Background: an optimization exercise with open tools, aiming at small area and a short achievable clock period. Do not read the settings as production practice. Function was checked by simulation only, so behaviour that the tests miss may differ from the original. The series may have gaps, and a smaller design here may also do less where the tests do not look.

==> run_1/power_grid.png <==
Pins as bars on the die edge.
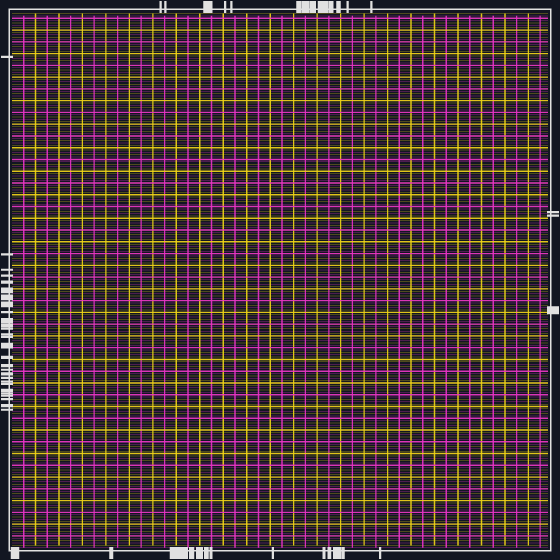
==> run_1/placement_by_type.png <==
Bar = 200 um. Fill, decap, tap and diode cells in grey.
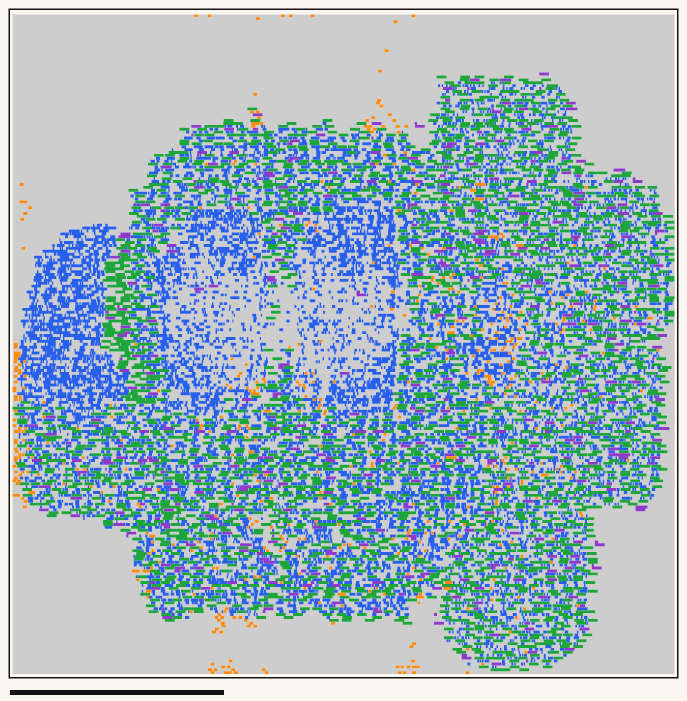
==> run_1/clk_routes.png <==
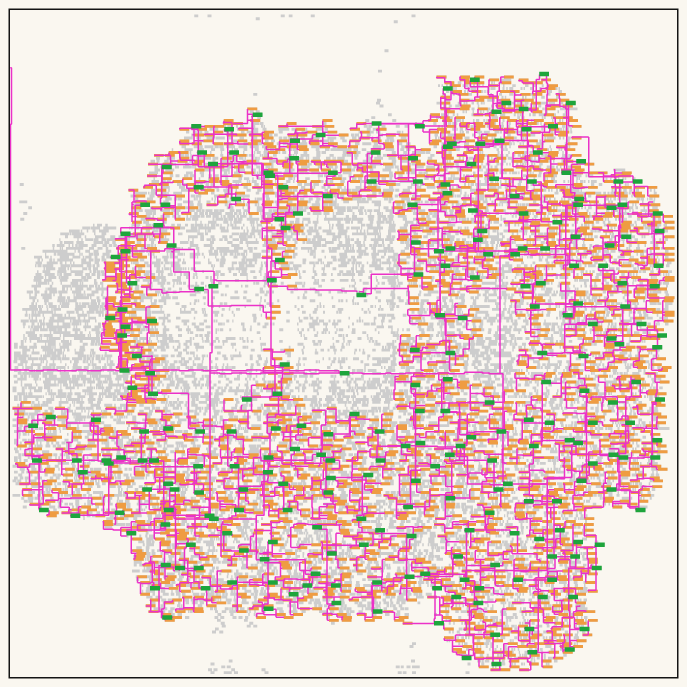
==> run_1/wires.png <==
Bar = 200 um.
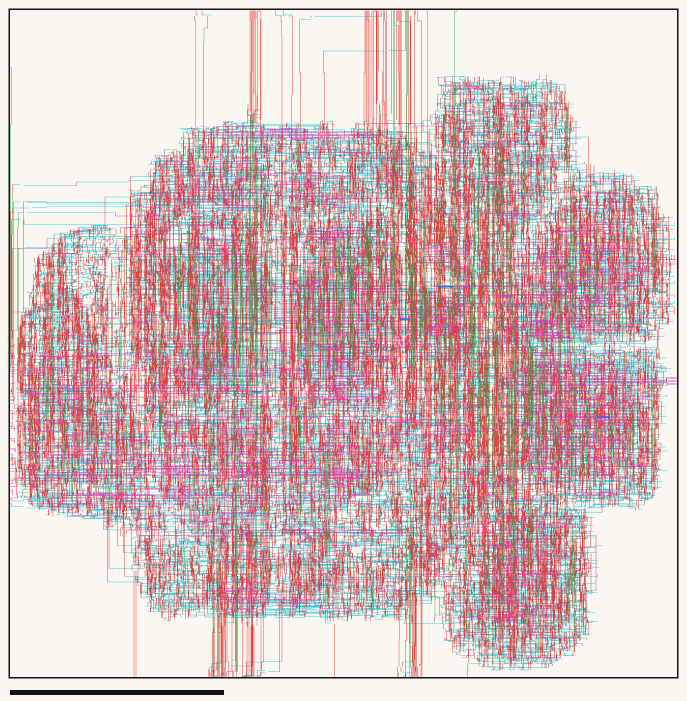
==> flow/design.v <==
module Xor(Z,A,B);
  input  A, B;
  output Z;
  not  xor_not0 (A_neg,  A);
  not  xor_not1 (B_neg,  B);
  and  xor_and0 (S0, A,  B_neg);
  and  xor_and1 (S1, B,  A_neg);
  or   xor_or0  (Z , S0, S1);
endmodule
module Full_Adder(A, B, Cin, S, Cout);
  input  A, B, Cin;
  output S, Cout;
  Xor  fa_xor0 (X0, A,  B);
  Xor  fa_xor1 (S , X0, Cin);
  and  fa_and0 (S0, A,    B);
  and  fa_and1 (S1, Cin,  X0);
  or   fa_or0  (Cout, S0, S1);
endmodule
module Full_Adder32(A,B,Cin,Mod,S,Cout,Overflow);
  input  [31:0] A, B;
  input         Cin, Mod;
  output [31:0] S;
  output        Cout;
  output        Overflow;
  wire [30:0] Cp;
  generate
  genvar i;
    for(i=0; i<32; i=i+1) begin: Adder_gen
      if(i == 0)
        Full_Adder Full_Adder_inst ( .A(A[i]), .B(B[i]^Mod), .Cin(Cin),     .S(S[i]), .Cout(Cp[i])   );
      else if(i<31)
        Full_Adder Full_Adder_inst ( .A(A[i]), .B(B[i]^Mod), .Cin(Cp[i-1]), .S(S[i]), .Cout(Cp[i])   );
      else  
        Full_Adder Full_Adder_inst ( .A(A[i]), .B(B[i]^Mod), .Cin(Cp[i-1]), .S(S[i]), .Cout(Cout)   );
    end
  endgenerate
  assign Overflow = Cout ^ Cp[30];
endmodule
module ALU( 
   input       [31:0]   Operand1, 
   input       [31:0]   Operand2,
   input       [ 4:0]   Shfamt,
   input       [ 4:0]   Tag_In,
   input       [ 3:0]   ALU_Opcode,   
   output reg  [31:0]   Result,
   output      [ 4:0]   Tag_Out,
   output reg           ALU_Branch,
   output reg           ALU_Branch_Taken,
   output reg           Carry_Out,
   output reg           Overflow   
   );
   parameter OP_AND  = 4'b0000;   
   parameter OP_OR   = 4'b0001;   
   parameter OP_ADD  = 4'b0010;   
   parameter OP_ADDU = 4'b0011;   
   parameter OP_SUB  = 4'b0110;   
   parameter OP_SLT  = 4'b0111;   
   parameter OP_SLTU = 4'b1010;   
   parameter OP_NOR  = 4'b1100;   
   parameter OP_SLL  = 4'b1000;   
   parameter OP_SRL  = 4'b1001;   
   parameter OP_BEQ  = 4'b0100;   
   parameter OP_BNQ  = 4'b0101;   
   wire [31:0] FA_Result;
   wire        FA_Cout;
   wire        FA_Overflow;
   wire        FA_Mod;
   assign FA_Mod = (ALU_Opcode == OP_SUB);
   Full_Adder32 Full_Adder32_inst0(
      .A        (Operand1),
      .B        (Operand2),
      .Cin      (FA_Mod),
      .Mod      (FA_Mod),
      .S        (FA_Result),   
      .Cout     (FA_Cout),
      .Overflow (FA_Overflow)
    );
   always@(*) begin
      ALU_Branch       = 1'b0;
      ALU_Branch_Taken = 1'b0;
      Carry_Out        = 1'b0;
      Overflow         = 1'b0;
      Result           = 32'h00000000;
      case(ALU_Opcode)
         OP_AND:  Result =   Operand1 & Operand2;
         OP_OR:   Result =   Operand1 | Operand2;        
         OP_ADDU: {Carry_Out,Result} =  {FA_Cout,FA_Result};          
         OP_SLTU: Result =  (Operand1 < Operand2) ? 32'h00000001:32'b00000000;
         OP_NOR:  Result = ~(Operand1 | Operand2);
         OP_SLL:  Result =   Operand1 << Shfamt;
         OP_SRL:  Result =   Operand1 >> Shfamt;
         OP_BEQ:  {ALU_Branch, ALU_Branch_Taken} = {1'b1, (Operand1 == Operand2)} ;
         OP_BNQ:  {ALU_Branch, ALU_Branch_Taken} = {1'b1, (Operand1 != Operand2)} ;
         OP_ADD:  {Overflow, Carry_Out, Result} =  {FA_Overflow, FA_Cout, FA_Result};
         OP_SUB:  {Overflow, Carry_Out, Result} =  {FA_Overflow, FA_Cout, FA_Result};             
         OP_SLT: begin
            Result =  ($signed(Operand1) < $signed(Operand2)) ? 32'h00000001:32'b00000000;
         end
         default: Result = 32'h00000000;
       endcase
   end 
   assign Tag_Out = Tag_In;  
endmodule
module Mult(
   input                Clk,
   input                Rst,
   input       [15:0]   OpA,
   input       [15:0]   OpB,
   output      [31:0]   Result
   );
   reg [31:0] result_reg [0:2];
   always@(posedge Clk, posedge Rst) begin
      if(Rst) begin
         result_reg[0] <= 32'h00000000;
         result_reg[1] <= 32'h00000000;
         result_reg[2] <= 32'h00000000;
      end
      else begin
         result_reg[0] <= OpA*OpB;
         result_reg[1] <= result_reg[0];
         result_reg[2] <= result_reg[1];
      end    
   end
   assign Result = result_reg[2];
endmodule
module DCache( 
   input                Clk,
   input                Rst,
   input       [31:0]   IssueQue_Data_In,
   input       [31:0]   IssueQue_Address,
   input       [ 4:0]   IssueQue_Tag_In,
   input                IssueQue_Opcode,
   input                IssueQue_Ready_In,
   output               IssueQue_Issue_Out,                        
   input                IssueUnit_Issue_In,
   output      [31:0]   IssueUnit_Data_Out,
   output      [ 4:0]   IssueUnit_Tag_Out, 
   output               IssueUnit_Ready_Out
   );
   integer i;
   reg [7:0] bank0 [0:31];
   reg [7:0] bank1 [0:31];
   reg [7:0] bank2 [0:31];
   reg [7:0] bank3 [0:31];
   wire [1:0] off  = IssueQue_Address[1:0];
   wire [4:0] row  = IssueQue_Address[6:2];
   wire [4:0] rown = IssueQue_Address[6:2] + 5'd1;
   wire [4:0] row0 = (off > 2'd0) ? rown : row;
   wire [4:0] row1 = (off > 2'd1) ? rown : row;
   wire [4:0] row2 = (off > 2'd2) ? rown : row;
   wire [4:0] row3 = row;
   wire [7:0] b0 = bank0[row0];
   wire [7:0] b1 = bank1[row1];
   wire [7:0] b2 = bank2[row2];
   wire [7:0] b3 = bank3[row3];
   assign IssueUnit_Tag_Out    = IssueQue_Tag_In;  
   assign IssueUnit_Ready_Out  = IssueQue_Ready_In & IssueQue_Opcode;  
   assign IssueQue_Issue_Out   = ((~IssueQue_Opcode) & IssueQue_Ready_In) | IssueUnit_Issue_In;
   assign IssueUnit_Data_Out = (off == 2'd0) ? {b3, b2, b1, b0} :
                               (off == 2'd1) ? {b0, b3, b2, b1} :
                               (off == 2'd2) ? {b1, b0, b3, b2} :
                                               {b2, b1, b0, b3};
   wire [7:0] d0 = IssueQue_Data_In[ 7: 0];
   wire [7:0] d1 = IssueQue_Data_In[15: 8];
   wire [7:0] d2 = IssueQue_Data_In[23:16];
   wire [7:0] d3 = IssueQue_Data_In[31:24];
   wire [7:0] w0 = (off == 2'd0) ? d0 : (off == 2'd1) ? d3 : (off == 2'd2) ? d2 : d1;
   wire [7:0] w1 = (off == 2'd0) ? d1 : (off == 2'd1) ? d0 : (off == 2'd2) ? d3 : d2;
   wire [7:0] w2 = (off == 2'd0) ? d2 : (off == 2'd1) ? d1 : (off == 2'd2) ? d0 : d3;
   wire [7:0] w3 = (off == 2'd0) ? d3 : (off == 2'd1) ? d2 : (off == 2'd2) ? d1 : d0;
   wire store = IssueQue_Ready_In & (~IssueQue_Opcode);
   function [31:0] init_word(input integer r);
      case (r)
         0: init_word = 4;
         1: init_word = 5;
         2: init_word = 3;
         3: init_word = 9;
         4: init_word = 15;
         5: init_word = 1;
         6: init_word = 2;
         7: init_word = 2;
         8: init_word = 20;
         9: init_word = 7;
         default: init_word = 0;
      endcase
   endfunction
   always@(posedge Clk, posedge Rst) begin
      if(Rst) begin
         for(i = 0; i < 32; i = i+1) begin
            {bank3[i], bank2[i], bank1[i], bank0[i]} <= init_word(i);
         end
      end
      else if(store) begin
         bank0[row0] <= w0;
         bank1[row1] <= w1;
         bank2[row2] <= w2;
         bank3[row3] <= w3;
      end
   end
endmodule
module IssueQueueInt (
   input                Clk,
   input                Rst,
   input       [ 4:0]   Dispatch_Rd_Tag,
   input       [31:0]   Dispatch_Rs_Data,
   input       [ 4:0]   Dispatch_Rs_Tag,
   input                Dispatch_Rs_Data_Val,    
   input       [31:0]   Dispatch_Rt_Data,
   input       [ 4:0]   Dispatch_Rt_Tag,
   input                Dispatch_Rt_Data_Val,    
   input       [ 3:0]   Dispatch_Opcode,
   input       [ 4:0]   Dispatch_Shfamt,
   input                Dispatch_Enable,
   output reg           IssueQue_Full,
   input       [ 4:0]   CDB_Tag,
   input       [31:0]   CDB_Data,
   input                CDB_Valid,   
   output reg           IssueQue_Ready,
   output reg  [31:0]   IssueQue_Rs_Data,
   output reg  [31:0]   IssueQue_Rt_Data,
   output reg  [ 4:0]   IssueQue_Rd_Tag,
   output reg  [ 3:0]   IssueQue_Opcode,
   output reg  [ 4:0]   IssueQue_Shfamt,
   input                Issueblk_Issue,   
   input                RB_Flush_Valid    
);
   parameter N_QUEUE = 4;
   integer i;
   reg [ 3:0] opcode_reg  [0:N_QUEUE-1];
   reg [ 4:0] shfamt_reg  [0:N_QUEUE-1];
   reg [ 4:0] rd_tag_reg  [0:N_QUEUE-1];
   reg [ 4:0] rs_tag_reg  [0:N_QUEUE-1];
   reg [31:0] rs_data_reg [0:N_QUEUE-1];
   reg        rs_val_reg  [0:N_QUEUE-1];
   reg [ 4:0] rt_tag_reg  [0:N_QUEUE-1];
   reg [31:0] rt_data_reg [0:N_QUEUE-1];
   reg        rt_val_reg  [0:N_QUEUE-1];
   reg        valid_reg   [0:N_QUEUE-1];
   reg valid_logic     [0:N_QUEUE-1];
   reg queue_add;
   reg queue_shift     [1:N_QUEUE-1];
   reg queue_rs_match  [0:N_QUEUE-1];
   reg queue_rt_match  [0:N_QUEUE-1];
   reg queue_ready     [0:N_QUEUE-1];
   reg queue_issue     [0:N_QUEUE-1];
   reg [ 4:0] src_rs_tag  [0:N_QUEUE-1];
   reg [31:0] src_rs_data [0:N_QUEUE-1];
   reg        src_rs_val  [0:N_QUEUE-1];
   reg [ 4:0] src_rt_tag  [0:N_QUEUE-1];
   reg [31:0] src_rt_data [0:N_QUEUE-1];
   reg        src_rt_val  [0:N_QUEUE-1];
   always@(*) begin : Src_Match_Logic
      for(i = 0; i<N_QUEUE; i = i+1) begin
         if(i == (N_QUEUE-1)) begin
            src_rs_tag [i] = (queue_add) ? Dispatch_Rs_Tag      : rs_tag_reg [i];
            src_rs_data[i] = (queue_add) ? Dispatch_Rs_Data     : rs_data_reg[i];
            src_rs_val [i] = (queue_add) ? Dispatch_Rs_Data_Val : rs_val_reg [i];
            src_rt_tag [i] = (queue_add) ? Dispatch_Rt_Tag      : rt_tag_reg [i];
            src_rt_data[i] = (queue_add) ? Dispatch_Rt_Data     : rt_data_reg[i];
            src_rt_val [i] = (queue_add) ? Dispatch_Rt_Data_Val : rt_val_reg [i];
         end
         else begin
            src_rs_tag [i] = (queue_shift[i+1]) ? rs_tag_reg [i+1] : rs_tag_reg [i];
            src_rs_data[i] = (queue_shift[i+1]) ? rs_data_reg[i+1] : rs_data_reg[i];
            src_rs_val [i] = (queue_shift[i+1]) ? rs_val_reg [i+1] : rs_val_reg [i];
            src_rt_tag [i] = (queue_shift[i+1]) ? rt_tag_reg [i+1] : rt_tag_reg [i];
            src_rt_data[i] = (queue_shift[i+1]) ? rt_data_reg[i+1] : rt_data_reg[i];
            src_rt_val [i] = (queue_shift[i+1]) ? rt_val_reg [i+1] : rt_val_reg [i];
         end
         queue_rt_match[i] = CDB_Valid & (~src_rt_val[i]) & (CDB_Tag == src_rt_tag[i]);
         queue_rs_match[i] = CDB_Valid & (~src_rs_val[i]) & (CDB_Tag == src_rs_tag[i]);
      end
   end
   always@(*) begin : Match_Rdy_Logic
      for(i = 0; i<N_QUEUE; i = i+1) begin
         queue_ready[i] = rs_val_reg[i] & rt_val_reg[i] & valid_reg[i]; 
      end
   end
   always@(*) begin
      queue_add      = (Dispatch_Enable) & ( ~(valid_reg[0]&valid_reg[1]&valid_reg[2]&valid_reg[3]) | (Issueblk_Issue & (queue_issue[0]|queue_issue[1]|queue_issue[2]|queue_issue[3]))  );
      queue_shift[1] = (valid_reg[1]) & (~(Issueblk_Issue & queue_issue[1])) & ( ~(valid_reg[0]                          ) | (Issueblk_Issue &  queue_issue[0]                               ) );
      queue_shift[2] = (valid_reg[2]) & (~(Issueblk_Issue & queue_issue[2])) & ( ~(valid_reg[0]&valid_reg[1]             ) | (Issueblk_Issue & (queue_issue[0]|queue_issue[1]               )) );
      queue_shift[3] = (valid_reg[3]) & (~(Issueblk_Issue & queue_issue[3])) & ( ~(valid_reg[0]&valid_reg[1]&valid_reg[2]) | (Issueblk_Issue & (queue_issue[0]|queue_issue[1]|queue_issue[2])) );   
      valid_logic[0] = (RB_Flush_Valid) ? 1'b0 : ( queue_shift[1] | (valid_reg[0] & (~(Issueblk_Issue & queue_issue[0]))      ) );
      valid_logic[1] = (RB_Flush_Valid) ? 1'b0 : ( queue_shift[2] | (valid_reg[1] & (~(Issueblk_Issue & queue_issue[1])) & (~queue_shift[1])) );
      valid_logic[2] = (RB_Flush_Valid) ? 1'b0 : ( queue_shift[3] | (valid_reg[2] & (~(Issueblk_Issue & queue_issue[2])) & (~queue_shift[2])) );
      valid_logic[3] = (RB_Flush_Valid) ? 1'b0 : ( queue_add      | (valid_reg[3] & (~(Issueblk_Issue & queue_issue[3])) & (~queue_shift[3])) );
   end
   always@(*) begin
      for(i = 0; i<N_QUEUE; i = i+1) begin
         queue_issue[i] = 1'b0;
      end
      casex({queue_ready[3],queue_ready[2],queue_ready[1],queue_ready[0]})
         {1'bX, 1'bX, 1'bX, 1'b1}: begin
            queue_issue[0]   = 1'b1; 
            IssueQue_Ready   = 1'b1;
            IssueQue_Opcode  = opcode_reg [0];
            IssueQue_Shfamt  = shfamt_reg [0];
            IssueQue_Rs_Data = rs_data_reg[0];
            IssueQue_Rt_Data = rt_data_reg[0];
            IssueQue_Rd_Tag  = rd_tag_reg [0];   
         end
         {1'bX, 1'bX, 1'b1, 1'b0}: begin
            queue_issue[1]   = 1'b1; 
            IssueQue_Ready   = 1'b1;
            IssueQue_Opcode  = opcode_reg [1];
            IssueQue_Shfamt  = shfamt_reg [1];
            IssueQue_Rs_Data = rs_data_reg[1];
            IssueQue_Rt_Data = rt_data_reg[1];
            IssueQue_Rd_Tag  = rd_tag_reg [1]; 
         end
         {1'bX, 1'b1, 1'b0, 1'b0}: begin
            queue_issue[2]   = 1'b1;
            IssueQue_Ready   = 1'b1;
            IssueQue_Opcode  = opcode_reg [2];
            IssueQue_Shfamt  = shfamt_reg [2];
            IssueQue_Rs_Data = rs_data_reg[2];
            IssueQue_Rt_Data = rt_data_reg[2];
            IssueQue_Rd_Tag  = rd_tag_reg [2]; 
         end
         {1'b1, 1'b0, 1'b0, 1'b0}: begin
            queue_issue[3]   = 1'b1;
            IssueQue_Ready   = 1'b1;
            IssueQue_Opcode  = opcode_reg [3];
            IssueQue_Shfamt  = shfamt_reg [3];
            IssueQue_Rs_Data = rs_data_reg[3];
            IssueQue_Rt_Data = rt_data_reg[3];
            IssueQue_Rd_Tag  = rd_tag_reg [3];  
         end
         default: begin   
            IssueQue_Ready   = 1'b0;
            IssueQue_Opcode  = opcode_reg [0];
            IssueQue_Shfamt  = shfamt_reg [0];
            IssueQue_Rs_Data = rs_data_reg[0];
            IssueQue_Rt_Data = rt_data_reg[0];
            IssueQue_Rd_Tag  = rd_tag_reg [0];        
         end  
      endcase
      IssueQue_Full = valid_reg[3] & valid_reg[2] & valid_reg[1] & valid_reg[0] & (~Issueblk_Issue);  
   end
   always@(posedge Clk, posedge Rst) begin
      if(Rst) begin
         for(i = 0; i < N_QUEUE; i = i + 1) begin
            opcode_reg  [i] <= 4'b0;
            shfamt_reg  [i] <= 5'b0;
            rd_tag_reg  [i] <= 5'b0;
            rs_tag_reg  [i] <= 5'b0;
            rs_data_reg [i] <= 32'h0;
            rs_val_reg  [i] <= 1'b0;
            rt_tag_reg  [i] <= 5'b0;
            rt_data_reg [i] <= 32'h0;
            rt_val_reg  [i] <= 1'b0;
            valid_reg   [i] <= 1'b0;
         end
      end
      else begin
         for(i = 0; i < N_QUEUE; i = i + 1) begin
            if(i == (N_QUEUE-1)) begin
               opcode_reg[i] <= (queue_add) ? Dispatch_Opcode : opcode_reg[i];
               shfamt_reg[i] <= (queue_add) ? Dispatch_Shfamt : shfamt_reg[i];
               rd_tag_reg[i] <= (queue_add) ? Dispatch_Rd_Tag : rd_tag_reg[i];
               rs_tag_reg[i] <= (queue_add) ? Dispatch_Rs_Tag : rs_tag_reg[i];
               rt_tag_reg[i] <= (queue_add) ? Dispatch_Rt_Tag : rt_tag_reg[i];
               rs_data_reg[i] <= (queue_rs_match[i]) ? CDB_Data : src_rs_data[i];
               rs_val_reg [i] <= (queue_rs_match[i]) | src_rs_val[i];
               rt_data_reg[i] <= (queue_rt_match[i]) ? CDB_Data : src_rt_data[i];
               rt_val_reg [i] <= (queue_rt_match[i]) | src_rt_val[i];
               valid_reg [i] <=  valid_logic[i];
            end
            else begin
               opcode_reg[i] <= (queue_shift[i+1]) ? opcode_reg[i+1] : opcode_reg[i];
               shfamt_reg[i] <= (queue_shift[i+1]) ? shfamt_reg[i+1] : shfamt_reg[i];
               rd_tag_reg[i] <= (queue_shift[i+1]) ? rd_tag_reg[i+1] : rd_tag_reg[i];
               rs_tag_reg[i] <= (queue_shift[i+1]) ? rs_tag_reg[i+1] : rs_tag_reg[i];
               rt_tag_reg[i] <= (queue_shift[i+1]) ? rt_tag_reg[i+1] : rt_tag_reg[i];
               rs_data_reg[i] <= (queue_rs_match[i]) ? CDB_Data : src_rs_data[i];
               rs_val_reg [i] <= (queue_rs_match[i]) | src_rs_val[i];
               rt_data_reg[i] <= (queue_rt_match[i]) ? CDB_Data : src_rt_data[i];
               rt_val_reg [i] <= (queue_rt_match[i]) | src_rt_val[i];
               valid_reg [i] <=  valid_logic[i];
            end
         end
      end
  end
endmodule
module IssueQueueMult (
   input                Clk,
   input                Rst,
   input       [ 4:0]   Dispatch_Rd_Tag,
   input       [15:0]   Dispatch_Rs_Data,
   input       [ 4:0]   Dispatch_Rs_Tag,
   input                Dispatch_Rs_Data_Val,    
   input       [15:0]   Dispatch_Rt_Data,
   input       [ 4:0]   Dispatch_Rt_Tag,
   input                Dispatch_Rt_Data_Val,    
   input                Dispatch_Enable,
   output reg           IssueQue_Full,
   input       [ 4:0]   CDB_Tag,
   input       [15:0]   CDB_Data,
   input                CDB_Valid,   
   output reg           IssueQue_Ready,
   output reg  [15:0]   IssueQue_Rs_Data,
   output reg  [15:0]   IssueQue_Rt_Data,
   output reg  [ 4:0]   IssueQue_Rd_Tag,
   input                Issueblk_Issue,   
   input                RB_Flush_Valid    
);
   parameter N_QUEUE = 4;
   integer i;
   reg [ 4:0] rd_tag_reg  [0:N_QUEUE-1];
   reg [ 4:0] rs_tag_reg  [0:N_QUEUE-1];
   reg [15:0] rs_data_reg [0:N_QUEUE-1];
   reg        rs_val_reg  [0:N_QUEUE-1];
   reg [ 4:0] rt_tag_reg  [0:N_QUEUE-1];
   reg [15:0] rt_data_reg [0:N_QUEUE-1];
   reg        rt_val_reg  [0:N_QUEUE-1];
   reg        valid_reg   [0:N_QUEUE-1];
   reg valid_logic     [0:N_QUEUE-1];
   reg queue_add;
   reg queue_shift     [1:N_QUEUE-1];
   reg queue_rs_match  [0:N_QUEUE-1];
   reg queue_rt_match  [0:N_QUEUE-1];
   reg queue_ready     [0:N_QUEUE-1];
   reg queue_issue     [0:N_QUEUE-1];
   reg [ 4:0] src_rs_tag  [0:N_QUEUE-1];
   reg [15:0] src_rs_data [0:N_QUEUE-1];
   reg        src_rs_val  [0:N_QUEUE-1];
   reg [ 4:0] src_rt_tag  [0:N_QUEUE-1];
   reg [15:0] src_rt_data [0:N_QUEUE-1];
   reg        src_rt_val  [0:N_QUEUE-1];
   always@(*) begin : Src_Match_Logic
      for(i = 0; i<N_QUEUE; i = i+1) begin
         if(i == (N_QUEUE-1)) begin
            src_rs_tag [i] = (queue_add) ? Dispatch_Rs_Tag      : rs_tag_reg [i];
            src_rs_data[i] = (queue_add) ? Dispatch_Rs_Data     : rs_data_reg[i];
            src_rs_val [i] = (queue_add) ? Dispatch_Rs_Data_Val : rs_val_reg [i];
            src_rt_tag [i] = (queue_add) ? Dispatch_Rt_Tag      : rt_tag_reg [i];
            src_rt_data[i] = (queue_add) ? Dispatch_Rt_Data     : rt_data_reg[i];
            src_rt_val [i] = (queue_add) ? Dispatch_Rt_Data_Val : rt_val_reg [i];
         end
         else begin
            src_rs_tag [i] = (queue_shift[i+1]) ? rs_tag_reg [i+1] : rs_tag_reg [i];
            src_rs_data[i] = (queue_shift[i+1]) ? rs_data_reg[i+1] : rs_data_reg[i];
            src_rs_val [i] = (queue_shift[i+1]) ? rs_val_reg [i+1] : rs_val_reg [i];
            src_rt_tag [i] = (queue_shift[i+1]) ? rt_tag_reg [i+1] : rt_tag_reg [i];
            src_rt_data[i] = (queue_shift[i+1]) ? rt_data_reg[i+1] : rt_data_reg[i];
            src_rt_val [i] = (queue_shift[i+1]) ? rt_val_reg [i+1] : rt_val_reg [i];
         end
         queue_rt_match[i] = CDB_Valid & (~src_rt_val[i]) & (CDB_Tag == src_rt_tag[i]);
         queue_rs_match[i] = CDB_Valid & (~src_rs_val[i]) & (CDB_Tag == src_rs_tag[i]);
      end
   end
   always@(*) begin : Match_Rdy_Logic
      for(i = 0; i<N_QUEUE; i = i+1) begin
         queue_ready[i] = rs_val_reg[i] & rt_val_reg[i] & valid_reg[i]; 
      end
   end
   always@(*) begin
      queue_add      = (Dispatch_Enable) & ( ~(valid_reg[0]&valid_reg[1]&valid_reg[2]&valid_reg[3]) | (Issueblk_Issue & (queue_issue[0]|queue_issue[1]|queue_issue[2]|queue_issue[3]))  );
      queue_shift[1] = (valid_reg[1]) & (~(Issueblk_Issue & queue_issue[1])) & ( ~(valid_reg[0]                          ) | (Issueblk_Issue &  queue_issue[0]                               ) );
      queue_shift[2] = (valid_reg[2]) & (~(Issueblk_Issue & queue_issue[2])) & ( ~(valid_reg[0]&valid_reg[1]             ) | (Issueblk_Issue & (queue_issue[0]|queue_issue[1]               )) );
      queue_shift[3] = (valid_reg[3]) & (~(Issueblk_Issue & queue_issue[3])) & ( ~(valid_reg[0]&valid_reg[1]&valid_reg[2]) | (Issueblk_Issue & (queue_issue[0]|queue_issue[1]|queue_issue[2])) );   
      valid_logic[0] = (RB_Flush_Valid) ? 1'b0 : ( queue_shift[1] | (valid_reg[0] & (~(Issueblk_Issue & queue_issue[0]))      ) );
      valid_logic[1] = (RB_Flush_Valid) ? 1'b0 : ( queue_shift[2] | (valid_reg[1] & (~(Issueblk_Issue & queue_issue[1])) & (~queue_shift[1])) );
      valid_logic[2] = (RB_Flush_Valid) ? 1'b0 : ( queue_shift[3] | (valid_reg[2] & (~(Issueblk_Issue & queue_issue[2])) & (~queue_shift[2])) );
      valid_logic[3] = (RB_Flush_Valid) ? 1'b0 : ( queue_add      | (valid_reg[3] & (~(Issueblk_Issue & queue_issue[3])) & (~queue_shift[3])) );
   end
   always@(*) begin
      for(i = 0; i<N_QUEUE; i = i+1) begin
         queue_issue[i] = 1'b0;
      end
      casex({queue_ready[3],queue_ready[2],queue_ready[1],queue_ready[0]})
         {1'bX, 1'bX, 1'bX, 1'b1}: begin
            queue_issue[0]   = 1'b1; 
            IssueQue_Ready   = 1'b1;
            IssueQue_Rs_Data = rs_data_reg[0];
            IssueQue_Rt_Data = rt_data_reg[0];
            IssueQue_Rd_Tag  = rd_tag_reg [0];   
         end
         {1'bX, 1'bX, 1'b1, 1'b0}: begin
            queue_issue[1]   = 1'b1; 
            IssueQue_Ready   = 1'b1;
            IssueQue_Rs_Data = rs_data_reg[1];
            IssueQue_Rt_Data = rt_data_reg[1];
            IssueQue_Rd_Tag  = rd_tag_reg [1]; 
         end
         {1'bX, 1'b1, 1'b0, 1'b0}: begin
            queue_issue[2]   = 1'b1;
            IssueQue_Ready   = 1'b1;
            IssueQue_Rs_Data = rs_data_reg[2];
            IssueQue_Rt_Data = rt_data_reg[2];
            IssueQue_Rd_Tag  = rd_tag_reg [2]; 
         end
         {1'b1, 1'b0, 1'b0, 1'b0}: begin
            queue_issue[3]   = 1'b1;
            IssueQue_Ready   = 1'b1;
            IssueQue_Rs_Data = rs_data_reg[3];
            IssueQue_Rt_Data = rt_data_reg[3];
            IssueQue_Rd_Tag  = rd_tag_reg [3];  
         end
         default: begin   
            IssueQue_Ready   = 1'b0;
            IssueQue_Rs_Data = rs_data_reg[0];
            IssueQue_Rt_Data = rt_data_reg[0];
            IssueQue_Rd_Tag  = rd_tag_reg [0];        
         end  
      endcase
      IssueQue_Full = valid_reg[3] & valid_reg[2] & valid_reg[1] & valid_reg[0] & (~Issueblk_Issue);  
   end
   always@(posedge Clk, posedge Rst) begin
      if(Rst) begin
         for(i = 0; i < N_QUEUE; i = i + 1) begin
            rd_tag_reg  [i] <= 5'b0;
            rs_tag_reg  [i] <= 5'b0;
            rs_data_reg [i] <= 16'h0;
            rs_val_reg  [i] <= 1'b0;
            rt_tag_reg  [i] <= 5'b0;
            rt_data_reg [i] <= 16'h0;
            rt_val_reg  [i] <= 1'b0;
            valid_reg   [i] <= 1'b0;
         end
      end
      else begin
         for(i = 0; i < N_QUEUE; i = i + 1) begin
            if(i == (N_QUEUE-1)) begin
               rd_tag_reg[i] <= (queue_add) ? Dispatch_Rd_Tag : rd_tag_reg[i];
               rs_tag_reg[i] <= (queue_add) ? Dispatch_Rs_Tag : rs_tag_reg[i];
               rt_tag_reg[i] <= (queue_add) ? Dispatch_Rt_Tag : rt_tag_reg[i];
               rs_data_reg[i] <= (queue_rs_match[i]) ? CDB_Data : src_rs_data[i];
               rs_val_reg [i] <= (queue_rs_match[i]) | src_rs_val[i];
               rt_data_reg[i] <= (queue_rt_match[i]) ? CDB_Data : src_rt_data[i];
               rt_val_reg [i] <= (queue_rt_match[i]) | src_rt_val[i];
               valid_reg [i] <=  valid_logic[i];
            end
            else begin
               rd_tag_reg[i] <= (queue_shift[i+1]) ? rd_tag_reg[i+1] : rd_tag_reg[i];
               rs_tag_reg[i] <= (queue_shift[i+1]) ? rs_tag_reg[i+1] : rs_tag_reg[i];
               rt_tag_reg[i] <= (queue_shift[i+1]) ? rt_tag_reg[i+1] : rt_tag_reg[i];
               rs_data_reg[i] <= (queue_rs_match[i]) ? CDB_Data : src_rs_data[i];
               rs_val_reg [i] <= (queue_rs_match[i]) | src_rs_val[i];
               rt_data_reg[i] <= (queue_rt_match[i]) ? CDB_Data : src_rt_data[i];
               rt_val_reg [i] <= (queue_rt_match[i]) | src_rt_val[i];
               valid_reg [i] <=  valid_logic[i];
            end
         end
      end
  end
endmodule
module IssueQueueLS (
   input                Clk,
   input                Rst,
   input       [ 4:0]   Dispatch_Rd_Tag,
   input       [31:0]   Dispatch_Rs_Data,
   input       [ 4:0]   Dispatch_Rs_Tag,
   input                Dispatch_Rs_Data_Val,    
   input       [31:0]   Dispatch_Rt_Data,
   input       [ 4:0]   Dispatch_Rt_Tag,
   input                Dispatch_Rt_Data_Val,    
   input                Dispatch_Opcode,
   input       [15:0]   Dispatch_Imm,  
   input                Dispatch_Enable,
   output reg           IssueQue_Full,
   input       [ 4:0]   CDB_Tag,
   input       [31:0]   CDB_Data,
   input                CDB_Valid,   
   output reg           IssueQue_Ready,
   output reg  [31:0]   IssueQue_Data,
   output reg  [31:0]   IssueQue_Address,
   output reg  [ 4:0]   IssueQue_Rd_Tag,
   output reg           IssueQue_Opcode,
   input                Issueblk_Issue,   
   input                RB_Store_Ready,
   input                RB_Flush_Valid    
);
   parameter N_QUEUE = 4;
   integer i;
   reg        opcode_reg  [0:N_QUEUE-1];
   reg [15:0] imm_reg     [0:N_QUEUE-1];
   reg [31:0] address_reg [0:N_QUEUE-1];
   reg [ 4:0] rd_tag_reg  [0:N_QUEUE-1];
   reg [ 4:0] rs_tag_reg  [0:N_QUEUE-1];
   reg [31:0] rs_data_reg [0:N_QUEUE-1];
   reg        rs_val_reg  [0:N_QUEUE-1];
   reg [ 4:0] rt_tag_reg  [0:N_QUEUE-1];
   reg [31:0] rt_data_reg [0:N_QUEUE-1];
   reg        rt_val_reg  [0:N_QUEUE-1];
   reg        valid_reg   [0:N_QUEUE-1];
   reg valid_logic     [0:N_QUEUE-1];
   reg queue_add;
   reg queue_shift     [1:N_QUEUE-1];
   reg queue_rs_match  [0:N_QUEUE-1];
   reg queue_rt_match  [0:N_QUEUE-1];
   reg queue_ready     [0:N_QUEUE-1];
   reg queue_issue     [0:N_QUEUE-1];
   reg [ 4:0] src_rs_tag  [0:N_QUEUE-1];
   reg [31:0] src_rs_data [0:N_QUEUE-1];
   reg        src_rs_val  [0:N_QUEUE-1];
   reg [ 4:0] src_rt_tag  [0:N_QUEUE-1];
   reg [31:0] src_rt_data [0:N_QUEUE-1];
   reg        src_rt_val  [0:N_QUEUE-1];
   reg [15:0] src_imm     [0:N_QUEUE-1];
   always@(*) begin : Src_Match_Logic
      for(i = 0; i<N_QUEUE; i = i+1) begin
         if(i == (N_QUEUE-1)) begin
            src_rs_tag [i] = (queue_add) ? Dispatch_Rs_Tag      : rs_tag_reg [i];
            src_imm    [i] = (queue_add) ? Dispatch_Imm         : imm_reg    [i];
            src_rs_data[i] = (queue_add) ? Dispatch_Rs_Data     : rs_data_reg[i];
            src_rs_val [i] = (queue_add) ? Dispatch_Rs_Data_Val : rs_val_reg [i];
            src_rt_tag [i] = (queue_add) ? Dispatch_Rt_Tag      : rt_tag_reg [i];
            src_rt_data[i] = (queue_add) ? Dispatch_Rt_Data     : rt_data_reg[i];
            src_rt_val [i] = (queue_add) ? Dispatch_Rt_Data_Val : rt_val_reg [i];
         end
         else begin
            src_rs_tag [i] = (queue_shift[i+1]) ? rs_tag_reg [i+1] : rs_tag_reg [i];
            src_imm    [i] = (queue_shift[i+1]) ? imm_reg    [i+1] : imm_reg    [i];
            src_rs_data[i] = (queue_shift[i+1]) ? rs_data_reg[i+1] : rs_data_reg[i];
            src_rs_val [i] = (queue_shift[i+1]) ? rs_val_reg [i+1] : rs_val_reg [i];
            src_rt_tag [i] = (queue_shift[i+1]) ? rt_tag_reg [i+1] : rt_tag_reg [i];
            src_rt_data[i] = (queue_shift[i+1]) ? rt_data_reg[i+1] : rt_data_reg[i];
            src_rt_val [i] = (queue_shift[i+1]) ? rt_val_reg [i+1] : rt_val_reg [i];
         end
         queue_rt_match[i] = CDB_Valid & (~src_rt_val[i]) & (CDB_Tag == src_rt_tag[i]);
         queue_rs_match[i] = CDB_Valid & (~src_rs_val[i]) & (CDB_Tag == src_rs_tag[i]);
      end
   end
   always@(*) begin : Match_Rdy_Logic
      for(i = 0; i<N_QUEUE; i = i+1) begin
         queue_ready[i] =(RB_Store_Ready | opcode_reg[i]) & rs_val_reg[i] & (rt_val_reg[i] | opcode_reg[i]);  
      end
   end
   always@(*) begin
      queue_add      = (Dispatch_Enable) & ( ~(valid_reg[0]&valid_reg[1]&valid_reg[2]&valid_reg[3]) | (Issueblk_Issue & (queue_issue[0]|queue_issue[1]|queue_issue[2]|queue_issue[3]))  );
      queue_shift[1] = (valid_reg[1]) & (~(Issueblk_Issue & queue_issue[1])) & ( ~(valid_reg[0]                          ) | (Issueblk_Issue &  queue_issue[0]                               ) );
      queue_shift[2] = (valid_reg[2]) & (~(Issueblk_Issue & queue_issue[2])) & ( ~(valid_reg[0]&valid_reg[1]             ) | (Issueblk_Issue & (queue_issue[0]|queue_issue[1]               )) );
      queue_shift[3] = (valid_reg[3]) & (~(Issueblk_Issue & queue_issue[3])) & ( ~(valid_reg[0]&valid_reg[1]&valid_reg[2]) | (Issueblk_Issue & (queue_issue[0]|queue_issue[1]|queue_issue[2])) );   
      valid_logic[0] = (RB_Flush_Valid) ? 1'b0 : ( queue_shift[1] | (valid_reg[0] & (~(Issueblk_Issue & queue_issue[0]))      ) );
      valid_logic[1] = (RB_Flush_Valid) ? 1'b0 : ( queue_shift[2] | (valid_reg[1] & (~(Issueblk_Issue & queue_issue[1])) & (~queue_shift[1])) );
      valid_logic[2] = (RB_Flush_Valid) ? 1'b0 : ( queue_shift[3] | (valid_reg[2] & (~(Issueblk_Issue & queue_issue[2])) & (~queue_shift[2])) );
      valid_logic[3] = (RB_Flush_Valid) ? 1'b0 : ( queue_add      | (valid_reg[3] & (~(Issueblk_Issue & queue_issue[3])) & (~queue_shift[3])) );
   end
   always@(*) begin
      for(i = 0; i<N_QUEUE; i = i+1) begin
         queue_issue[i] = 1'b0;
      end
      casex({queue_ready[3], valid_reg[3], queue_ready[2], valid_reg[2], queue_ready[1], valid_reg[1], queue_ready[0], valid_reg[0]})
         {2'bXX, 2'bXX, 2'bXX, 2'b11}: begin
            queue_issue[0]   = 1'b1; 
            IssueQue_Ready   = 1'b1;
            IssueQue_Opcode  = opcode_reg [0];           
            IssueQue_Data    = rt_data_reg[0];
            IssueQue_Address = address_reg[0];
            IssueQue_Rd_Tag  = rd_tag_reg [0];   
         end
         {2'bXX, 2'bXX, 2'b11, 2'b00}: begin
            queue_issue[1]   = 1'b1; 
            IssueQue_Ready   = 1'b1;
            IssueQue_Opcode  = opcode_reg [1];         
            IssueQue_Data    = rt_data_reg[1];
            IssueQue_Address = address_reg[1];
            IssueQue_Rd_Tag  = rd_tag_reg [1]; 
         end
         {2'bXX, 2'b11, 2'b00, 2'b00}: begin
            queue_issue[2]   = 1'b1;
            IssueQue_Ready   = 1'b1;
            IssueQue_Opcode  = opcode_reg [2];           
            IssueQue_Data    = rt_data_reg[2];
            IssueQue_Address = address_reg[2];
            IssueQue_Rd_Tag  = rd_tag_reg [2]; 
         end
         {2'b11, 2'b00, 2'b00, 2'b00}: begin
            queue_issue[3]   = 1'b1;
            IssueQue_Ready   = 1'b1;
            IssueQue_Opcode  = opcode_reg [3];           
            IssueQue_Data    = rt_data_reg[3];
            IssueQue_Address = address_reg[3];
            IssueQue_Rd_Tag  = rd_tag_reg [3];  
         end
         default: begin   
            IssueQue_Ready   = 1'b0;
            IssueQue_Opcode  = opcode_reg [0];            
            IssueQue_Data    = rt_data_reg[0];
            IssueQue_Address = address_reg[0];
            IssueQue_Rd_Tag  = rd_tag_reg [0];        
         end  
      endcase
      IssueQue_Full = valid_reg[3] & valid_reg[2] & valid_reg[1] & valid_reg[0] & (~Issueblk_Issue);  
   end
   always@(posedge Clk, posedge Rst) begin
      if(Rst) begin
         for(i = 0; i < N_QUEUE; i = i + 1) begin
            opcode_reg  [i] <= 1'b0;
            imm_reg     [i] <= 16'b0;
            address_reg [i] <= 32'h0;
            rd_tag_reg  [i] <= 5'b0;
            rs_tag_reg  [i] <= 5'b0;
            rs_data_reg [i] <= 32'h0;
            rs_val_reg  [i] <= 1'b0;
            rt_tag_reg  [i] <= 5'b0;
            rt_data_reg [i] <= 32'h0;
            rt_val_reg  [i] <= 1'b0;
            valid_reg   [i] <= 1'b0;
         end
      end
      else begin
         for(i = 0; i < N_QUEUE; i = i + 1) begin
            if(i == (N_QUEUE-1)) begin
               opcode_reg[i] <= (queue_add) ? Dispatch_Opcode : opcode_reg[i];
               imm_reg[i]    <= (queue_add) ? Dispatch_Imm    :    imm_reg[i];
               rd_tag_reg[i] <= (queue_add) ? Dispatch_Rd_Tag : rd_tag_reg[i];
               rs_tag_reg[i] <= (queue_add) ? Dispatch_Rs_Tag : rs_tag_reg[i];
               rt_tag_reg[i] <= (queue_add) ? Dispatch_Rt_Tag : rt_tag_reg[i];
               address_reg[i] <= (queue_rs_match[i]) ? (CDB_Data + {{16{src_imm[i][15]}},src_imm[i]}) : 
                                 (queue_add)  ?  (Dispatch_Rs_Data + {{16{Dispatch_Imm[15]}},Dispatch_Imm}) : address_reg[i]; 
               rs_data_reg[i] <= (queue_rs_match[i]) ? CDB_Data : src_rs_data[i];
               rs_val_reg [i] <= (queue_rs_match[i]) | src_rs_val[i];
               rt_data_reg[i] <= (queue_rt_match[i]) ? CDB_Data : src_rt_data[i];
               rt_val_reg [i] <= (queue_rt_match[i]) | src_rt_val[i];
               valid_reg [i] <=  valid_logic[i];
            end
            else begin
               opcode_reg[i] <= (queue_shift[i+1]) ? opcode_reg[i+1] : opcode_reg[i];
               imm_reg[i]    <= (queue_shift[i+1]) ? imm_reg[i+1]    :    imm_reg[i];
               rd_tag_reg[i] <= (queue_shift[i+1]) ? rd_tag_reg[i+1] : rd_tag_reg[i];
               rs_tag_reg[i] <= (queue_shift[i+1]) ? rs_tag_reg[i+1] : rs_tag_reg[i];
               rt_tag_reg[i] <= (queue_shift[i+1]) ? rt_tag_reg[i+1] : rt_tag_reg[i];
               address_reg[i] <= (queue_rs_match[i]) ? (CDB_Data + {{16{src_imm[i][15]}},src_imm[i]}) : (queue_shift[i+1])  ? address_reg[i+1] : address_reg[i];
               rs_data_reg[i] <= (queue_rs_match[i]) ? CDB_Data : src_rs_data[i];
               rs_val_reg [i] <= (queue_rs_match[i]) | src_rs_val[i];
               rt_data_reg[i] <= (queue_rt_match[i]) ? CDB_Data : src_rt_data[i];
               rt_val_reg [i] <= (queue_rt_match[i]) | src_rt_val[i];
               valid_reg [i] <=  valid_logic[i];
            end
         end
      end
  end
endmodule
module IssueUnit(
   input                Clk,
   input                Rst,
   input                Ready_Int0,
   input                Ready_Int1,
   input                Ready_Mult,
   input                Ready_LS,
   output reg           Issue_Int0,
   output reg           Issue_Int1,
   output reg           Issue_Mult,
   output reg           Issue_LS,
   output      [ 4:0]   CDB_Tag,
   output      [31:0]   CDB_Data,
   output               CDB_Valid,
   output               CDB_Branch,
   output               CDB_Branch_Taken,
   input       [ 4:0]   IntIssue0_Tag,
   input       [31:0]   IntIssue0_Result,
   input                IntIssue0_ALU_Branch,
   input                IntIssue0_ALU_Branch_Taken,
   input       [ 4:0]   IntIssue1_Tag,
   input       [31:0]   IntIssue1_Result,
   input                IntIssue1_ALU_Branch,
   input                IntIssue1_ALU_Branch_Taken,
   input       [ 4:0]   LSIssue_Tag,
   input       [31:0]   LSIssue_Result,
   input       [ 4:0]   MultIssue_Tag,
   input       [31:0]   MultIssue_Result   
);
   reg  [ 4:0]   CDB_Tag_reg;
   reg  [31:0]   CDB_Data_reg;
   reg           CDB_Valid_reg;
   reg           CDB_Branch_reg;
   reg           CDB_Branch_Taken_reg;
   wire       mult_done;
   reg [ 1:0] LRU_logic;
   reg [ 1:0] LRU_reg;
   reg [ 3:0] CDB_Slot_reg;
   always@(posedge Clk, posedge Rst) begin
      if(Rst) begin
         CDB_Slot_reg <= 4'b0000;
      end
      else begin      
         CDB_Slot_reg[3] <= Ready_Mult;  
         CDB_Slot_reg[2] <= CDB_Slot_reg[3];
         CDB_Slot_reg[1] <= CDB_Slot_reg[2];
         CDB_Slot_reg[0] <= CDB_Slot_reg[1] | Ready_Int0 | Ready_Int1 | Ready_LS;  
      end
   end
   always@(posedge Clk, posedge Rst) begin
      if(Rst) begin
         LRU_reg <= 2'b10;
      end    
      else begin
         LRU_reg <= LRU_logic;        
      end         
   end
   assign mult_done = CDB_Slot_reg[1];
   always@(*) begin 
      Issue_Int0 = 1'b0;
      Issue_Int1 = 1'b0;
      Issue_LS   = 1'b0;      
      Issue_Mult = Ready_Mult;
      LRU_logic  = LRU_reg;
      casex ({mult_done,LRU_reg})
         {1'b0, 2'b00}: begin
            casex({Ready_LS, Ready_Int1, Ready_Int0})
               {1'b1,1'bX,1'bX}: begin
                  Issue_LS   = 1'b1;
                  LRU_logic  = 2'b10;   
               end
               {1'b0,1'b1,1'bX}: begin
                  Issue_Int1 = 1'b1;
                  LRU_logic  = 2'b01;   
               end 
               {1'b0,1'b0,1'b1}: begin
                  Issue_Int0 = 1'b1;
                  LRU_logic  = 2'b00;   
               end   
            endcase           
         end 
         {1'b0, 2'b01}: begin       
            casex({Ready_LS, Ready_Int0, Ready_Int1})
               {1'b1,1'bX,1'bX}: begin
                  Issue_LS   = 1'b1;
                  LRU_logic  = 2'b11;   
               end
               {1'b0,1'b1,1'bX}: begin
                  Issue_Int0 = 1'b1;
                  LRU_logic  = 2'b00;   
               end 
               {1'b0,1'b0,1'b1}: begin
                  Issue_Int1 = 1'b1;
                  LRU_logic  = 2'b01;   
               end   
            endcase       
         end
         {1'b0, 2'b10}: begin       
            casex({Ready_Int1, Ready_Int0, Ready_LS})
               {1'b1,1'bX,1'bX}: begin
                  Issue_Int1 = 1'b1;
                  LRU_logic  = 2'b01;   
               end
               {1'b0,1'b1,1'bX}: begin
                  Issue_Int0 = 1'b1;
                  LRU_logic  = 2'b00;   
               end 
               {1'b0,1'b0,1'b1}: begin
                  Issue_LS   = 1'b1;
                  LRU_logic  = 2'b10;   
               end   
            endcase
         end
         {1'b0, 2'b11}: begin       
            casex({Ready_Int0, Ready_Int1, Ready_LS})
               {1'b1,1'bX,1'bX}: begin
                  Issue_Int0   = 1'b1;
                  LRU_logic  = 2'b00;   
               end
               {1'b0,1'b1,1'bX}: begin
                  Issue_Int1 = 1'b1;
                  LRU_logic  = 2'b01;   
               end 
               {1'b0,1'b0,1'b1}: begin
                  Issue_LS   = 1'b1;
                  LRU_logic  = 2'b11;   
               end   
            endcase    
         end
         default begin       
            LRU_logic  = LRU_reg;        
         end
      endcase
   end
   assign CDB_Tag          = CDB_Tag_reg;
   assign CDB_Data         = CDB_Data_reg;
   assign CDB_Valid        = CDB_Valid_reg;
   assign CDB_Branch       = CDB_Branch_reg;
   assign CDB_Branch_Taken = CDB_Branch_Taken_reg;
   always@(posedge Clk, posedge Rst) begin
      if (Rst) begin
         CDB_Tag_reg          <= 5'b00000;
         CDB_Data_reg         <= 32'h00000000;
         CDB_Valid_reg        <= 1'b0;
         CDB_Branch_reg       <= 1'b0;
         CDB_Branch_Taken_reg <= 1'b0;   
      end
      else begin
        case({mult_done,Issue_LS,Issue_Int1,Issue_Int0})
         4'b0100: begin
            CDB_Tag_reg          <= LSIssue_Tag;
            CDB_Data_reg         <= LSIssue_Result;
            CDB_Valid_reg        <= 1'b1;
            CDB_Branch_reg       <= 1'b0;
            CDB_Branch_Taken_reg <= 1'b0;
         end
         4'b0001: begin
            CDB_Tag_reg          <= IntIssue0_Tag;
            CDB_Data_reg         <= IntIssue0_Result;
            CDB_Valid_reg        <= 1'b1;
            CDB_Branch_reg       <= IntIssue0_ALU_Branch;
            CDB_Branch_Taken_reg <= IntIssue0_ALU_Branch_Taken;     
         end
         4'b0010: begin
            CDB_Tag_reg          <= IntIssue1_Tag;
            CDB_Data_reg         <= IntIssue1_Result;
            CDB_Valid_reg        <= 1'b1;
            CDB_Branch_reg       <= IntIssue1_ALU_Branch;
            CDB_Branch_Taken_reg <= IntIssue1_ALU_Branch_Taken;
         end
         4'b1000: begin
            CDB_Tag_reg          <= MultIssue_Tag;
            CDB_Data_reg         <= MultIssue_Result;
            CDB_Valid_reg        <= 1'b1;
            CDB_Branch_reg       <= 1'b0;
            CDB_Branch_Taken_reg <= 1'b0;   
         end
         default: begin
            CDB_Tag_reg          <= 5'b00000;
            CDB_Data_reg         <= 32'h00000000;
            CDB_Valid_reg        <= 1'b0;
            CDB_Branch_reg       <= 1'b0;
            CDB_Branch_Taken_reg <= 1'b0;  
         end  
        endcase
      end
   end
endmodule
module BackEnd(
   input                Clk,
   input                Rst,  
   input       [ 4:0]   Dispatch_Rd_Tag,
   input       [31:0]   Dispatch_Rs_Data,
   input       [ 4:0]   Dispatch_Rs_Tag,
   input                Dispatch_Rs_Data_Val,
   input       [31:0]   Dispatch_Rt_Data,
   input       [ 4:0]   Dispatch_Rt_Tag,
   input                Dispatch_Rt_Data_Val,     
   input       [ 3:0]   Dispatch_Opcode_Int,
   input       [ 4:0]   Dispatch_Shfamt_Int,   
   input                Dispatch_Opcode_LS,
   input       [15:0]   Dispatch_Imm_LS,   
   input                Dispatch_Enable_Int0,
   input                Dispatch_Enable_Int1,
   input                Dispatch_Enable_Mult,
   input                Dispatch_Enable_LS,   
   output               IssueQueInt0_Full,
   output               IssueQueInt1_Full,
   output               IssueQueMult_Full,
   output               IssueQueLS_Full,
   input       [ 4:0]   CDB_Tag_In,
   input       [31:0]   CDB_Data_In,
   input                CDB_Valid_In,
   output      [ 4:0]   CDB_Tag_Out,
   output      [31:0]   CDB_Data_Out,
   output               CDB_Valid_Out,
   output               CDB_Branch_Out,
   output               CDB_Branch_Taken_Out,
   input                RB_Store_Ready,
   input                RB_Flush_Valid,
   output               ALU0_Overflow,
   output               ALU0_Carry_Out,
   output               ALU1_Overflow,
   output               ALU1_Carry_Out   
  );
   wire        IssueQueInt0_Ready;
   wire [31:0] IssueQueInt0_Rs_Data;
   wire [31:0] IssueQueInt0_Rt_Data;
   wire [ 4:0] IssueQueInt0_Rd_Tag;
   wire [ 3:0] IssueQueInt0_Opcode;
   wire [ 4:0] IssueQueInt0_Shfamt;
   wire        IssueblkInt0_Issue;
   wire [31:0] ALU0_Result;
   wire [ 4:0] ALU0_Tag_Out;
   wire        ALU0_Branch;
   wire        ALU0_Branch_Taken;  
   wire        IssueQueInt1_Ready;
   wire [31:0] IssueQueInt1_Rs_Data;
   wire [31:0] IssueQueInt1_Rt_Data;
   wire [ 4:0] IssueQueInt1_Rd_Tag;
   wire [ 3:0] IssueQueInt1_Opcode;
   wire [ 4:0] IssueQueInt1_Shfamt;
   wire        IssueblkInt1_Issue;
   wire [31:0] ALU1_Result;
   wire [ 4:0] ALU1_Tag_Out;
   wire        ALU1_Branch;
   wire        ALU1_Branch_Taken;
   wire        IssueQueMult_Ready;
   wire [15:0] IssueQueMult_Rs_Data;
   wire [15:0] IssueQueMult_Rt_Data;
   wire [ 4:0] IssueQueMult_Rd_Tag;
   wire        IssueblkMult_Issue;
   wire [31:0] Multiplier_Result; 
   wire        IssueQueLS_Ready;
   wire [31:0] IssueQueLS_Data;
   wire [31:0] IssueQueLS_Address;
   wire [ 4:0] IssueQueLS_Rd_Tag;
   wire        IssueQueLS_Opcode;
   wire        IssueblkLS_Issue;
   wire [31:0] DCache_Data;
   wire [ 4:0] DCache_Tag_Out;
   wire        DCache_Ready_Out;
   wire        DCache_Issue_In;
   IssueQueueInt IssueQueueInt_inst0(
   .Clk                   (Clk),
   .Rst                   (Rst),
   .Dispatch_Rd_Tag       (Dispatch_Rd_Tag),
   .Dispatch_Rs_Data      (Dispatch_Rs_Data),
   .Dispatch_Rs_Tag       (Dispatch_Rs_Tag),
   .Dispatch_Rs_Data_Val  (Dispatch_Rs_Data_Val), 
   .Dispatch_Rt_Data      (Dispatch_Rt_Data),
   .Dispatch_Rt_Tag       (Dispatch_Rt_Tag),
   .Dispatch_Rt_Data_Val  (Dispatch_Rt_Data_Val), 
   .Dispatch_Opcode       (Dispatch_Opcode_Int),
   .Dispatch_Shfamt       (Dispatch_Shfamt_Int),
   .Dispatch_Enable       (Dispatch_Enable_Int0),
   .IssueQue_Full         (IssueQueInt0_Full),
   .CDB_Tag               (CDB_Tag_In),
   .CDB_Data              (CDB_Data_In),
   .CDB_Valid             (CDB_Valid_In),
   .IssueQue_Ready        (IssueQueInt0_Ready),
   .IssueQue_Rs_Data      (IssueQueInt0_Rs_Data),
   .IssueQue_Rt_Data      (IssueQueInt0_Rt_Data),
   .IssueQue_Rd_Tag       (IssueQueInt0_Rd_Tag),
   .IssueQue_Opcode       (IssueQueInt0_Opcode),
   .IssueQue_Shfamt       (IssueQueInt0_Shfamt),
   .Issueblk_Issue        (IssueblkInt0_Issue),  
   .RB_Flush_Valid        (RB_Flush_Valid)
);
   ALU ALU_inst0( 
   .Operand1          (IssueQueInt0_Rs_Data), 
   .Operand2          (IssueQueInt0_Rt_Data),
   .Shfamt            (IssueQueInt0_Shfamt),
   .Tag_In            (IssueQueInt0_Rd_Tag),
   .ALU_Opcode        (IssueQueInt0_Opcode),
   .Result            (ALU0_Result),
   .Tag_Out           (ALU0_Tag_Out),
   .ALU_Branch        (ALU0_Branch),
   .ALU_Branch_Taken  (ALU0_Branch_Taken),
   .Carry_Out         (ALU0_Carry_Out),
   .Overflow          (ALU0_Overflow)
   );
   IssueQueueInt IssueQueueInt_inst1(
   .Clk                   (Clk),
   .Rst                   (Rst),
   .Dispatch_Rd_Tag       (Dispatch_Rd_Tag),
   .Dispatch_Rs_Data      (Dispatch_Rs_Data),
   .Dispatch_Rs_Tag       (Dispatch_Rs_Tag),
   .Dispatch_Rs_Data_Val  (Dispatch_Rs_Data_Val), 
   .Dispatch_Rt_Data      (Dispatch_Rt_Data),
   .Dispatch_Rt_Tag       (Dispatch_Rt_Tag),
   .Dispatch_Rt_Data_Val  (Dispatch_Rt_Data_Val), 
   .Dispatch_Opcode       (Dispatch_Opcode_Int),
   .Dispatch_Shfamt       (Dispatch_Shfamt_Int),
   .Dispatch_Enable       (Dispatch_Enable_Int1),
   .IssueQue_Full         (IssueQueInt1_Full),
   .CDB_Tag               (CDB_Tag_In),
   .CDB_Data              (CDB_Data_In),
   .CDB_Valid             (CDB_Valid_In),
   .IssueQue_Ready        (IssueQueInt1_Ready),
   .IssueQue_Rs_Data      (IssueQueInt1_Rs_Data),
   .IssueQue_Rt_Data      (IssueQueInt1_Rt_Data),
   .IssueQue_Rd_Tag       (IssueQueInt1_Rd_Tag),
   .IssueQue_Opcode       (IssueQueInt1_Opcode),
   .IssueQue_Shfamt       (IssueQueInt1_Shfamt),
   .Issueblk_Issue        (IssueblkInt1_Issue),  
   .RB_Flush_Valid        (RB_Flush_Valid)
);
   ALU ALU_inst1( 
   .Operand1          (IssueQueInt1_Rs_Data), 
   .Operand2          (IssueQueInt1_Rt_Data),
   .Shfamt            (IssueQueInt1_Shfamt),
   .Tag_In            (IssueQueInt1_Rd_Tag),
   .ALU_Opcode        (IssueQueInt1_Opcode),
   .Result            (ALU1_Result),
   .Tag_Out           (ALU1_Tag_Out),
   .ALU_Branch        (ALU1_Branch),
   .ALU_Branch_Taken  (ALU1_Branch_Taken),
   .Carry_Out         (ALU1_Carry_Out),
   .Overflow          (ALU1_Overflow)
   );
   IssueQueueMult IssueQueueMult_inst0 (
   .Clk                   (Clk),
   .Rst                   (Rst),
   .Dispatch_Rd_Tag       (Dispatch_Rd_Tag),
   .Dispatch_Rs_Data      (Dispatch_Rs_Data[15:0]),
   .Dispatch_Rs_Tag       (Dispatch_Rs_Tag),
   .Dispatch_Rs_Data_Val  (Dispatch_Rs_Data_Val), 
   .Dispatch_Rt_Data      (Dispatch_Rt_Data[15:0]),
   .Dispatch_Rt_Tag       (Dispatch_Rt_Tag),
   .Dispatch_Rt_Data_Val  (Dispatch_Rt_Data_Val), 
   .Dispatch_Enable       (Dispatch_Enable_Mult),
   .IssueQue_Full         (IssueQueMult_Full),
   .CDB_Tag               (CDB_Tag_In),
   .CDB_Data              (CDB_Data_In[15:0]),
   .CDB_Valid             (CDB_Valid_In),  
   .IssueQue_Ready        (IssueQueMult_Ready),
   .IssueQue_Rs_Data      (IssueQueMult_Rs_Data),
   .IssueQue_Rt_Data      (IssueQueMult_Rt_Data),
   .IssueQue_Rd_Tag       (IssueQueMult_Rd_Tag),
   .Issueblk_Issue        (IssueblkMult_Issue),  
   .RB_Flush_Valid        (RB_Flush_Valid)
); 
   reg [ 4:0] Mult_Tag_Pipe [0:2];
   wire [4:0] Mult_Tag_Out = Mult_Tag_Pipe[2];
   always@(posedge Clk, posedge Rst) begin
      if(Rst) begin
         Mult_Tag_Pipe[0] <= 5'b0;
         Mult_Tag_Pipe[1] <= 5'b0;
         Mult_Tag_Pipe[2] <= 5'b0;
      end
      else begin
         Mult_Tag_Pipe[0] <= IssueQueMult_Rd_Tag;
         Mult_Tag_Pipe[1] <= Mult_Tag_Pipe[0];
         Mult_Tag_Pipe[2] <= Mult_Tag_Pipe[1];
      end
   end
   Mult Mult_inst0(
   .Clk     (Clk),
   .Rst     (Rst),
   .OpA     (IssueQueMult_Rs_Data),
   .OpB     (IssueQueMult_Rt_Data),
   .Result  (Multiplier_Result)
   );
   IssueQueueLS IssueQueueLS_inst0 (
   .Clk                    (Clk),
   .Rst                    (Rst),
   .Dispatch_Rd_Tag        (Dispatch_Rd_Tag),
   .Dispatch_Rs_Data       (Dispatch_Rs_Data),
   .Dispatch_Rs_Tag        (Dispatch_Rs_Tag),
   .Dispatch_Rs_Data_Val   (Dispatch_Rs_Data_Val),
   .Dispatch_Rt_Data       (Dispatch_Rt_Data),
   .Dispatch_Rt_Tag        (Dispatch_Rt_Tag),
   .Dispatch_Rt_Data_Val   (Dispatch_Rt_Data_Val),
   .Dispatch_Opcode        (Dispatch_Opcode_LS),
   .Dispatch_Imm           (Dispatch_Imm_LS),
   .Dispatch_Enable        (Dispatch_Enable_LS),
   .IssueQue_Full          (IssueQueLS_Full),
   .CDB_Tag                (CDB_Tag_In),
   .CDB_Data               (CDB_Data_In),
   .CDB_Valid              (CDB_Valid_In), 
   .IssueQue_Ready         (IssueQueLS_Ready),
   .IssueQue_Data          (IssueQueLS_Data),
   .IssueQue_Address       (IssueQueLS_Address),
   .IssueQue_Rd_Tag        (IssueQueLS_Rd_Tag),
   .IssueQue_Opcode        (IssueQueLS_Opcode),
   .Issueblk_Issue         (IssueblkLS_Issue), 
   .RB_Store_Ready         (RB_Store_Ready),
   .RB_Flush_Valid         (RB_Flush_Valid)  
);
   DCache DCache_inst0 ( 
   .Clk                  (Clk),
   .Rst                  (Rst),
   .IssueQue_Data_In     (IssueQueLS_Data),
   .IssueQue_Address     (IssueQueLS_Address),
   .IssueQue_Tag_In      (IssueQueLS_Rd_Tag),
   .IssueQue_Opcode      (IssueQueLS_Opcode),
   .IssueQue_Ready_In    (IssueQueLS_Ready),
   .IssueQue_Issue_Out   (IssueblkLS_Issue),                        
   .IssueUnit_Issue_In   (DCache_Issue_In),
   .IssueUnit_Data_Out   (DCache_Data),
   .IssueUnit_Tag_Out    (DCache_Tag_Out), 
   .IssueUnit_Ready_Out  (DCache_Ready_Out)
   );
   IssueUnit IssueUnit_inst0(
   .Clk                         (Clk),
   .Rst                         (Rst),
   .Ready_Int0                  (IssueQueInt0_Ready),
   .Ready_Int1                  (IssueQueInt1_Ready),
   .Ready_Mult                  (IssueQueMult_Ready),
   .Ready_LS                    (DCache_Ready_Out),
   .Issue_Int0                  (IssueblkInt0_Issue),
   .Issue_Int1                  (IssueblkInt1_Issue),
   .Issue_Mult                  (IssueblkMult_Issue),
   .Issue_LS                    (DCache_Issue_In),
   .CDB_Tag                     (CDB_Tag_Out),
   .CDB_Data                    (CDB_Data_Out),
   .CDB_Valid                   (CDB_Valid_Out),
   .CDB_Branch                  (CDB_Branch_Out),
   .CDB_Branch_Taken            (CDB_Branch_Taken_Out),
   .IntIssue0_Tag               (ALU0_Tag_Out),
   .IntIssue0_Result            (ALU0_Result),
   .IntIssue0_ALU_Branch        (ALU0_Branch),
   .IntIssue0_ALU_Branch_Taken  (ALU0_Branch_Taken),
   .IntIssue1_Tag               (ALU1_Tag_Out),
   .IntIssue1_Result            (ALU1_Result),
   .IntIssue1_ALU_Branch        (ALU1_Branch),
   .IntIssue1_ALU_Branch_Taken  (ALU1_Branch_Taken),
   .LSIssue_Tag                 (DCache_Tag_Out),
   .LSIssue_Result              (DCache_Data),
   .MultIssue_Tag               (Mult_Tag_Out),
   .MultIssue_Result            (Multiplier_Result)
);
endmodule
module tomasulo_backend (
   input                Clk,
   input                Rst,
   input       [ 4:0]   Dispatch_Rd_Tag,
   input       [31:0]   Dispatch_Rs_Data,
   input       [ 4:0]   Dispatch_Rs_Tag,
   input                Dispatch_Rs_Data_Val,
   input       [31:0]   Dispatch_Rt_Data,
   input       [ 4:0]   Dispatch_Rt_Tag,
   input                Dispatch_Rt_Data_Val,
   input       [ 3:0]   Dispatch_Opcode_Int,
   input       [ 4:0]   Dispatch_Shfamt_Int,
   input                Dispatch_Opcode_LS,
   input       [15:0]   Dispatch_Imm_LS,
   input                Dispatch_Enable_Int0,
   input                Dispatch_Enable_Int1,
   input                Dispatch_Enable_Mult,
   input                Dispatch_Enable_LS,
   output               IssueQueInt0_Full,
   output               IssueQueInt1_Full,
   output               IssueQueMult_Full,
   output               IssueQueLS_Full,
   output      [ 4:0]   CDB_Tag,
   output      [31:0]   CDB_Data,
   output               CDB_Valid,
   output               CDB_Branch,
   output               CDB_Branch_Taken,
   input                RB_Store_Ready,
   input                RB_Flush_Valid,
   output               ALU0_Overflow,
   output               ALU0_Carry_Out,
   output               ALU1_Overflow,
   output               ALU1_Carry_Out
);
   BackEnd BackEnd_inst0 (
   .Clk                   (Clk),
   .Rst                   (Rst),
   .Dispatch_Rd_Tag       (Dispatch_Rd_Tag),
   .Dispatch_Rs_Data      (Dispatch_Rs_Data),
   .Dispatch_Rs_Tag       (Dispatch_Rs_Tag),
   .Dispatch_Rs_Data_Val  (Dispatch_Rs_Data_Val),
   .Dispatch_Rt_Data      (Dispatch_Rt_Data),
   .Dispatch_Rt_Tag       (Dispatch_Rt_Tag),
   .Dispatch_Rt_Data_Val  (Dispatch_Rt_Data_Val),
   .Dispatch_Opcode_Int   (Dispatch_Opcode_Int),
   .Dispatch_Shfamt_Int   (Dispatch_Shfamt_Int),
   .Dispatch_Opcode_LS    (Dispatch_Opcode_LS),
   .Dispatch_Imm_LS       (Dispatch_Imm_LS),
   .Dispatch_Enable_Int0  (Dispatch_Enable_Int0),
   .Dispatch_Enable_Int1  (Dispatch_Enable_Int1),
   .Dispatch_Enable_Mult  (Dispatch_Enable_Mult),
   .Dispatch_Enable_LS    (Dispatch_Enable_LS),
   .IssueQueInt0_Full     (IssueQueInt0_Full),
   .IssueQueInt1_Full     (IssueQueInt1_Full),
   .IssueQueMult_Full     (IssueQueMult_Full),
   .IssueQueLS_Full       (IssueQueLS_Full),
   .CDB_Tag_In            (CDB_Tag),
   .CDB_Data_In           (CDB_Data),
   .CDB_Valid_In          (CDB_Valid),
   .CDB_Tag_Out           (CDB_Tag),
   .CDB_Data_Out          (CDB_Data),
   .CDB_Valid_Out         (CDB_Valid),
   .CDB_Branch_Out        (CDB_Branch),
   .CDB_Branch_Taken_Out  (CDB_Branch_Taken),
   .RB_Store_Ready        (RB_Store_Ready),
   .RB_Flush_Valid        (RB_Flush_Valid),
   .ALU0_Overflow         (ALU0_Overflow),
   .ALU0_Carry_Out        (ALU0_Carry_Out),
   .ALU1_Overflow         (ALU1_Overflow),
   .ALU1_Carry_Out        (ALU1_Carry_Out)
   );
endmodule
==> flow/run.sh <==
#!/bin/bash
# synth_recipe.tcl (not shown) runs the flow's synth.tcl, then flattens the netlist and writes it again
# the make line also repeats each setting of config.mk as NAME=value (left out here)
make -C /OpenROAD-flow-scripts/flow DESIGN_CONFIG=/design/flow/config.mk WORK_HOME=/design/flow/orfs CLKGATE_MAP_FILE= SYNTH_SCRIPT=/design/flow/synth_recipe.tcl finish
==> flow/config.mk <==
export PLATFORM = sky130hd
export DESIGN_NAME = tomasulo_backend
export DESIGN_NICKNAME = tomasulo_backend
export VERILOG_FILES = /design/flow/design.v
export SDC_FILE = /design/flow/constraint.sdc
export NUM_CORES = 4
export LEC_CHECK = 0
export CAP_MARGIN = 20
export CORE_MARGIN = 2
export CORE_UTILIZATION = 35
export SLEW_MARGIN = 20
==> flow/constraint.sdc <==
create_clock -name core_clock -period 28.0 [get_ports {Clk}]
set_input_delay 5.6000 -clock core_clock [delete_from_list [all_inputs] [get_ports {Clk}]]
set_output_delay 5.6000 -clock core_clock [all_outputs]
set_load 0.01 [all_outputs]
==> flow_metrics.env, run 1 <==
export IMPL_antenna_found_initial=43
export IMPL_r2r_start="BackEnd_inst0.IssueQueueInt_inst1.valid_reg[0]"
export IMPL_remaining_drc_errors=0
export IMPL_ys_async_sr_fraction_pct=100
export IMPL_final_period_utilization_pct=91.3
export IMPL_synth_compound_area_share_pct=16.1
export IMPL_clk_transition_reported_paths_ns=0.06
export IMPL_nets=14316
export IMPL_core_region_area_um2=383000
export IMPL_dominant_combinational_cell_family_by_area_after_synthesis="compound AO/OA/AOI/OAI gates"
export IMPL_start_util_pct=35.2
export IMPL_drt_iter0_drc=11685
export IMPL_detail_route_vias_per_cell=5.79
export IMPL_place_hpwl_mm=360
export IMPL_run_status="no timing/DRC/antenna violations"
export IMPL_detailroute_via_count=109382
export IMPL_wl_mm=509
export IMPL_max_freq_mhz=39.1
export IMPL_worst_slew_margin_rel_pct=14.5
export IMPL_cts_buffers_inserted=270
export IMPL_postRouteAntennaNets=0
export IMPL_numPortBuffers=153
export IMPL_mean_area_per_synthesized_cell_um2=9.75
export IMPL_post_synth_instance_area_um2=135000
export IMPL_syn_inst=13807
export IMPL_yosysWarningCount=87
export IMPL_mostFrequentLayoutCells="sky130_fd_sc_hd__nand2_1, sky130_fd_sc_hd__dfrtp_1, sky130_fd_sc_hd__o21ai_0, sky130_fd_sc_hd__mux2_2, sky130_fd_sc_hd__nor2_1"
export IMPL_grt_start_max_net_pins=168
export IMPL_path_common_cell="sky130_fd_sc_hd__fa_1"
export IMPL_synth_mux_area_fraction_pct=14.8
export IMPL_critical_path_max_stage_delay_ns=0.69
export IMPL_synth_yosys_seq_area_share_pct=44.0
export IMPL_number_of_global_route_vias_before_repair=106783
export IMPL_clock_path_buffers=4
export IMPL_number_of_synthesized_register_bits=2368
export IMPL_detailedPlace_worstSlack_ns=3.29
export IMPL_tritoncts="built"
export IMPL_placement_rows=227
export IMPL_critPathLaunch="BackEnd_inst0.IssueQueueInt_inst1.valid_reg[0]"
export IMPL_drt_pass1_iter_count=8
export IMPL_fraction_of_layout_cells_with_a_size_suffix_above_1_pct=15.8
export IMPL_critPathCaptureType="output pin"
export IMPL_crit_slowest_cell="sky130_fd_sc_hd__clkdlybuf4s50_1"
export IMPL_die_area_um2=390000
export IMPL_most_common_cell_after_layout_fill_and_taps_aside="sky130_fd_sc_hd__nand2_1"
export IMPL_type_of_the_setup_path_with_the_least_slack="reg2out"
export IMPL_finalHoldViolations=0
export IMPL_max_cap_viol_count=0
-- power_grid.png (at the start) --
Yellow stands for VDD. Magenta stands for VSS.
45 straps on met5. 163 signal pins sit on the boundary.

-- placement_by_type.png (at the start) --
Orange stands for remaining buffers and delay cells, cells 562. Blue stands for combinational and other logic, cells 10406. Purple stands for clock drivers and dummy loads, cells 484. Green stands for sequential cells, cells 2368.

-- clk_routes.png (at the start) --
Green stands for clock drivers, count 270. Orange stands for flip-flops, count 2368. Magenta stands for clock wires, length 33.0 mm.
Position of the flops: all over the die.
Layout Skew: 0.123 ns
worst-skew pair later-pin latency: 0.97 ns

-- wires.png (at the start) --
Red stands for metal 2, wire length 234 mm. Blue stands for metal 5, wire length 38.6 um. Green stands for metal 4, wire length 27.6 mm. Magenta stands for metal 3, wire length 38.3 mm. Cyan stands for metal 1, wire length 209 mm.

==> run 1: worst paths after layout <==
kind / depth (start not counted) / slack [ns] / to
setup / recovery: 47 / 2.44 / ALU1_Overflow
hold / removal: 0 / 0.33 / BackEnd_inst0.Mult_inst0.result_reg[2][7]
setup reg to reg: 50 / 8.38 / BackEnd_inst0.IssueUnit_inst0.CDB_Data_reg[31]
hold reg to reg: 0 / 0.33 / BackEnd_inst0.Mult_inst0.result_reg[2][7]
max in group asynchronous: 6 / 19.03 / asynchronous set/reset pin
min in group asynchronous: 2 / 5.16 / BackEnd_inst0.DCache_inst0.bank3[14][3]
==> run 1: critical path: cells and delay by family, from the launching register on <==
family,cells,cell delay (ns)
AOI/OAI and AO/OA,2,0.53
xor gates and xnor gates,2,0.49
adders and majority gates,31,13.90
buffers and inverters,7,1.73
DFF,1,0.53
and+or+nand+nor,5,1.83
==> run 1: per-layer routing <==
| layer | GRT usage, % | vias to the layer above | wire (um) |
|---|---|---|---|
| met5 | 0 | - | 38 |
| met4 | 12.4 | 8 | 27600 |
| met3 | 4.10 | 1129 | 38300 |
| met2 | 40.9 | 4557 | 234000 |
| met1 | 33.6 | 55056 | 209000 |
| li1 | - | 48632 | - |
==> run 1: final cells by class <==
cell class              count  area [um^2]
fillers                 37564       230000
multi-input cells        9891        70600
flip-flops and latches   2368        59300
clock buffers             386         7950
well taps                5038         6300
repair buffers            562         4790
inverters                 515         1940
clock inverters            98         1310
diodes                     28         70.1
==> run 1: cells in the mapped netlist (32+ instances only) <==
library cell | instances | area, um^2
sky130_fd_sc_hd__a2111oi_0 | 34 | 298
sky130_fd_sc_hd__nand4_1 | 86 | 538
sky130_fd_sc_hd__a211oi_1 | 86 | 646
sky130_fd_sc_hd__a22o_1 | 73 | 639
sky130_fd_sc_hd__inv_1 | 509 | 1910
sky130_fd_sc_hd__xor2_1 | 57 | 499
sky130_fd_sc_hd__a222oi_1 | 240 | 2400
sky130_fd_sc_hd__nand3_1 | 207 | 1040
sky130_fd_sc_hd__xnor2_1 | 215 | 1880
sky130_fd_sc_hd__mux4_2 | 41 | 923
sky130_fd_sc_hd__mux2_2 | 1065 | 12000
sky130_fd_sc_hd__o2111ai_1 | 41 | 359
sky130_fd_sc_hd__nor3_1 | 146 | 731
sky130_fd_sc_hd__fa_1 | 261 | 5230
sky130_fd_sc_hd__a21oi_1 | 512 | 2560
sky130_fd_sc_hd__mux2i_1 | 695 | 6960
sky130_fd_sc_hd__buf_2 | 37 | 185
sky130_fd_sc_hd__nor2_1 | 683 | 2560
sky130_fd_sc_hd__a22oi_1 | 176 | 1320
sky130_fd_sc_hd__dfrtp_1 | 2348 | 58800
sky130_fd_sc_hd__and3_1 | 72 | 450
sky130_fd_sc_hd__a32oi_1 | 45 | 394
sky130_fd_sc_hd__o22ai_1 | 35 | 219
sky130_fd_sc_hd__a221oi_1 | 86 | 753
sky130_fd_sc_hd__clkbuf_1 | 852 | 3200
sky130_fd_sc_hd__nand2_1 | 2397 | 9000
sky130_fd_sc_hd__a21boi_0 | 75 | 563
sky130_fd_sc_hd__a31oi_1 | 89 | 557
sky130_fd_sc_hd__o21ai_0 | 1389 | 6950
sky130_fd_sc_hd__and2_1 | 62 | 388
sky130_fd_sc_hd__o221ai_1 | 42 | 368
sky130_fd_sc_hd__ha_1 | 332 | 4150
sky130_fd_sc_hd__nor4_1 | 50 | 313
sky130_fd_sc_hd__o21a_1 | 32 | 240
sky130_fd_sc_hd__buf_1 | 139 | 522
sky130_fd_sc_hd__o211ai_1 | 86 | 646
==> run 1: stage by stage <==
step | hold slack (ns) | util (%) | cell area, um^2 | std cells
floorplan | 0.331 | - | 135000 | 13807
global placement | 0.331 | 37.3 | 143000 | 18368
detailed placement | 0.335 | 37.3 | 143000 | 18370
CTS | 0.328 | 39.7 | 152000 | 18854
global route | 0.350 | 39.8 | 152000 | 18871
finish | 0.328 | 39.8 | 152000 | 18886
==> run_1/chip.png <==
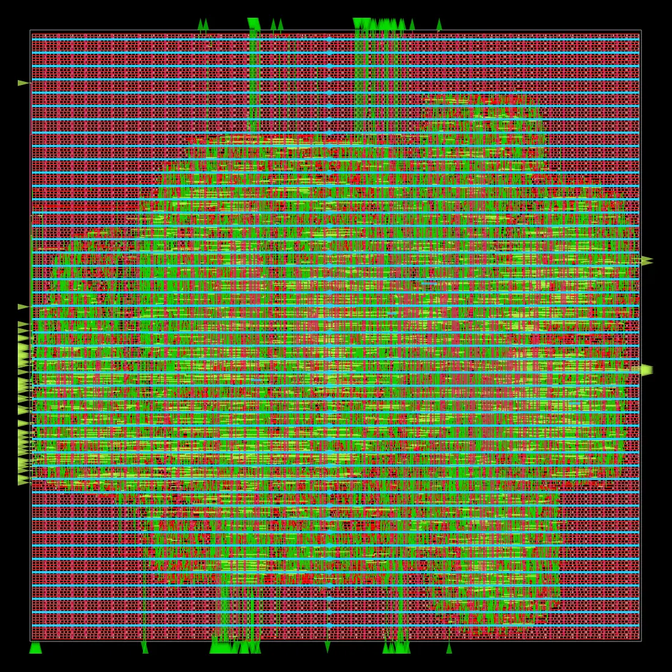

--- run 2: outline of the changes from run 1 ---
flow/design.v: 1262 -> 909 lines; modules unchanged: 4
  ALU_Adder: new, 19 lines
  ALU: edited, 65 -> 53 lines
  Mult: edited, 22 -> 23 lines
  DCache: edited, 75 -> 65 lines
  IssueQueueInt: edited, 185 -> 125 lines
  IssueQueueMult: edited, 163 -> 103 lines
  IssueQueueLS: edited, 188 -> 155 lines
  IssueUnit: edited, 188 -> 89 lines
  FullFlags: new, 16 lines
  BackEnd: edited, 266 -> 151 lines
==> module Mult as of run 2 <==
module Mult (
   input                Clk,
   input       [15:0]   OpA,
   input       [15:0]   OpB,
   input       [ 4:0]   Tag_In,
   output      [31:0]   Result,
   output      [ 4:0]   Tag_Out
);
   reg [15:0] a_reg, b_reg;
   reg [31:0] p1_reg, p2_reg;
   reg [ 4:0] t0_reg, t1_reg, t2_reg;
   always @(posedge Clk) begin
      a_reg  <= OpA;
      b_reg  <= OpB;
      p1_reg <= a_reg * b_reg;
      p2_reg <= p1_reg;
      t0_reg <= Tag_In;
      t1_reg <= t0_reg;
      t2_reg <= t1_reg;
   end
   assign Result  = p2_reg;
   assign Tag_Out = t2_reg;
endmodule
==> module ALU_Adder as of run 2 <==
module ALU_Adder (
   input       [31:0]   Operand1,
   input       [31:0]   Operand2,
   input       [ 3:0]   ALU_Opcode,
   output      [31:0]   Sum,
   output               Cout,
   output               Ovf,
   output               Carry_Out,
   output               Overflow
);
   wire        sub = ALU_Opcode[3] | ALU_Opcode[2];
   wire [31:0] b   = Operand2 ^ {32{sub}};
   wire [33:0] t   = {1'b0, Operand1, 1'b1} + {1'b0, b, sub};
   assign Sum  = t[32:1];
   assign Cout = t[33];
   assign Ovf  = (Operand1[31] ~^ b[31]) & (Sum[31] ^ Operand1[31]);
   assign Carry_Out = Cout & ~ALU_Opcode[3] & ALU_Opcode[1] & ~(ALU_Opcode[2] & ALU_Opcode[0]);
   assign Overflow  = Ovf  & ~ALU_Opcode[3] & ALU_Opcode[1] & ~ALU_Opcode[0];
endmodule
==> module IssueQueueInt as of run 2 <==
module IssueQueueInt (
   input                Clk,
   input                Rst,
   input       [ 4:0]   Dispatch_Rd_Tag,
   input       [31:0]   Dispatch_Rs_Data,
   input       [ 4:0]   Dispatch_Rs_Tag,
   input                Dispatch_Rs_Data_Val,
   input       [31:0]   Dispatch_Rt_Data,
   input       [ 4:0]   Dispatch_Rt_Tag,
   input                Dispatch_Rt_Data_Val,
   input       [ 3:0]   Dispatch_Opcode,
   input       [ 4:0]   Dispatch_Shfamt,
   input                Dispatch_Enable,
   output               IssueQue_AllValid,
   input       [ 4:0]   CDB_Tag,
   input       [31:0]   CDB_Data,
   input                CDB_Valid,
   output               IssueQue_Ready,
   output      [31:0]   IssueQue_Rs_Data,
   output      [31:0]   IssueQue_Rt_Data,    
   output      [ 4:0]   IssueQue_Rd_Tag,
   output      [ 3:0]   IssueQue_Opcode,
   input                Issueblk_Issue,
   input                RB_Flush_Valid
);
   integer i;
   reg [ 3:0] op   [0:3];
   reg [ 4:0] rd   [0:3];
   reg [ 4:0] rst  [0:3];
   reg [31:0] rsd  [0:3];
   reg        rsv  [0:3];
   reg [ 4:0] rtt  [0:3];
   reg [31:0] rtd  [0:3];
   reg        rtv  [0:3];
   reg        v    [0:3];
   wire r0 = rsv[0] & rtv[0] & v[0];
   wire r1 = rsv[1] & rtv[1] & v[1];
   wire r2 = rsv[2] & rtv[2] & v[2];
   wire r3 = rsv[3] & rtv[3] & v[3];
   wire s1 = ~r0 & r1;
   wire s2 = ~r0 & ~r1 & r2;
   wire s3 = ~r0 & ~r1 & ~r2 & r3;
   wire s0 = ~(s1 | s2 | s3);
   assign IssueQue_Ready = r0 | r1 | r2 | r3;
   assign IssueQue_Rs_Data = ({32{s0}} & rsd[0]) | ({32{s1}} & rsd[1]) | ({32{s2}} & rsd[2]) | ({32{s3}} & rsd[3]);
   assign IssueQue_Rt_Data = ({32{s0}} & rtd[0]) | ({32{s1}} & rtd[1]) | ({32{s2}} & rtd[2]) | ({32{s3}} & rtd[3]);
   assign IssueQue_Rd_Tag  = ({ 5{s0}} & rd [0]) | ({ 5{s1}} & rd [1]) | ({ 5{s2}} & rd [2]) | ({ 5{s3}} & rd [3]);
   assign IssueQue_Opcode  = ({ 4{s0}} & op [0]) | ({ 4{s1}} & op [1]) | ({ 4{s2}} & op [2]) | ({ 4{s3}} & op [3]);
   wire i0 = Issueblk_Issue & r0;
   wire i1 = Issueblk_Issue & s1;
   wire i2 = Issueblk_Issue & s2;
   wire i3 = Issueblk_Issue & s3;
   wire allv = v[0] & v[1] & v[2] & v[3];
   wire add  = Dispatch_Enable & (~allv | Issueblk_Issue);
   wire sh1  = v[1] & ~i1 & (~v[0] | i0);
   wire sh2  = v[2] & ~i2 & (~(v[0] & v[1]) | i0 | i1);
   wire sh3  = v[3] & ~i3 & (~(v[0] & v[1] & v[2]) | i0 | i1 | i2);
   wire vn0 = ~RB_Flush_Valid & (sh1 | (v[0] & ~i0));
   wire vn1 = ~RB_Flush_Valid & (sh2 | (v[1] & ~i1 & ~sh1));
   wire vn2 = ~RB_Flush_Valid & (sh3 | (v[2] & ~i2 & ~sh2));
   wire vn3 = ~RB_Flush_Valid & (add | (v[3] & ~i3 & ~sh3));
   assign IssueQue_AllValid = allv;
   wire d_shift = (Dispatch_Opcode[3:1] == 3'b100);
   wire [31:0] d_rtd = {Dispatch_Rt_Data[31:5], d_shift ? Dispatch_Shfamt : Dispatch_Rt_Data[4:0]};
   reg        mv  [0:3];
   reg [ 3:0] nop [0:3];
   reg [ 4:0] nrd [0:3];
   reg [ 4:0] nrst[0:3];
   reg [31:0] nrsd[0:3];
   reg        nrsv[0:3];
   reg [ 4:0] nrtt[0:3];
   reg [31:0] nrtd[0:3];
   reg        nrtv[0:3];
   reg        mrs [0:3];
   reg        mrt [0:3];
   always @(*) begin
      mv[0] = sh1; mv[1] = sh2; mv[2] = sh3; mv[3] = add;
      for (i = 0; i < 3; i = i + 1) begin
         nop [i] = mv[i] ? op [i+1] : op [i];
         nrd [i] = mv[i] ? rd [i+1] : rd [i];
         nrst[i] = mv[i] ? rst[i+1] : rst[i];
         nrsd[i] = mv[i] ? rsd[i+1] : rsd[i];
         nrsv[i] = mv[i] ? rsv[i+1] : rsv[i];
         nrtt[i] = mv[i] ? rtt[i+1] : rtt[i];
         nrtd[i] = mv[i] ? rtd[i+1] : rtd[i];
         nrtv[i] = mv[i] ? rtv[i+1] : rtv[i];
      end
      nop [3] = add ? Dispatch_Opcode      : op [3];
      nrd [3] = add ? Dispatch_Rd_Tag      : rd [3];
      nrst[3] = add ? Dispatch_Rs_Tag      : rst[3];
      nrsd[3] = add ? Dispatch_Rs_Data     : rsd[3];
      nrsv[3] = add ? Dispatch_Rs_Data_Val : rsv[3];
      nrtt[3] = add ? Dispatch_Rt_Tag      : rtt[3];
      nrtd[3] = add ? d_rtd                : rtd[3];
      nrtv[3] = add ? Dispatch_Rt_Data_Val : rtv[3];
      for (i = 0; i < 4; i = i + 1) begin
         mrs[i] = CDB_Valid & ~nrsv[i] & (CDB_Tag == nrst[i]);
         mrt[i] = CDB_Valid & ~nrtv[i] & (CDB_Tag == nrtt[i]);
      end
   end
   always @(posedge Clk, posedge Rst) begin
      if (Rst) begin
         for (i = 0; i < 4; i = i + 1) begin
            op[i] <= 4'b0;
            v [i] <= 1'b0;
         end
      end
      else begin
         v[0] <= vn0; v[1] <= vn1; v[2] <= vn2; v[3] <= vn3;
         for (i = 0; i < 4; i = i + 1)
            op[i] <= nop[i];
      end
   end
   always @(posedge Clk) begin
      for (i = 0; i < 4; i = i + 1) begin
         rd [i] <= nrd [i];
         rst[i] <= nrst[i];
         rtt[i] <= nrtt[i];
         rsd[i] <= mrs[i] ? CDB_Data : nrsd[i];
         rsv[i] <= mrs[i] | nrsv[i];
         rtd[i] <= (mrt[i] & (nop[i][3:1] != 3'b100)) ? CDB_Data : nrtd[i];
         rtv[i] <= mrt[i] | nrtv[i];
      end
   end
endmodule
==> module DCache as of run 2 <==
module DCache (
   input                Clk,
   input                Rst,
   input       [31:0]   Store_Data,
   input       [ 6:0]   Address,
   input                Store,
   output      [31:0]   Load_Data
);
   integer i;
   reg [7:0] bank0 [0:31];
   reg [7:0] bank1 [0:31];
   reg [7:0] bank2 [0:31];
   reg [7:0] bank3 [0:31];
   wire [1:0] off  = Address[1:0];
   wire [4:0] row  = Address[6:2];
   wire [4:0] rown = Address[6:2] + 5'd1;
   wire [4:0] row0 = (off > 2'd0) ? rown : row;
   wire [4:0] row1 = (off > 2'd1) ? rown : row;
   wire [4:0] row2 = (off > 2'd2) ? rown : row;
   wire [4:0] row3 = row;
   wire [7:0] b0 = bank0[row0];
   wire [7:0] b1 = bank1[row1];
   wire [7:0] b2 = bank2[row2];
   wire [7:0] b3 = bank3[row3];
   assign Load_Data = (off == 2'd0) ? {b3, b2, b1, b0} :
                      (off == 2'd1) ? {b0, b3, b2, b1} :
                      (off == 2'd2) ? {b1, b0, b3, b2} :
                                      {b2, b1, b0, b3};
   wire [7:0] d0 = Store_Data[ 7: 0];
   wire [7:0] d1 = Store_Data[15: 8];
   wire [7:0] d2 = Store_Data[23:16];
   wire [7:0] d3 = Store_Data[31:24];
   wire [7:0] w0 = (off == 2'd0) ? d0 : (off == 2'd1) ? d3 : (off == 2'd2) ? d2 : d1;
   wire [7:0] w1 = (off == 2'd0) ? d1 : (off == 2'd1) ? d0 : (off == 2'd2) ? d3 : d2;
   wire [7:0] w2 = (off == 2'd0) ? d2 : (off == 2'd1) ? d1 : (off == 2'd2) ? d0 : d3;
   wire [7:0] w3 = (off == 2'd0) ? d3 : (off == 2'd1) ? d2 : (off == 2'd2) ? d1 : d0;
   function [31:0] init_word(input integer r);
      case (r)
         0: init_word = 4;
         1: init_word = 5;
         2: init_word = 3;
         3: init_word = 9;
         4: init_word = 15;
         5: init_word = 1;
         6: init_word = 2;
         7: init_word = 2;
         8: init_word = 20;
         9: init_word = 7;
         default: init_word = 0;
      endcase
   endfunction
   always @(posedge Clk, posedge Rst) begin
      if (Rst) begin
         for (i = 0; i < 32; i = i + 1) begin
            {bank3[i], bank2[i], bank1[i], bank0[i]} <= init_word(i);
         end
      end
      else if (Store) begin
         bank0[row0] <= w0;
         bank1[row1] <= w1;
         bank2[row2] <= w2;
         bank3[row3] <= w3;
      end
   end
endmodule
==> module ALU as of run 2 <==
module ALU (
   input       [31:0]   Operand1,
   input       [31:0]   Operand2,    
   input       [ 3:0]   ALU_Opcode,
   input       [31:0]   Sum,         
   input                Cout,
   input                Ovf,
   output reg  [31:0]   Result,
   output               ALU_Branch,
   output               ALU_Branch_Taken
);
   parameter OP_AND  = 4'b0000;
   parameter OP_OR   = 4'b0001;
   parameter OP_ADD  = 4'b0010;
   parameter OP_ADDU = 4'b0011;
   parameter OP_SUB  = 4'b0110;
   parameter OP_SLT  = 4'b0111;
   parameter OP_SLTU = 4'b1010;
   parameter OP_NOR  = 4'b1100;
   parameter OP_SLL  = 4'b1000;
   parameter OP_SRL  = 4'b1001;
   parameter OP_BEQ  = 4'b0100;
   parameter OP_BNQ  = 4'b0101;
   integer k;
   wire        right = ALU_Opcode[0];
   reg  [31:0] rev_in, rev_out;
   wire [31:0] sh_in  = right ? rev_in : Operand1;
   wire [31:0] sh_out = sh_in << Operand2[4:0];
   always @(*) begin
      for (k = 0; k < 32; k = k + 1) begin
         rev_in[k]  = Operand1[31-k];
         rev_out[k] = sh_out[31-k];
      end
   end
   wire [31:0] shifted = right ? rev_out : sh_out;
   wire eq = (Sum == 32'b0);
   always @(*) begin
      case (ALU_Opcode)
         OP_AND:  Result = Operand1 & Operand2;
         OP_OR:   Result = Operand1 | Operand2;
         OP_NOR:  Result = ~(Operand1 | Operand2);
         OP_ADD, OP_ADDU, OP_SUB:
                  Result = Sum;
         OP_SLT:  Result = {31'b0, Sum[31] ^ Ovf};
         OP_SLTU: Result = {31'b0, ~Cout};
         OP_SLL, OP_SRL:
                  Result = shifted;
         default: Result = 32'b0;
      endcase
   end
   assign ALU_Branch       = (ALU_Opcode[3:1] == 3'b010);
   assign ALU_Branch_Taken = ALU_Branch & (eq ^ ALU_Opcode[0]);
endmodule
==> module FullFlags as of run 2 <==
module FullFlags (
   input                RB_Store_Ready,
   input                Int0_Full_1,
   input                Int0_Full_0,
   input                Int1_Full_1,
   input                Int1_Full_0,
   input                LS_Full_1,
   input                LS_Full_0,
   output               Int0_Full,
   output               Int1_Full,
   output               LS_Full
);
   assign Int0_Full = RB_Store_Ready ? Int0_Full_1 : Int0_Full_0;
   assign Int1_Full = RB_Store_Ready ? Int1_Full_1 : Int1_Full_0;
   assign LS_Full   = RB_Store_Ready ? LS_Full_1   : LS_Full_0;
endmodule
==> flow/flow/run.sh (new file) <==
#!/bin/bash
set -euo pipefail
bash standard.sh \
  SETUP_SLACK_MARGIN=16 \
  "BUFFER_PORTS_ARGS=-buffer_cell sky130_fd_sc_hd__buf_4" \
  finish > make_finish.log 2>&1
==> flow/standard.sh (new file) <==
#!/bin/bash
# synth_recipe.tcl (not shown) runs the flow's synth.tcl, then flattens the netlist and writes it again
# the make line also repeats each setting of config.mk as NAME=value (left out here)
make -C /OpenROAD-flow-scripts/flow DESIGN_CONFIG=/design/flow/config.mk WORK_HOME=/design/flow/orfs CLKGATE_MAP_FILE= SYNTH_SCRIPT=/design/flow/synth_recipe.tcl "${@:-finish}"
--- a/flow/config.mk
+++ b/flow/config.mk
@@ -8,4 +8,4 @@
 export CAP_MARGIN = 20
 export CORE_MARGIN = 2
-export CORE_UTILIZATION = 35
+export CORE_UTILIZATION = 50
 export SLEW_MARGIN = 20
removed: flow/run.sh
==> run_2/chip.png <==
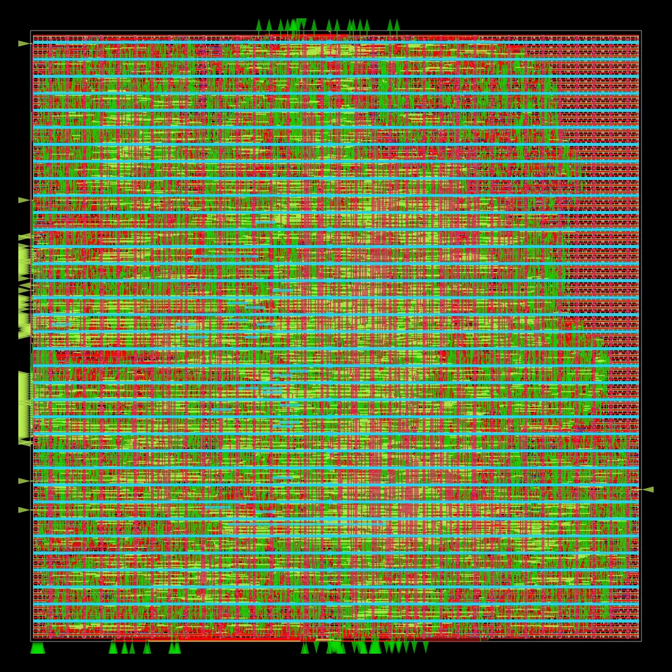
post-layout instance count excluding filler cells: 15.0k
x dimension of the die: 488 um
final wirelength: 452 mm

==> run_2/power_grid.png <==
Pins as bars on the die edge.
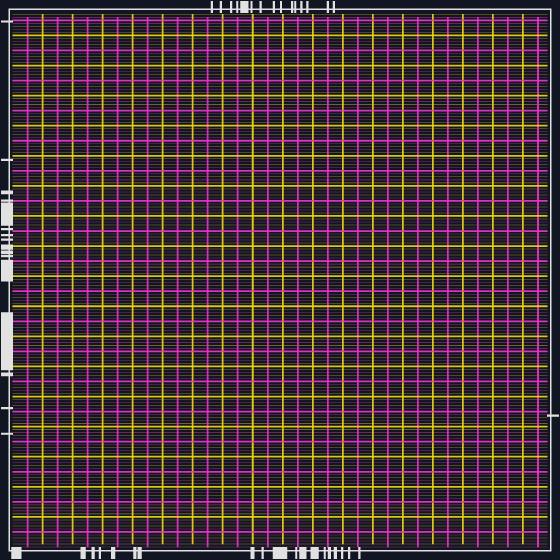
Magenta stands for VSS. Yellow stands for VDD.
35 straps on met5. 35 straps on met4. 178 met1 rails follow the rows. 163 signal pins sit on the boundary. The core has 177 rows.
core outline area: 233000 um^2
die span in y: 488 um

==> flow_metrics.env, run 2 <==
export IMPL_place_hpwl_mm=313
export IMPL_clock_path_buffers=3
export IMPL_max_freq_mhz=79.5
export IMPL_clk_transition_reported_paths_ns=0.06
export IMPL_clockRootBuffer="sky130_fd_sc_hd__clkbuf_16"
export IMPL_setup_worst_path_start_class="input port"
export IMPL_synth_yosys_seq_area_share_pct=50.0
export IMPL_globalRouteTotalUtil_pct=37.2
export IMPL_max_cap_viol_count=0
export IMPL_post_synth_instance_area_um2=117000
export IMPL_mostFrequentLayoutCells="sky130_fd_sc_hd__nand2_1, sky130_fd_sc_hd__dfrtp_1, sky130_fd_sc_hd__nor2_1, sky130_fd_sc_hd__o21ai_0, sky130_fd_sc_hd__a21oi_1"
export IMPL_cts_hold_fix_buffers=0
export IMPL_worst_slew_margin_rel_pct=17.1
export IMPL_required_ns=22.40
export IMPL_fin_tns_setup_ns=0
export IMPL_hold_path_class="reg2reg"
export IMPL_routabilityCongestion=0.980
export IMPL_route_met3_wl_mm=54.2
export IMPL_critPathCaptureType="output pin"
export IMPL_type_of_the_setup_path_with_the_least_slack="in2out"
export IMPL_num_io_pins=163
export IMPL_grt_overflow=0
export IMPL_cts_htree_levels=4
export IMPL_final_min_clock_period_ns=12.58
export IMPL_drt_iter0_drc=13661
export IMPL_path_max_fanout=5
export IMPL_run_status="no timing/DRC/antenna violations"
export IMPL_number_of_synthesized_register_bits=2240
export IMPL_remaining_drc_errors=0
export IMPL_yosysWarningCount=65
export IMPL_synth_top_cells_by_area="sky130_fd_sc_hd__dfrtp_1, sky130_fd_sc_hd__edfxtp_1, sky130_fd_sc_hd__mux2_2, sky130_fd_sc_hd__nand2_1, sky130_fd_sc_hd__dfxtp_1"
export IMPL_nets=12164
export IMPL_synthesis_nets=12218
export IMPL_detail_route_vias_per_cell=6.41
export IMPL_worstPathArrival_ns=6.98
export IMPL_final_period_utilization_pct=44.9
export IMPL_timing_clock_skew_ns=0.161
export IMPL_mean_area_per_synthesized_cell_um2=10.0
export IMPL_number_of_pins_with_negative_max_slew_slack_in_the_final_report=0
export IMPL_most_common_cell_after_layout_fill_and_taps_aside="sky130_fd_sc_hd__nand2_1"
export IMPL_numPortBuffers=153
export IMPL_cts_buffers_inserted=235
export IMPL_routed_wl_met2_mm=192
export IMPL_placement_rows=177
export IMPL_detailroute_via_count=96279
export IMPL_tritoncts="built"
export IMPL_worstSkewPairLatency_ns=0.95
export IMPL_number_of_global_route_vias_before_repair=91668
export IMPL_dr_max_layer_used="met5"
export IMPL_routed_length_per_placed_instance_um=30.1
export IMPL_fraction_of_layout_cells_with_a_size_suffix_above_1_pct=15.7
export IMPL_ys_async_sr_fraction_pct=52.2
export IMPL_grt_start_max_net_pins=187
export IMPL_drt_pass1_iter_count=12
export IMPL_top_post_synthesis_cells_by_count="sky130_fd_sc_hd__nand2_1, sky130_fd_sc_hd__dfrtp_1, sky130_fd_sc_hd__nor2_1"
export IMPL_die_area_um2=238000
export IMPL_synth_top_cell_area_share_pct=24.5
export IMPL_synth_most_common_cell="sky130_fd_sc_hd__nand2_1"
export IMPL_wirelength_met1_mm=178
export IMPL_setup_viol_count_final=0
export IMPL_start_util_pct=50.3
export IMPL_worst_tran_pin_value_ns=1.21
export IMPL_synthFlopType="sky130_fd_sc_hd__dfrtp_1"
export IMPL_global_route_wire_length_before_repair_mm=647
export IMPL_postRouteAntennaNets=0
export IMPL_post_synth_top_area_cell="sky130_fd_sc_hd__dfrtp_1"
export IMPL_syn_inst=11700
export IMPL_finalHoldViolations=0
export IMPL_antenna_found_initial=55
export IMPL_synth_enable_flop_cells=788
==> run_2/wires.png <==
Bar = 100 um.
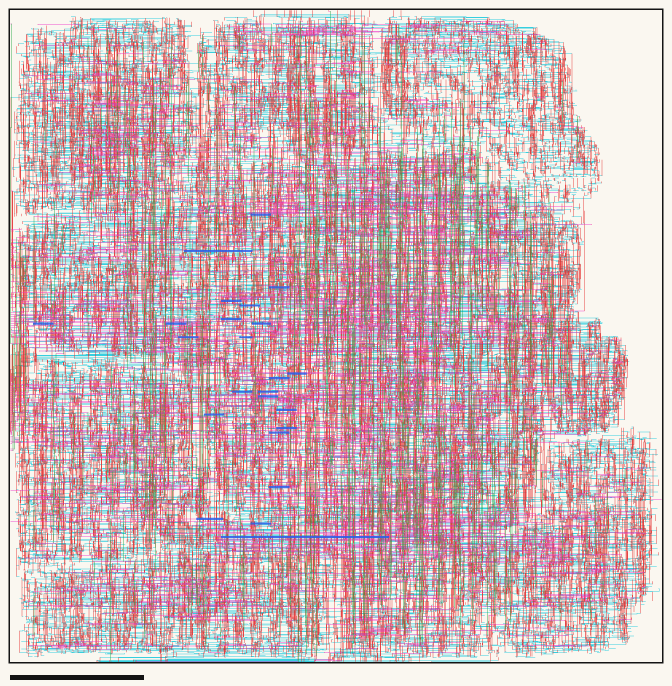
Cyan stands for metal 1, wire length 178 mm. Magenta stands for metal 3, wire length 54.2 mm. Green stands for metal 4, wire length 26.7 mm. Red stands for metal 2, wire length 192 mm. Blue stands for metal 5, wire length 475 um.

[run 2: cell count changes after synthesis, moves of 411 or more]
cell	before	now
sky130_fd_sc_hd__mux2_2	1065	553
sky130_fd_sc_hd__dfrtp_1	2348	1149
sky130_fd_sc_hd__mux2i_1	695	204
sky130_fd_sc_hd__edfxtp_1	0	788
sky130_fd_sc_hd__nand2_1	2397	1602
sky130_fd_sc_hd__nor2_1	683	1094
[run 2: cells by family after synthesis]
family                   after synthesis  synth area share, %
adder cells (fa/ha/maj)              410                 5.64
AO/OA/AOI/OAI                       3160                 17.2
AND/OR/NAND/NOR                     3562                 13.0
XOR/XNOR                             338                 2.53
flip-flops                          2240                 50.0
multiplexers                         803                 7.50
buffers and inverters               1187                 4.07
[run 2: final timing paths]
check	to	slack, ns	start	cells past startpoint
worst max-delay path	IssueQueInt1_Full	15.42	RB_Store_Ready	8
worst min-delay path	BackEnd_inst0.Mult_inst0.p2_reg[23]	0.31	BackEnd_inst0.Mult_inst0.p1_reg[23]	0
worst max register to register	BackEnd_inst0.Mult_inst0.p1_reg[29]	19.98	BackEnd_inst0.Mult_inst0.a_reg[12]	26
worst min register to register	BackEnd_inst0.Mult_inst0.p2_reg[23]	0.31	BackEnd_inst0.Mult_inst0.p1_reg[23]	0
max in group asynchronous	BackEnd_inst0.IssueUnit_inst0.CDB_Tag[4]	18.57	Rst	8
min in group asynchronous	BackEnd_inst0.DCache_inst0.bank2[16][0]	4.87	Rst	2
[run 2: what timing repair did]
action,CTS,global route
setup endpoints to repair,27,28
setup buffers,26,52
gates resized for setup,108,83
gates cloned,6,6
pin swaps,23,31
[run 2: layer usage]
layer / track usage, % / up-vias
li1: - / 41962
met1: 50.4 / 47698
met2: 54.2 / 5467
met3: 11.0 / 1103
met4: 18.7 / 49
met5: 0.388 / -
[run 2: cell type report]
cell class,instances,area [um^2]
diodes,27,67.6
clock buffers,336,6870
inverters,322,1220
multi-input cells,8275,55100
repair buffers,572,4880
well taps,3132,3920
fillers,20150,101000
flip-flops and latches,2240,58600
clock inverters,105,1500
[run 2: critical path, cell delays in order]
cell and delay (ns):
sky130_fd_sc_hd__buf_12 0.11, sky130_fd_sc_hd__nand2b_4 0.12, sky130_fd_sc_hd__o31a_1 0.25, sky130_fd_sc_hd__buf_6 0.14
sky130_fd_sc_hd__a21oi_4 0.22, sky130_fd_sc_hd__buf_6 0.13, sky130_fd_sc_hd__a31oi_4 0.16, sky130_fd_sc_hd__buf_6 0.23
[run 2: metrics by stage]
stage / worst slack, ns / area (um^2) / util [%] / hold slack (ns) / cells
detailed placement: 14.69 / 122000 / 52.4 / 0.313 / 14448
CTS: 15.43 / 131000 / 56.3 / 0.320 / 14921
finish: 15.42 / 132000 / 56.8 / 0.315 / 15009
global placement: 14.73 / 122000 / 52.3 / 0.311 / 14446
global route: 15.40 / 132000 / 56.8 / 0.324 / 14992
floorplan: 6.27 / 117000 / - / 0.310 / 11700
==> run_2/placement_by_type.png <==
Bar = 100 um. Fill, decap, tap and diode cells in grey.
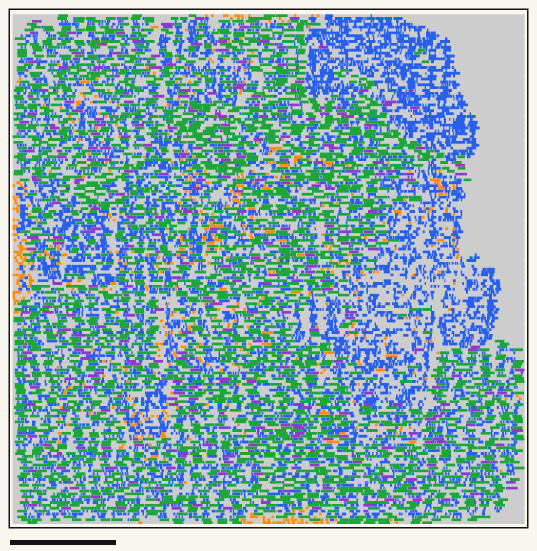

==> inputs of run 3 (changes only) <==
==> flow/run.sh (new file) <==
#!/bin/bash
# synth_recipe.tcl (not shown) runs the flow's synth.tcl, then flattens the netlist and writes it again
# the make line also repeats each setting of config.mk as NAME=value (left out here)
make -C /OpenROAD-flow-scripts/flow DESIGN_CONFIG=/design/flow/config.mk WORK_HOME=/design/flow/orfs CLKGATE_MAP_FILE= SYNTH_SCRIPT=/design/flow/synth_recipe.tcl finish
--- a/flow/config.mk
+++ b/flow/config.mk
@@ -7,5 +7,5 @@
 export LEC_CHECK = 0
 export CAP_MARGIN = 20
 export CORE_MARGIN = 2
-export CORE_UTILIZATION = 50
+export CORE_UTILIZATION = 35
 export SLEW_MARGIN = 20
removed: flow/flow/run.sh
removed: flow/standard.sh
==> run_3/placement_by_type.png <==
Bar = 200 um. Fill, decap, tap and diode cells in grey.
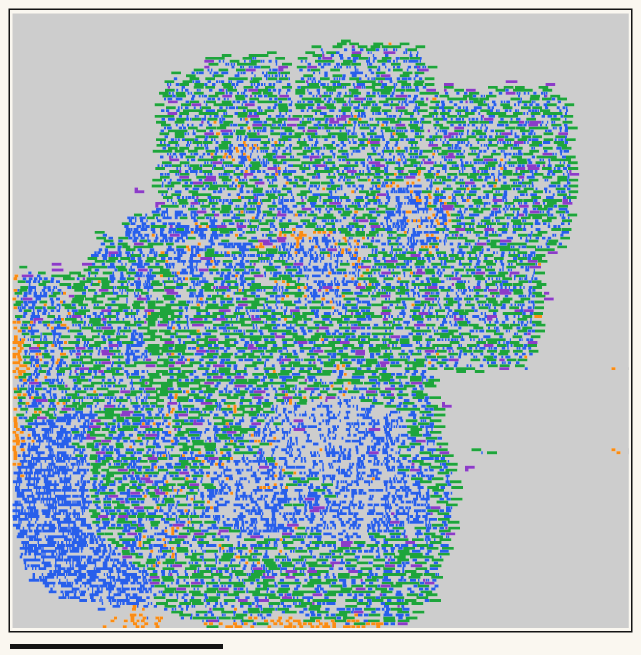
Blue stands for combinational and other logic, cells 8595. Green stands for sequential cells, cells 2240. Purple stands for clock drivers and dummy loads, cells 450. Orange stands for remaining buffers and delay cells, cells 482.

==> run_3/power_grid.png <==
Pins as bars on the die edge.
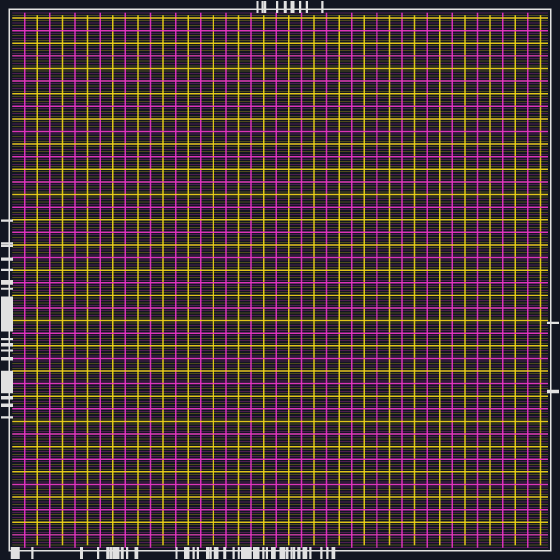
core outline area: 333000 um^2
die span in y: 583 um

==> run_3/clk_routes.png <==
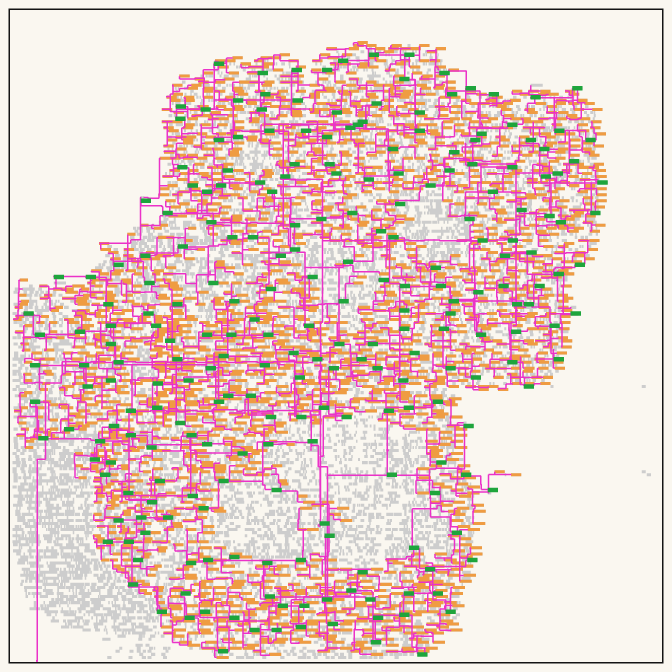
Green stands for clock drivers, count 243. Orange stands for flip-flops, count 2240. Magenta stands for clock wires, length 29.6 mm.
Position of the flops: all over the die.
Layout Skew: 0.0719 ns
worst-skew pair later-pin latency: 0.95 ns

==> flow_metrics.env, run 3 <==
export IMPL_routabilityCongestion=0.982
export IMPL_path_max_fanout=14
export IMPL_tritoncts="built"
export IMPL_number_of_global_route_vias_before_repair=89016
export IMPL_global_route_wire_length_before_repair_mm=622
export IMPL_numPortBuffers=153
export IMPL_ys_async_sr_fraction_pct=52.2
export IMPL_most_common_cell_after_layout_fill_and_taps_aside="sky130_fd_sc_hd__nand2_1"
export IMPL_final_critical_path_setup_slack_ns=13.61
export IMPL_synth_yosys_seq_area_share_pct=50.0
export IMPL_required_ns=22.40
export IMPL_routed_length_per_placed_instance_um=26.4
export IMPL_start_util_pct=35.1
export IMPL_fin_tns_setup_ns=0
export IMPL_synthDistinctLibCells=123
export IMPL_critPathCaptureType="output pin"
export IMPL_drt_iter0_drc=12221
export IMPL_postRouteAntennaNets=0
export IMPL_rsz_0062_raised_after_global_routing="false"
export IMPL_grt_start_max_net_pins=150
export IMPL_fp_dieW_um=583
export IMPL_drt_pass1_iter_count=11
export IMPL_post_synth_top_area_cell="sky130_fd_sc_hd__dfrtp_1"
export IMPL_remaining_drc_errors=0
export IMPL_max_cap_viol_count=0
export IMPL_critical_path_max_stage_delay_ns=0.85
export IMPL_cts_htree_levels=4
export IMPL_setup_viol_count_final=0
export IMPL_max_freq_mhz=69.5
export IMPL_synthFlopType="sky130_fd_sc_hd__dfrtp_1"
export IMPL_place_hpwl_mm=291
export IMPL_synthesis_nets=12218
export IMPL_whs_path_depth=0
export IMPL_clk_transition_reported_paths_ns=0.06
export IMPL_number_of_pins_with_negative_max_slew_slack_in_the_final_report=0
export IMPL_yosysWarningCount=65
export IMPL_crit_path_cell_trace="clkdlybuf4s50_1, o2111ai_1, o31a_1, and3b_1, buf_4, nor3_1, clkdlybuf4s50_1"
export IMPL_cts_buffers_inserted=243
export IMPL_antenna_found_initial=26
export IMPL_placement_rows=212
export IMPL_num_io_pins=163
export IMPL_multi_input_area_um2=54400
export IMPL_area_delta_synth_final_pct=12.9
export IMPL_wl_mm=426
export IMPL_detail_route_vias_per_cell=5.78
export IMPL_top_post_synthesis_cells_by_count="sky130_fd_sc_hd__nand2_1, sky130_fd_sc_hd__dfrtp_1, sky130_fd_sc_hd__nor2_1"
export IMPL_worstPathArrival_ns=8.79
export IMPL_final_fill_count=32489
export IMPL_die_area_um2=339000
export IMPL_fraction_of_layout_cells_with_a_size_suffix_above_1_pct=13.2
export IMPL_setup_worst_path_start_class="input port"
export IMPL_final_period_utilization_pct=51.4
export IMPL_post_layout_nonfiller_instances=16162
export IMPL_synth_top_cell_area_share_pct=24.5
export IMPL_layout_area_seq_um2=58600
export IMPL_post_synth_instance_area_um2=117000
export IMPL_clock_path_buffers=4
export IMPL_type_of_the_setup_path_with_the_least_slack="in2out"
export IMPL_hold_path_class="reg2reg"
export IMPL_detailedPlace_worstSlack_ns=13.71
export IMPL_postCtsSetupBuffers=0
export IMPL_dpl_instance_area_um2=124000
export IMPL_synth_most_common_cell="sky130_fd_sc_hd__nand2_1"
export IMPL_worst_slew_margin_rel_pct=12.7
export IMPL_ff2ff_path_depth=23
export IMPL_detailroute_via_count=93460
export IMPL_mean_area_per_synthesized_cell_um2=10.0
export IMPL_postCtsResizedCells=0
export IMPL_numPlacedInstances=15704
export IMPL_crit_slowest_cell="sky130_fd_sc_hd__nor3_1"
export IMPL_synth_top_cells_by_area="sky130_fd_sc_hd__dfrtp_1, sky130_fd_sc_hd__edfxtp_1, sky130_fd_sc_hd__mux2_2, sky130_fd_sc_hd__nand2_1, sky130_fd_sc_hd__dfxtp_1"
export IMPL_final_min_clock_period_ns=14.39
export IMPL_number_of_synthesized_register_bits=2240
export IMPL_syn_inst=11700
export IMPL_mostFrequentLayoutCells="sky130_fd_sc_hd__nand2_1, sky130_fd_sc_hd__dfrtp_1, sky130_fd_sc_hd__nor2_1, sky130_fd_sc_hd__o21ai_0, sky130_fd_sc_hd__a21oi_1"
export IMPL_globalRouteTotalUtil_pct=24.4
export IMPL_run_status="no timing/DRC/antenna violations"
export IMPL_design_area_um2=132000
export IMPL_cts_hold_fix_buffers=0
export IMPL_path_common_cell="sky130_fd_sc_hd__clkdlybuf4s50_1"
export IMPL_clockRootBuffer="sky130_fd_sc_hd__clkbuf_16"
export IMPL_grt_overflow=0
export IMPL_synth_enable_flop_cells=788
export IMPL_cts_sinks=2240
export IMPL_nets=12080
export IMPL_finalHoldViolations=0
export IMPL_worst_tran_pin_value_ns=1.27
-- run 3: changes by cell type in the layout (fill, tap and decap cells not counted), moves of 9 or more --
| cell | before | now |
|---|---|---|
| sky130_fd_sc_hd__diode_2 | 27 | 8 |
| sky130_fd_sc_hd__buf_6 | 12 | 3 |
| sky130_fd_sc_hd__clkdlybuf4s50_1 | 0 | 153 |
| sky130_fd_sc_hd__buf_4 | 522 | 324 |
| sky130_fd_sc_hd__buf_12 | 15 | 2 |
| sky130_fd_sc_hd__o21ai_0 | 1016 | 1030 |
-- run 3: cell type report --
cell class | count | area share (%)
sequential | 2240 | 44.3
clock buffer | 327 | 5.14
timing repair buffer | 482 | 3.05
multi-input combinational | 8273 | 41.2
clock inverter | 123 | 1.24
inverter | 322 | 0.918
antenna | 8 | 0.0151
tap | 4387 | 4.15
-- run 3: per-stage QoR --
stage / util (%) / hold WS, ns
floorplan: - / 0.310
global placement: 37.1 / 0.310
detailed placement: 37.1 / 0.313
CTS: 39.6 / 0.301
global route: 39.7 / 0.320
finish: 39.7 / 0.307
-- run 3: kinds of logic (layout without fill, tap and decap cells) --
kind of cell / Yosys count / count (layout) / share of synthesized area [%]
other: 0 / 8 / 0
AO/OA/AOI/OAI: 3160 / 3160 / 17.2
flip-flops: 2240 / 2240 / 50.0
adder cells (fa/ha/maj): 410 / 410 / 5.64
AND/OR/NAND/NOR: 3562 / 3562 / 13.0
multiplexers: 803 / 803 / 7.50
buffers and inverters: 1187 / 1254 / 4.07
XOR/XNOR: 338 / 338 / 2.53
-- run 3: worst paths after layout --
path / startpoint / end / slack, ns
max: RB_Store_Ready / IssueQueLS_Full / 13.61
min: BackEnd_inst0.Mult_inst0.p1_reg[18] / BackEnd_inst0.Mult_inst0.p2_reg[18] / 0.31
max reg2reg: BackEnd_inst0.IssueQueueLS_inst0.v[0] / BackEnd_inst0.IssueUnit_inst0.CDB_Data[10] / 19.23
min reg2reg: BackEnd_inst0.Mult_inst0.p1_reg[18] / BackEnd_inst0.Mult_inst0.p2_reg[18] / 0.31
max in group asynchronous: Rst / BackEnd_inst0.DCache_inst0.bank1[27][7] / 18.32
min in group asynchronous: Rst / BackEnd_inst0.DCache_inst0.bank2[7][2] / 5.17
-- run 3: metal layers --
| metal | GRT usage, % | vias to the layer above | share of wire, % |
|---|---|---|---|
| met5 | 0 | - | 0.030 |
| met4 | 11.5 | 20 | 5.3 |
| met3 | 3.86 | 822 | 8.7 |
| met2 | 37.2 | 4438 | 44 |
| met1 | 33.9 | 46373 | 42 |
| li1 | - | 41807 | - |
-- run 3: critical path, delay by kind of cell --
kind / cells / cell delay (ns)
buffers and inverters: 3 / 1.55
and+or+nand+nor: 2 / 1.06
AOI/OAI and AO/OA: 2 / 0.56
==> run_3/wires.png <==
Bar = 200 um.
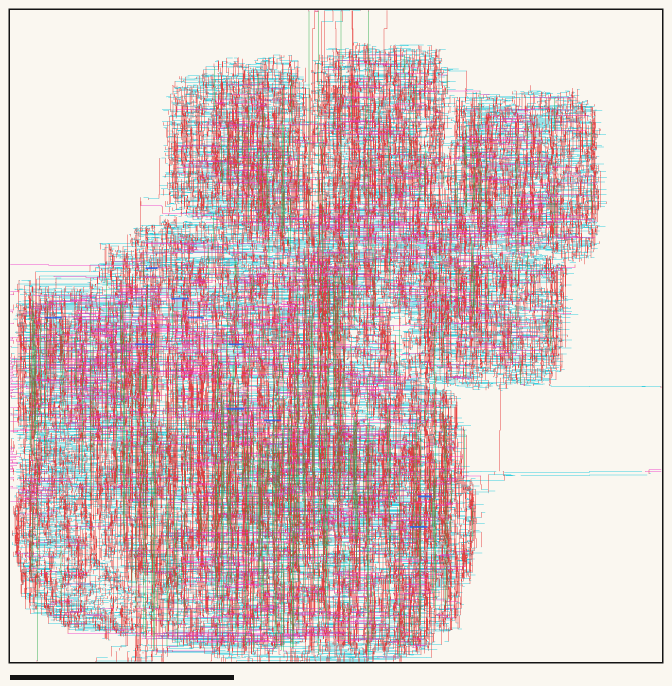

--- run 4: outline of the changes from run 3 ---
flow/design.v: 909 -> 1389 lines; modules unchanged: 7
  Mult: edited, 23 -> 454 lines
  DCache: edited, 65 -> 73 lines
  IssueQueueInt: edited, 125 -> 136 lines
  IssueQueueLS: edited, 155 -> 166 lines
  IssueUnit: edited, 89 -> 86 lines
  BackEnd: edited, 151 -> 157 lines
  tomasulo_backend: edited, 72 -> 88 lines
==> flow/flow/run.sh (new file) <==
#!/bin/bash
# The standard layout (standard.sh, with its synthesis unchanged), with:
#  - timing repair aimed at a setup target tighter than the clock period,
#  - buf_4 cells as the port buffers,
set -euo pipefail
bash standard.sh \
  SETUP_SLACK_MARGIN=16.5 \
  "BUFFER_PORTS_ARGS=-buffer_cell sky130_fd_sc_hd__buf_4" \
  "CTS_ARGS=-sink_clustering_enable -repair_clock_nets -dont_use_dummy_load -sink_clustering_size 20 -buf_list {sky130_fd_sc_hd__clkbuf_4 sky130_fd_sc_hd__clkbuf_8}" \
  finish > make_finish.log 2>&1
==> flow/standard.sh (new file) <==
#!/bin/bash
# synth_recipe.tcl (not shown) runs the flow's synth.tcl, then flattens the netlist and writes it again
# the make line also repeats each setting of config.mk as NAME=value (left out here)
make -C /OpenROAD-flow-scripts/flow DESIGN_CONFIG=/design/flow/config.mk WORK_HOME=/design/flow/orfs CLKGATE_MAP_FILE= SYNTH_SCRIPT=/design/flow/synth_recipe.tcl "${@:-finish}"
--- a/flow/config.mk
+++ b/flow/config.mk
@@ -8,4 +8,6 @@
 export CAP_MARGIN = 20
 export CORE_MARGIN = 2
-export CORE_UTILIZATION = 35
+export CORE_UTILIZATION = 60
 export SLEW_MARGIN = 20
+export SYNTH_HIERARCHICAL = 1
+export SYNTH_MINIMUM_KEEP_SIZE = 20000
removed: flow/run.sh
==> run_4/wires.png <==
Bar = 100 um.
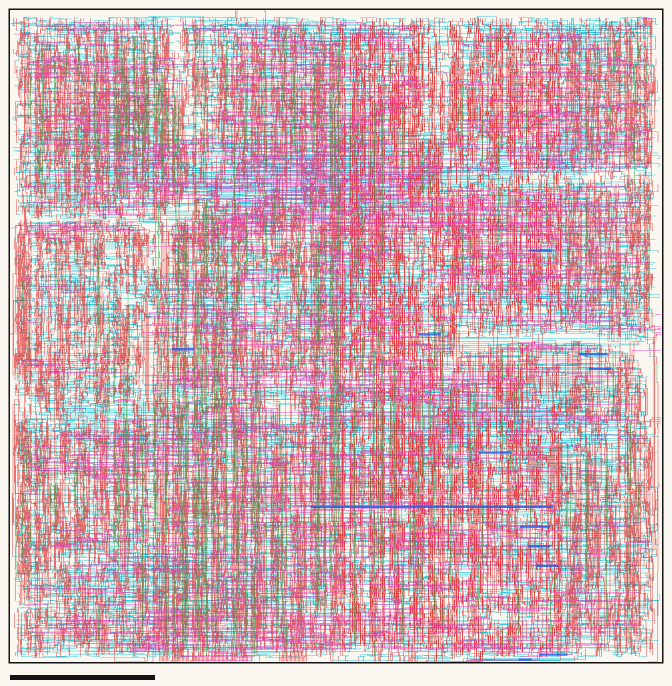
gr usage total: 44.1%
final wirelength: 456 mm

==> run_4/clk_routes.png <==
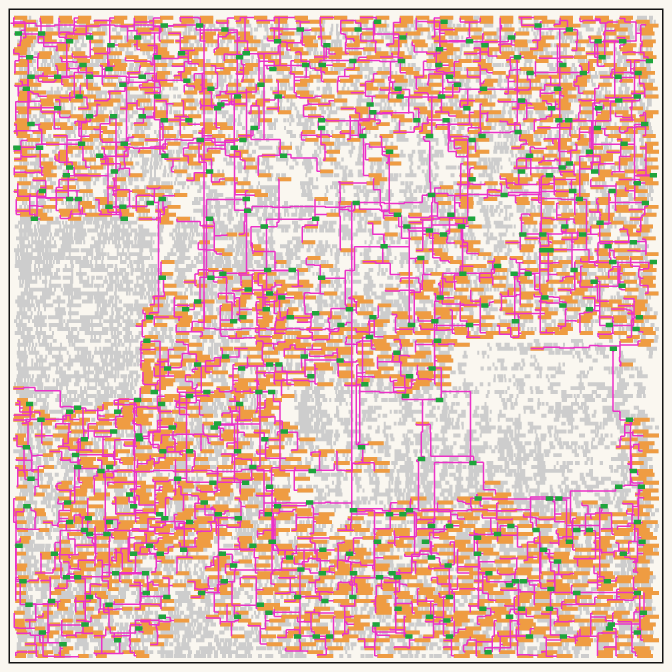
Magenta stands for clock wires, length 29.1 mm. Orange stands for flip-flops, count 2248. Green stands for clock drivers, count 384.
Position of the flops: all over the die.

==> flow_metrics.env, run 4 <==
export IMPL_global_route_wire_length_before_repair_mm=658
export IMPL_mostFrequentLayoutCells="sky130_fd_sc_hd__nand2_1, sky130_fd_sc_hd__dfrtp_1, sky130_fd_sc_hd__nor2_1, sky130_fd_sc_hd__a21oi_1, sky130_fd_sc_hd__o21ai_0"
export IMPL_r2r_start="BackEnd_inst0.IssueQueueLS_inst0.rsv[0]"
export IMPL_mean_area_per_synthesized_cell_um2=9.91
export IMPL_tritoncts="built"
export IMPL_synth_yosys_seq_area_share_pct=49.3
export IMPL_run_status="no timing/DRC/antenna violations"
export IMPL_cts_sinks=2248
export IMPL_min_from="BackEnd_inst0.Mult_inst0.p1_reg[22]"
export IMPL_crit_slowest_cell="sky130_fd_sc_hd__nand3_2"
export IMPL_ys_async_sr_fraction_pct=52.4
export IMPL_drt_iter0_drc=15170
export IMPL_routed_length_per_placed_instance_um=30.8
export IMPL_gr_usage_met2_pct=62.9
export IMPL_clk_transition_reported_paths_ns=0.06
export IMPL_max_freq_mhz=79.4
export IMPL_number_of_global_route_vias_before_repair=96943
export IMPL_worstPathArrival_ns=6.99
export IMPL_synthFlopType="sky130_fd_sc_hd__dfrtp_1"
export IMPL_cp_depth=8
export IMPL_nets=12600
export IMPL_drt_pass1_iter_count=14
export IMPL_fraction_of_layout_cells_with_a_size_suffix_above_1_pct=14.8
==> run_4/chip.png <==
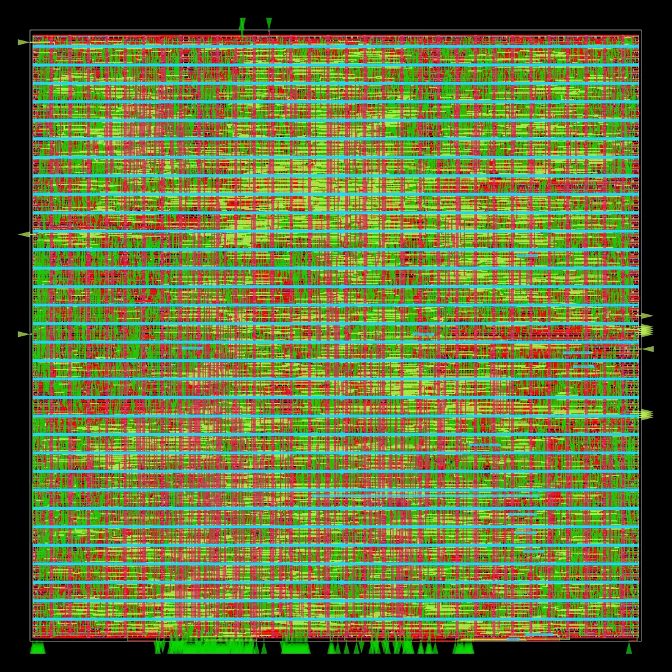
floorplan die area: 203000 um^2
I/O Pins: 163
Finished Cell Area: 131000 um^2
die span in y: 450 um
post-layout instance count excluding filler cells: 14.8k

run 4: cell types whose count changed in the layout (fill, tap and decap cells not counted), moves of 49 or more:
cell	previous run	this run
sky130_fd_sc_hd__clkbuf_16	246	1
sky130_fd_sc_hd__clkinv_2	49	0
sky130_fd_sc_hd__ha_1	204	138
sky130_fd_sc_hd__o21ai_0	1030	929
sky130_fd_sc_hd__a21oi_1	892	972
sky130_fd_sc_hd__a32oi_1	7	70
sky130_fd_sc_hd__a222oi_1	267	106
sky130_fd_sc_hd__buf_4	324	536
sky130_fd_sc_hd__mux2i_1	201	313
sky130_fd_sc_hd__clkdlybuf4s50_1	153	0
sky130_fd_sc_hd__a22oi_1	231	452
sky130_fd_sc_hd__clkbuf_8	34	384
run 4: stage by stage:
step	area (um^2)	util [%]	instances	hold WS [ns]
2_1_floorplan	119000	-	12050	0.310
3_3_place_gp	123000	62.4	14289	0.310
3_5_place_dp	123000	62.4	14291	0.312
4_1_cts	130000	65.6	14733	0.304
5_1_grt	130000	66.0	14782	0.315
6_report	131000	66.0	14798	0.298
run 4: layout make-up:
cell class	instances	area [um^2]	area share (%)
diodes	19	47.5	0.0364
repair inverters	1	8.76	0.00671
flip-flops and latches	2248	58800	45.1
repair buffers	576	4790	3.67
multi-input cells	8573	56900	43.6
well taps	2640	3300	2.53
inverters	357	1360	1.04
clock buffers	384	5290	4.05
run 4: logic make-up (layout without fill, tap and decap cells):
group           Yosys count  count (layout)
xor+xnor                356             356
compound gates         3355            3355
simple gates           3634            3634
buf+inv                1229            1318
mux                     875             875
flops                  2248            2248
other cells               0              19
fa+ha+maj               353             353
run 4: what timing repair did:
action,CTS,global route
pin swaps,32,54
setup buffers,51,43
hold buffers,0,0
cloned,7,1
gates resized for setup,103,63
setup endpoints to repair,7,7

[static timing again, ports no longer ideal]
How much do the figures lean on ideal ports? The routed layouts below were timed once more, with nothing changed but the port constraints. Step 1 assumes that a clkbuf_16 drives the clock port and a buf_2 every other input. Step 2 adds t to the input delays and takes it off the output delays; t is the mean of the earliest and latest rising clock arrival at the registers after step 1. Input paths then give back, and output paths get back, about the clock's delay inside the block. Slacks: ideal ports / drivers / drivers and shift; pairs: ideal ports / drivers.
run | t (ns) | setup WS [ns] | hold slack, ns | worst register clock-pin slew, ns | pins driven straight from the clock port
run 1 | 1.030 | 2.437 / 2.321 / 3.350 | 0.328 / 0.328 / 0.328 | 0.08 / 0.08 | 1
run 2 | 0.972 | 15.420 / 15.338 / 15.002 | 0.315 / 0.315 / 0.315 | 0.07 / 0.07 | 1
run 3 | 1.029 | 13.611 / 13.491 / 13.483 | 0.307 / 0.307 / 0.307 | 0.07 / 0.07 | 1
run 4 | 1.178 | 15.413 / 15.195 / 15.195 | 0.298 / 0.298 / 0.298 | 0.07 / 0.07 | 1
After both steps every run listed still meets setup and hold. For run 2, which loses most, drivers alone change the setup slack by -0.082 ns; drivers and shift together by -0.418 ns.
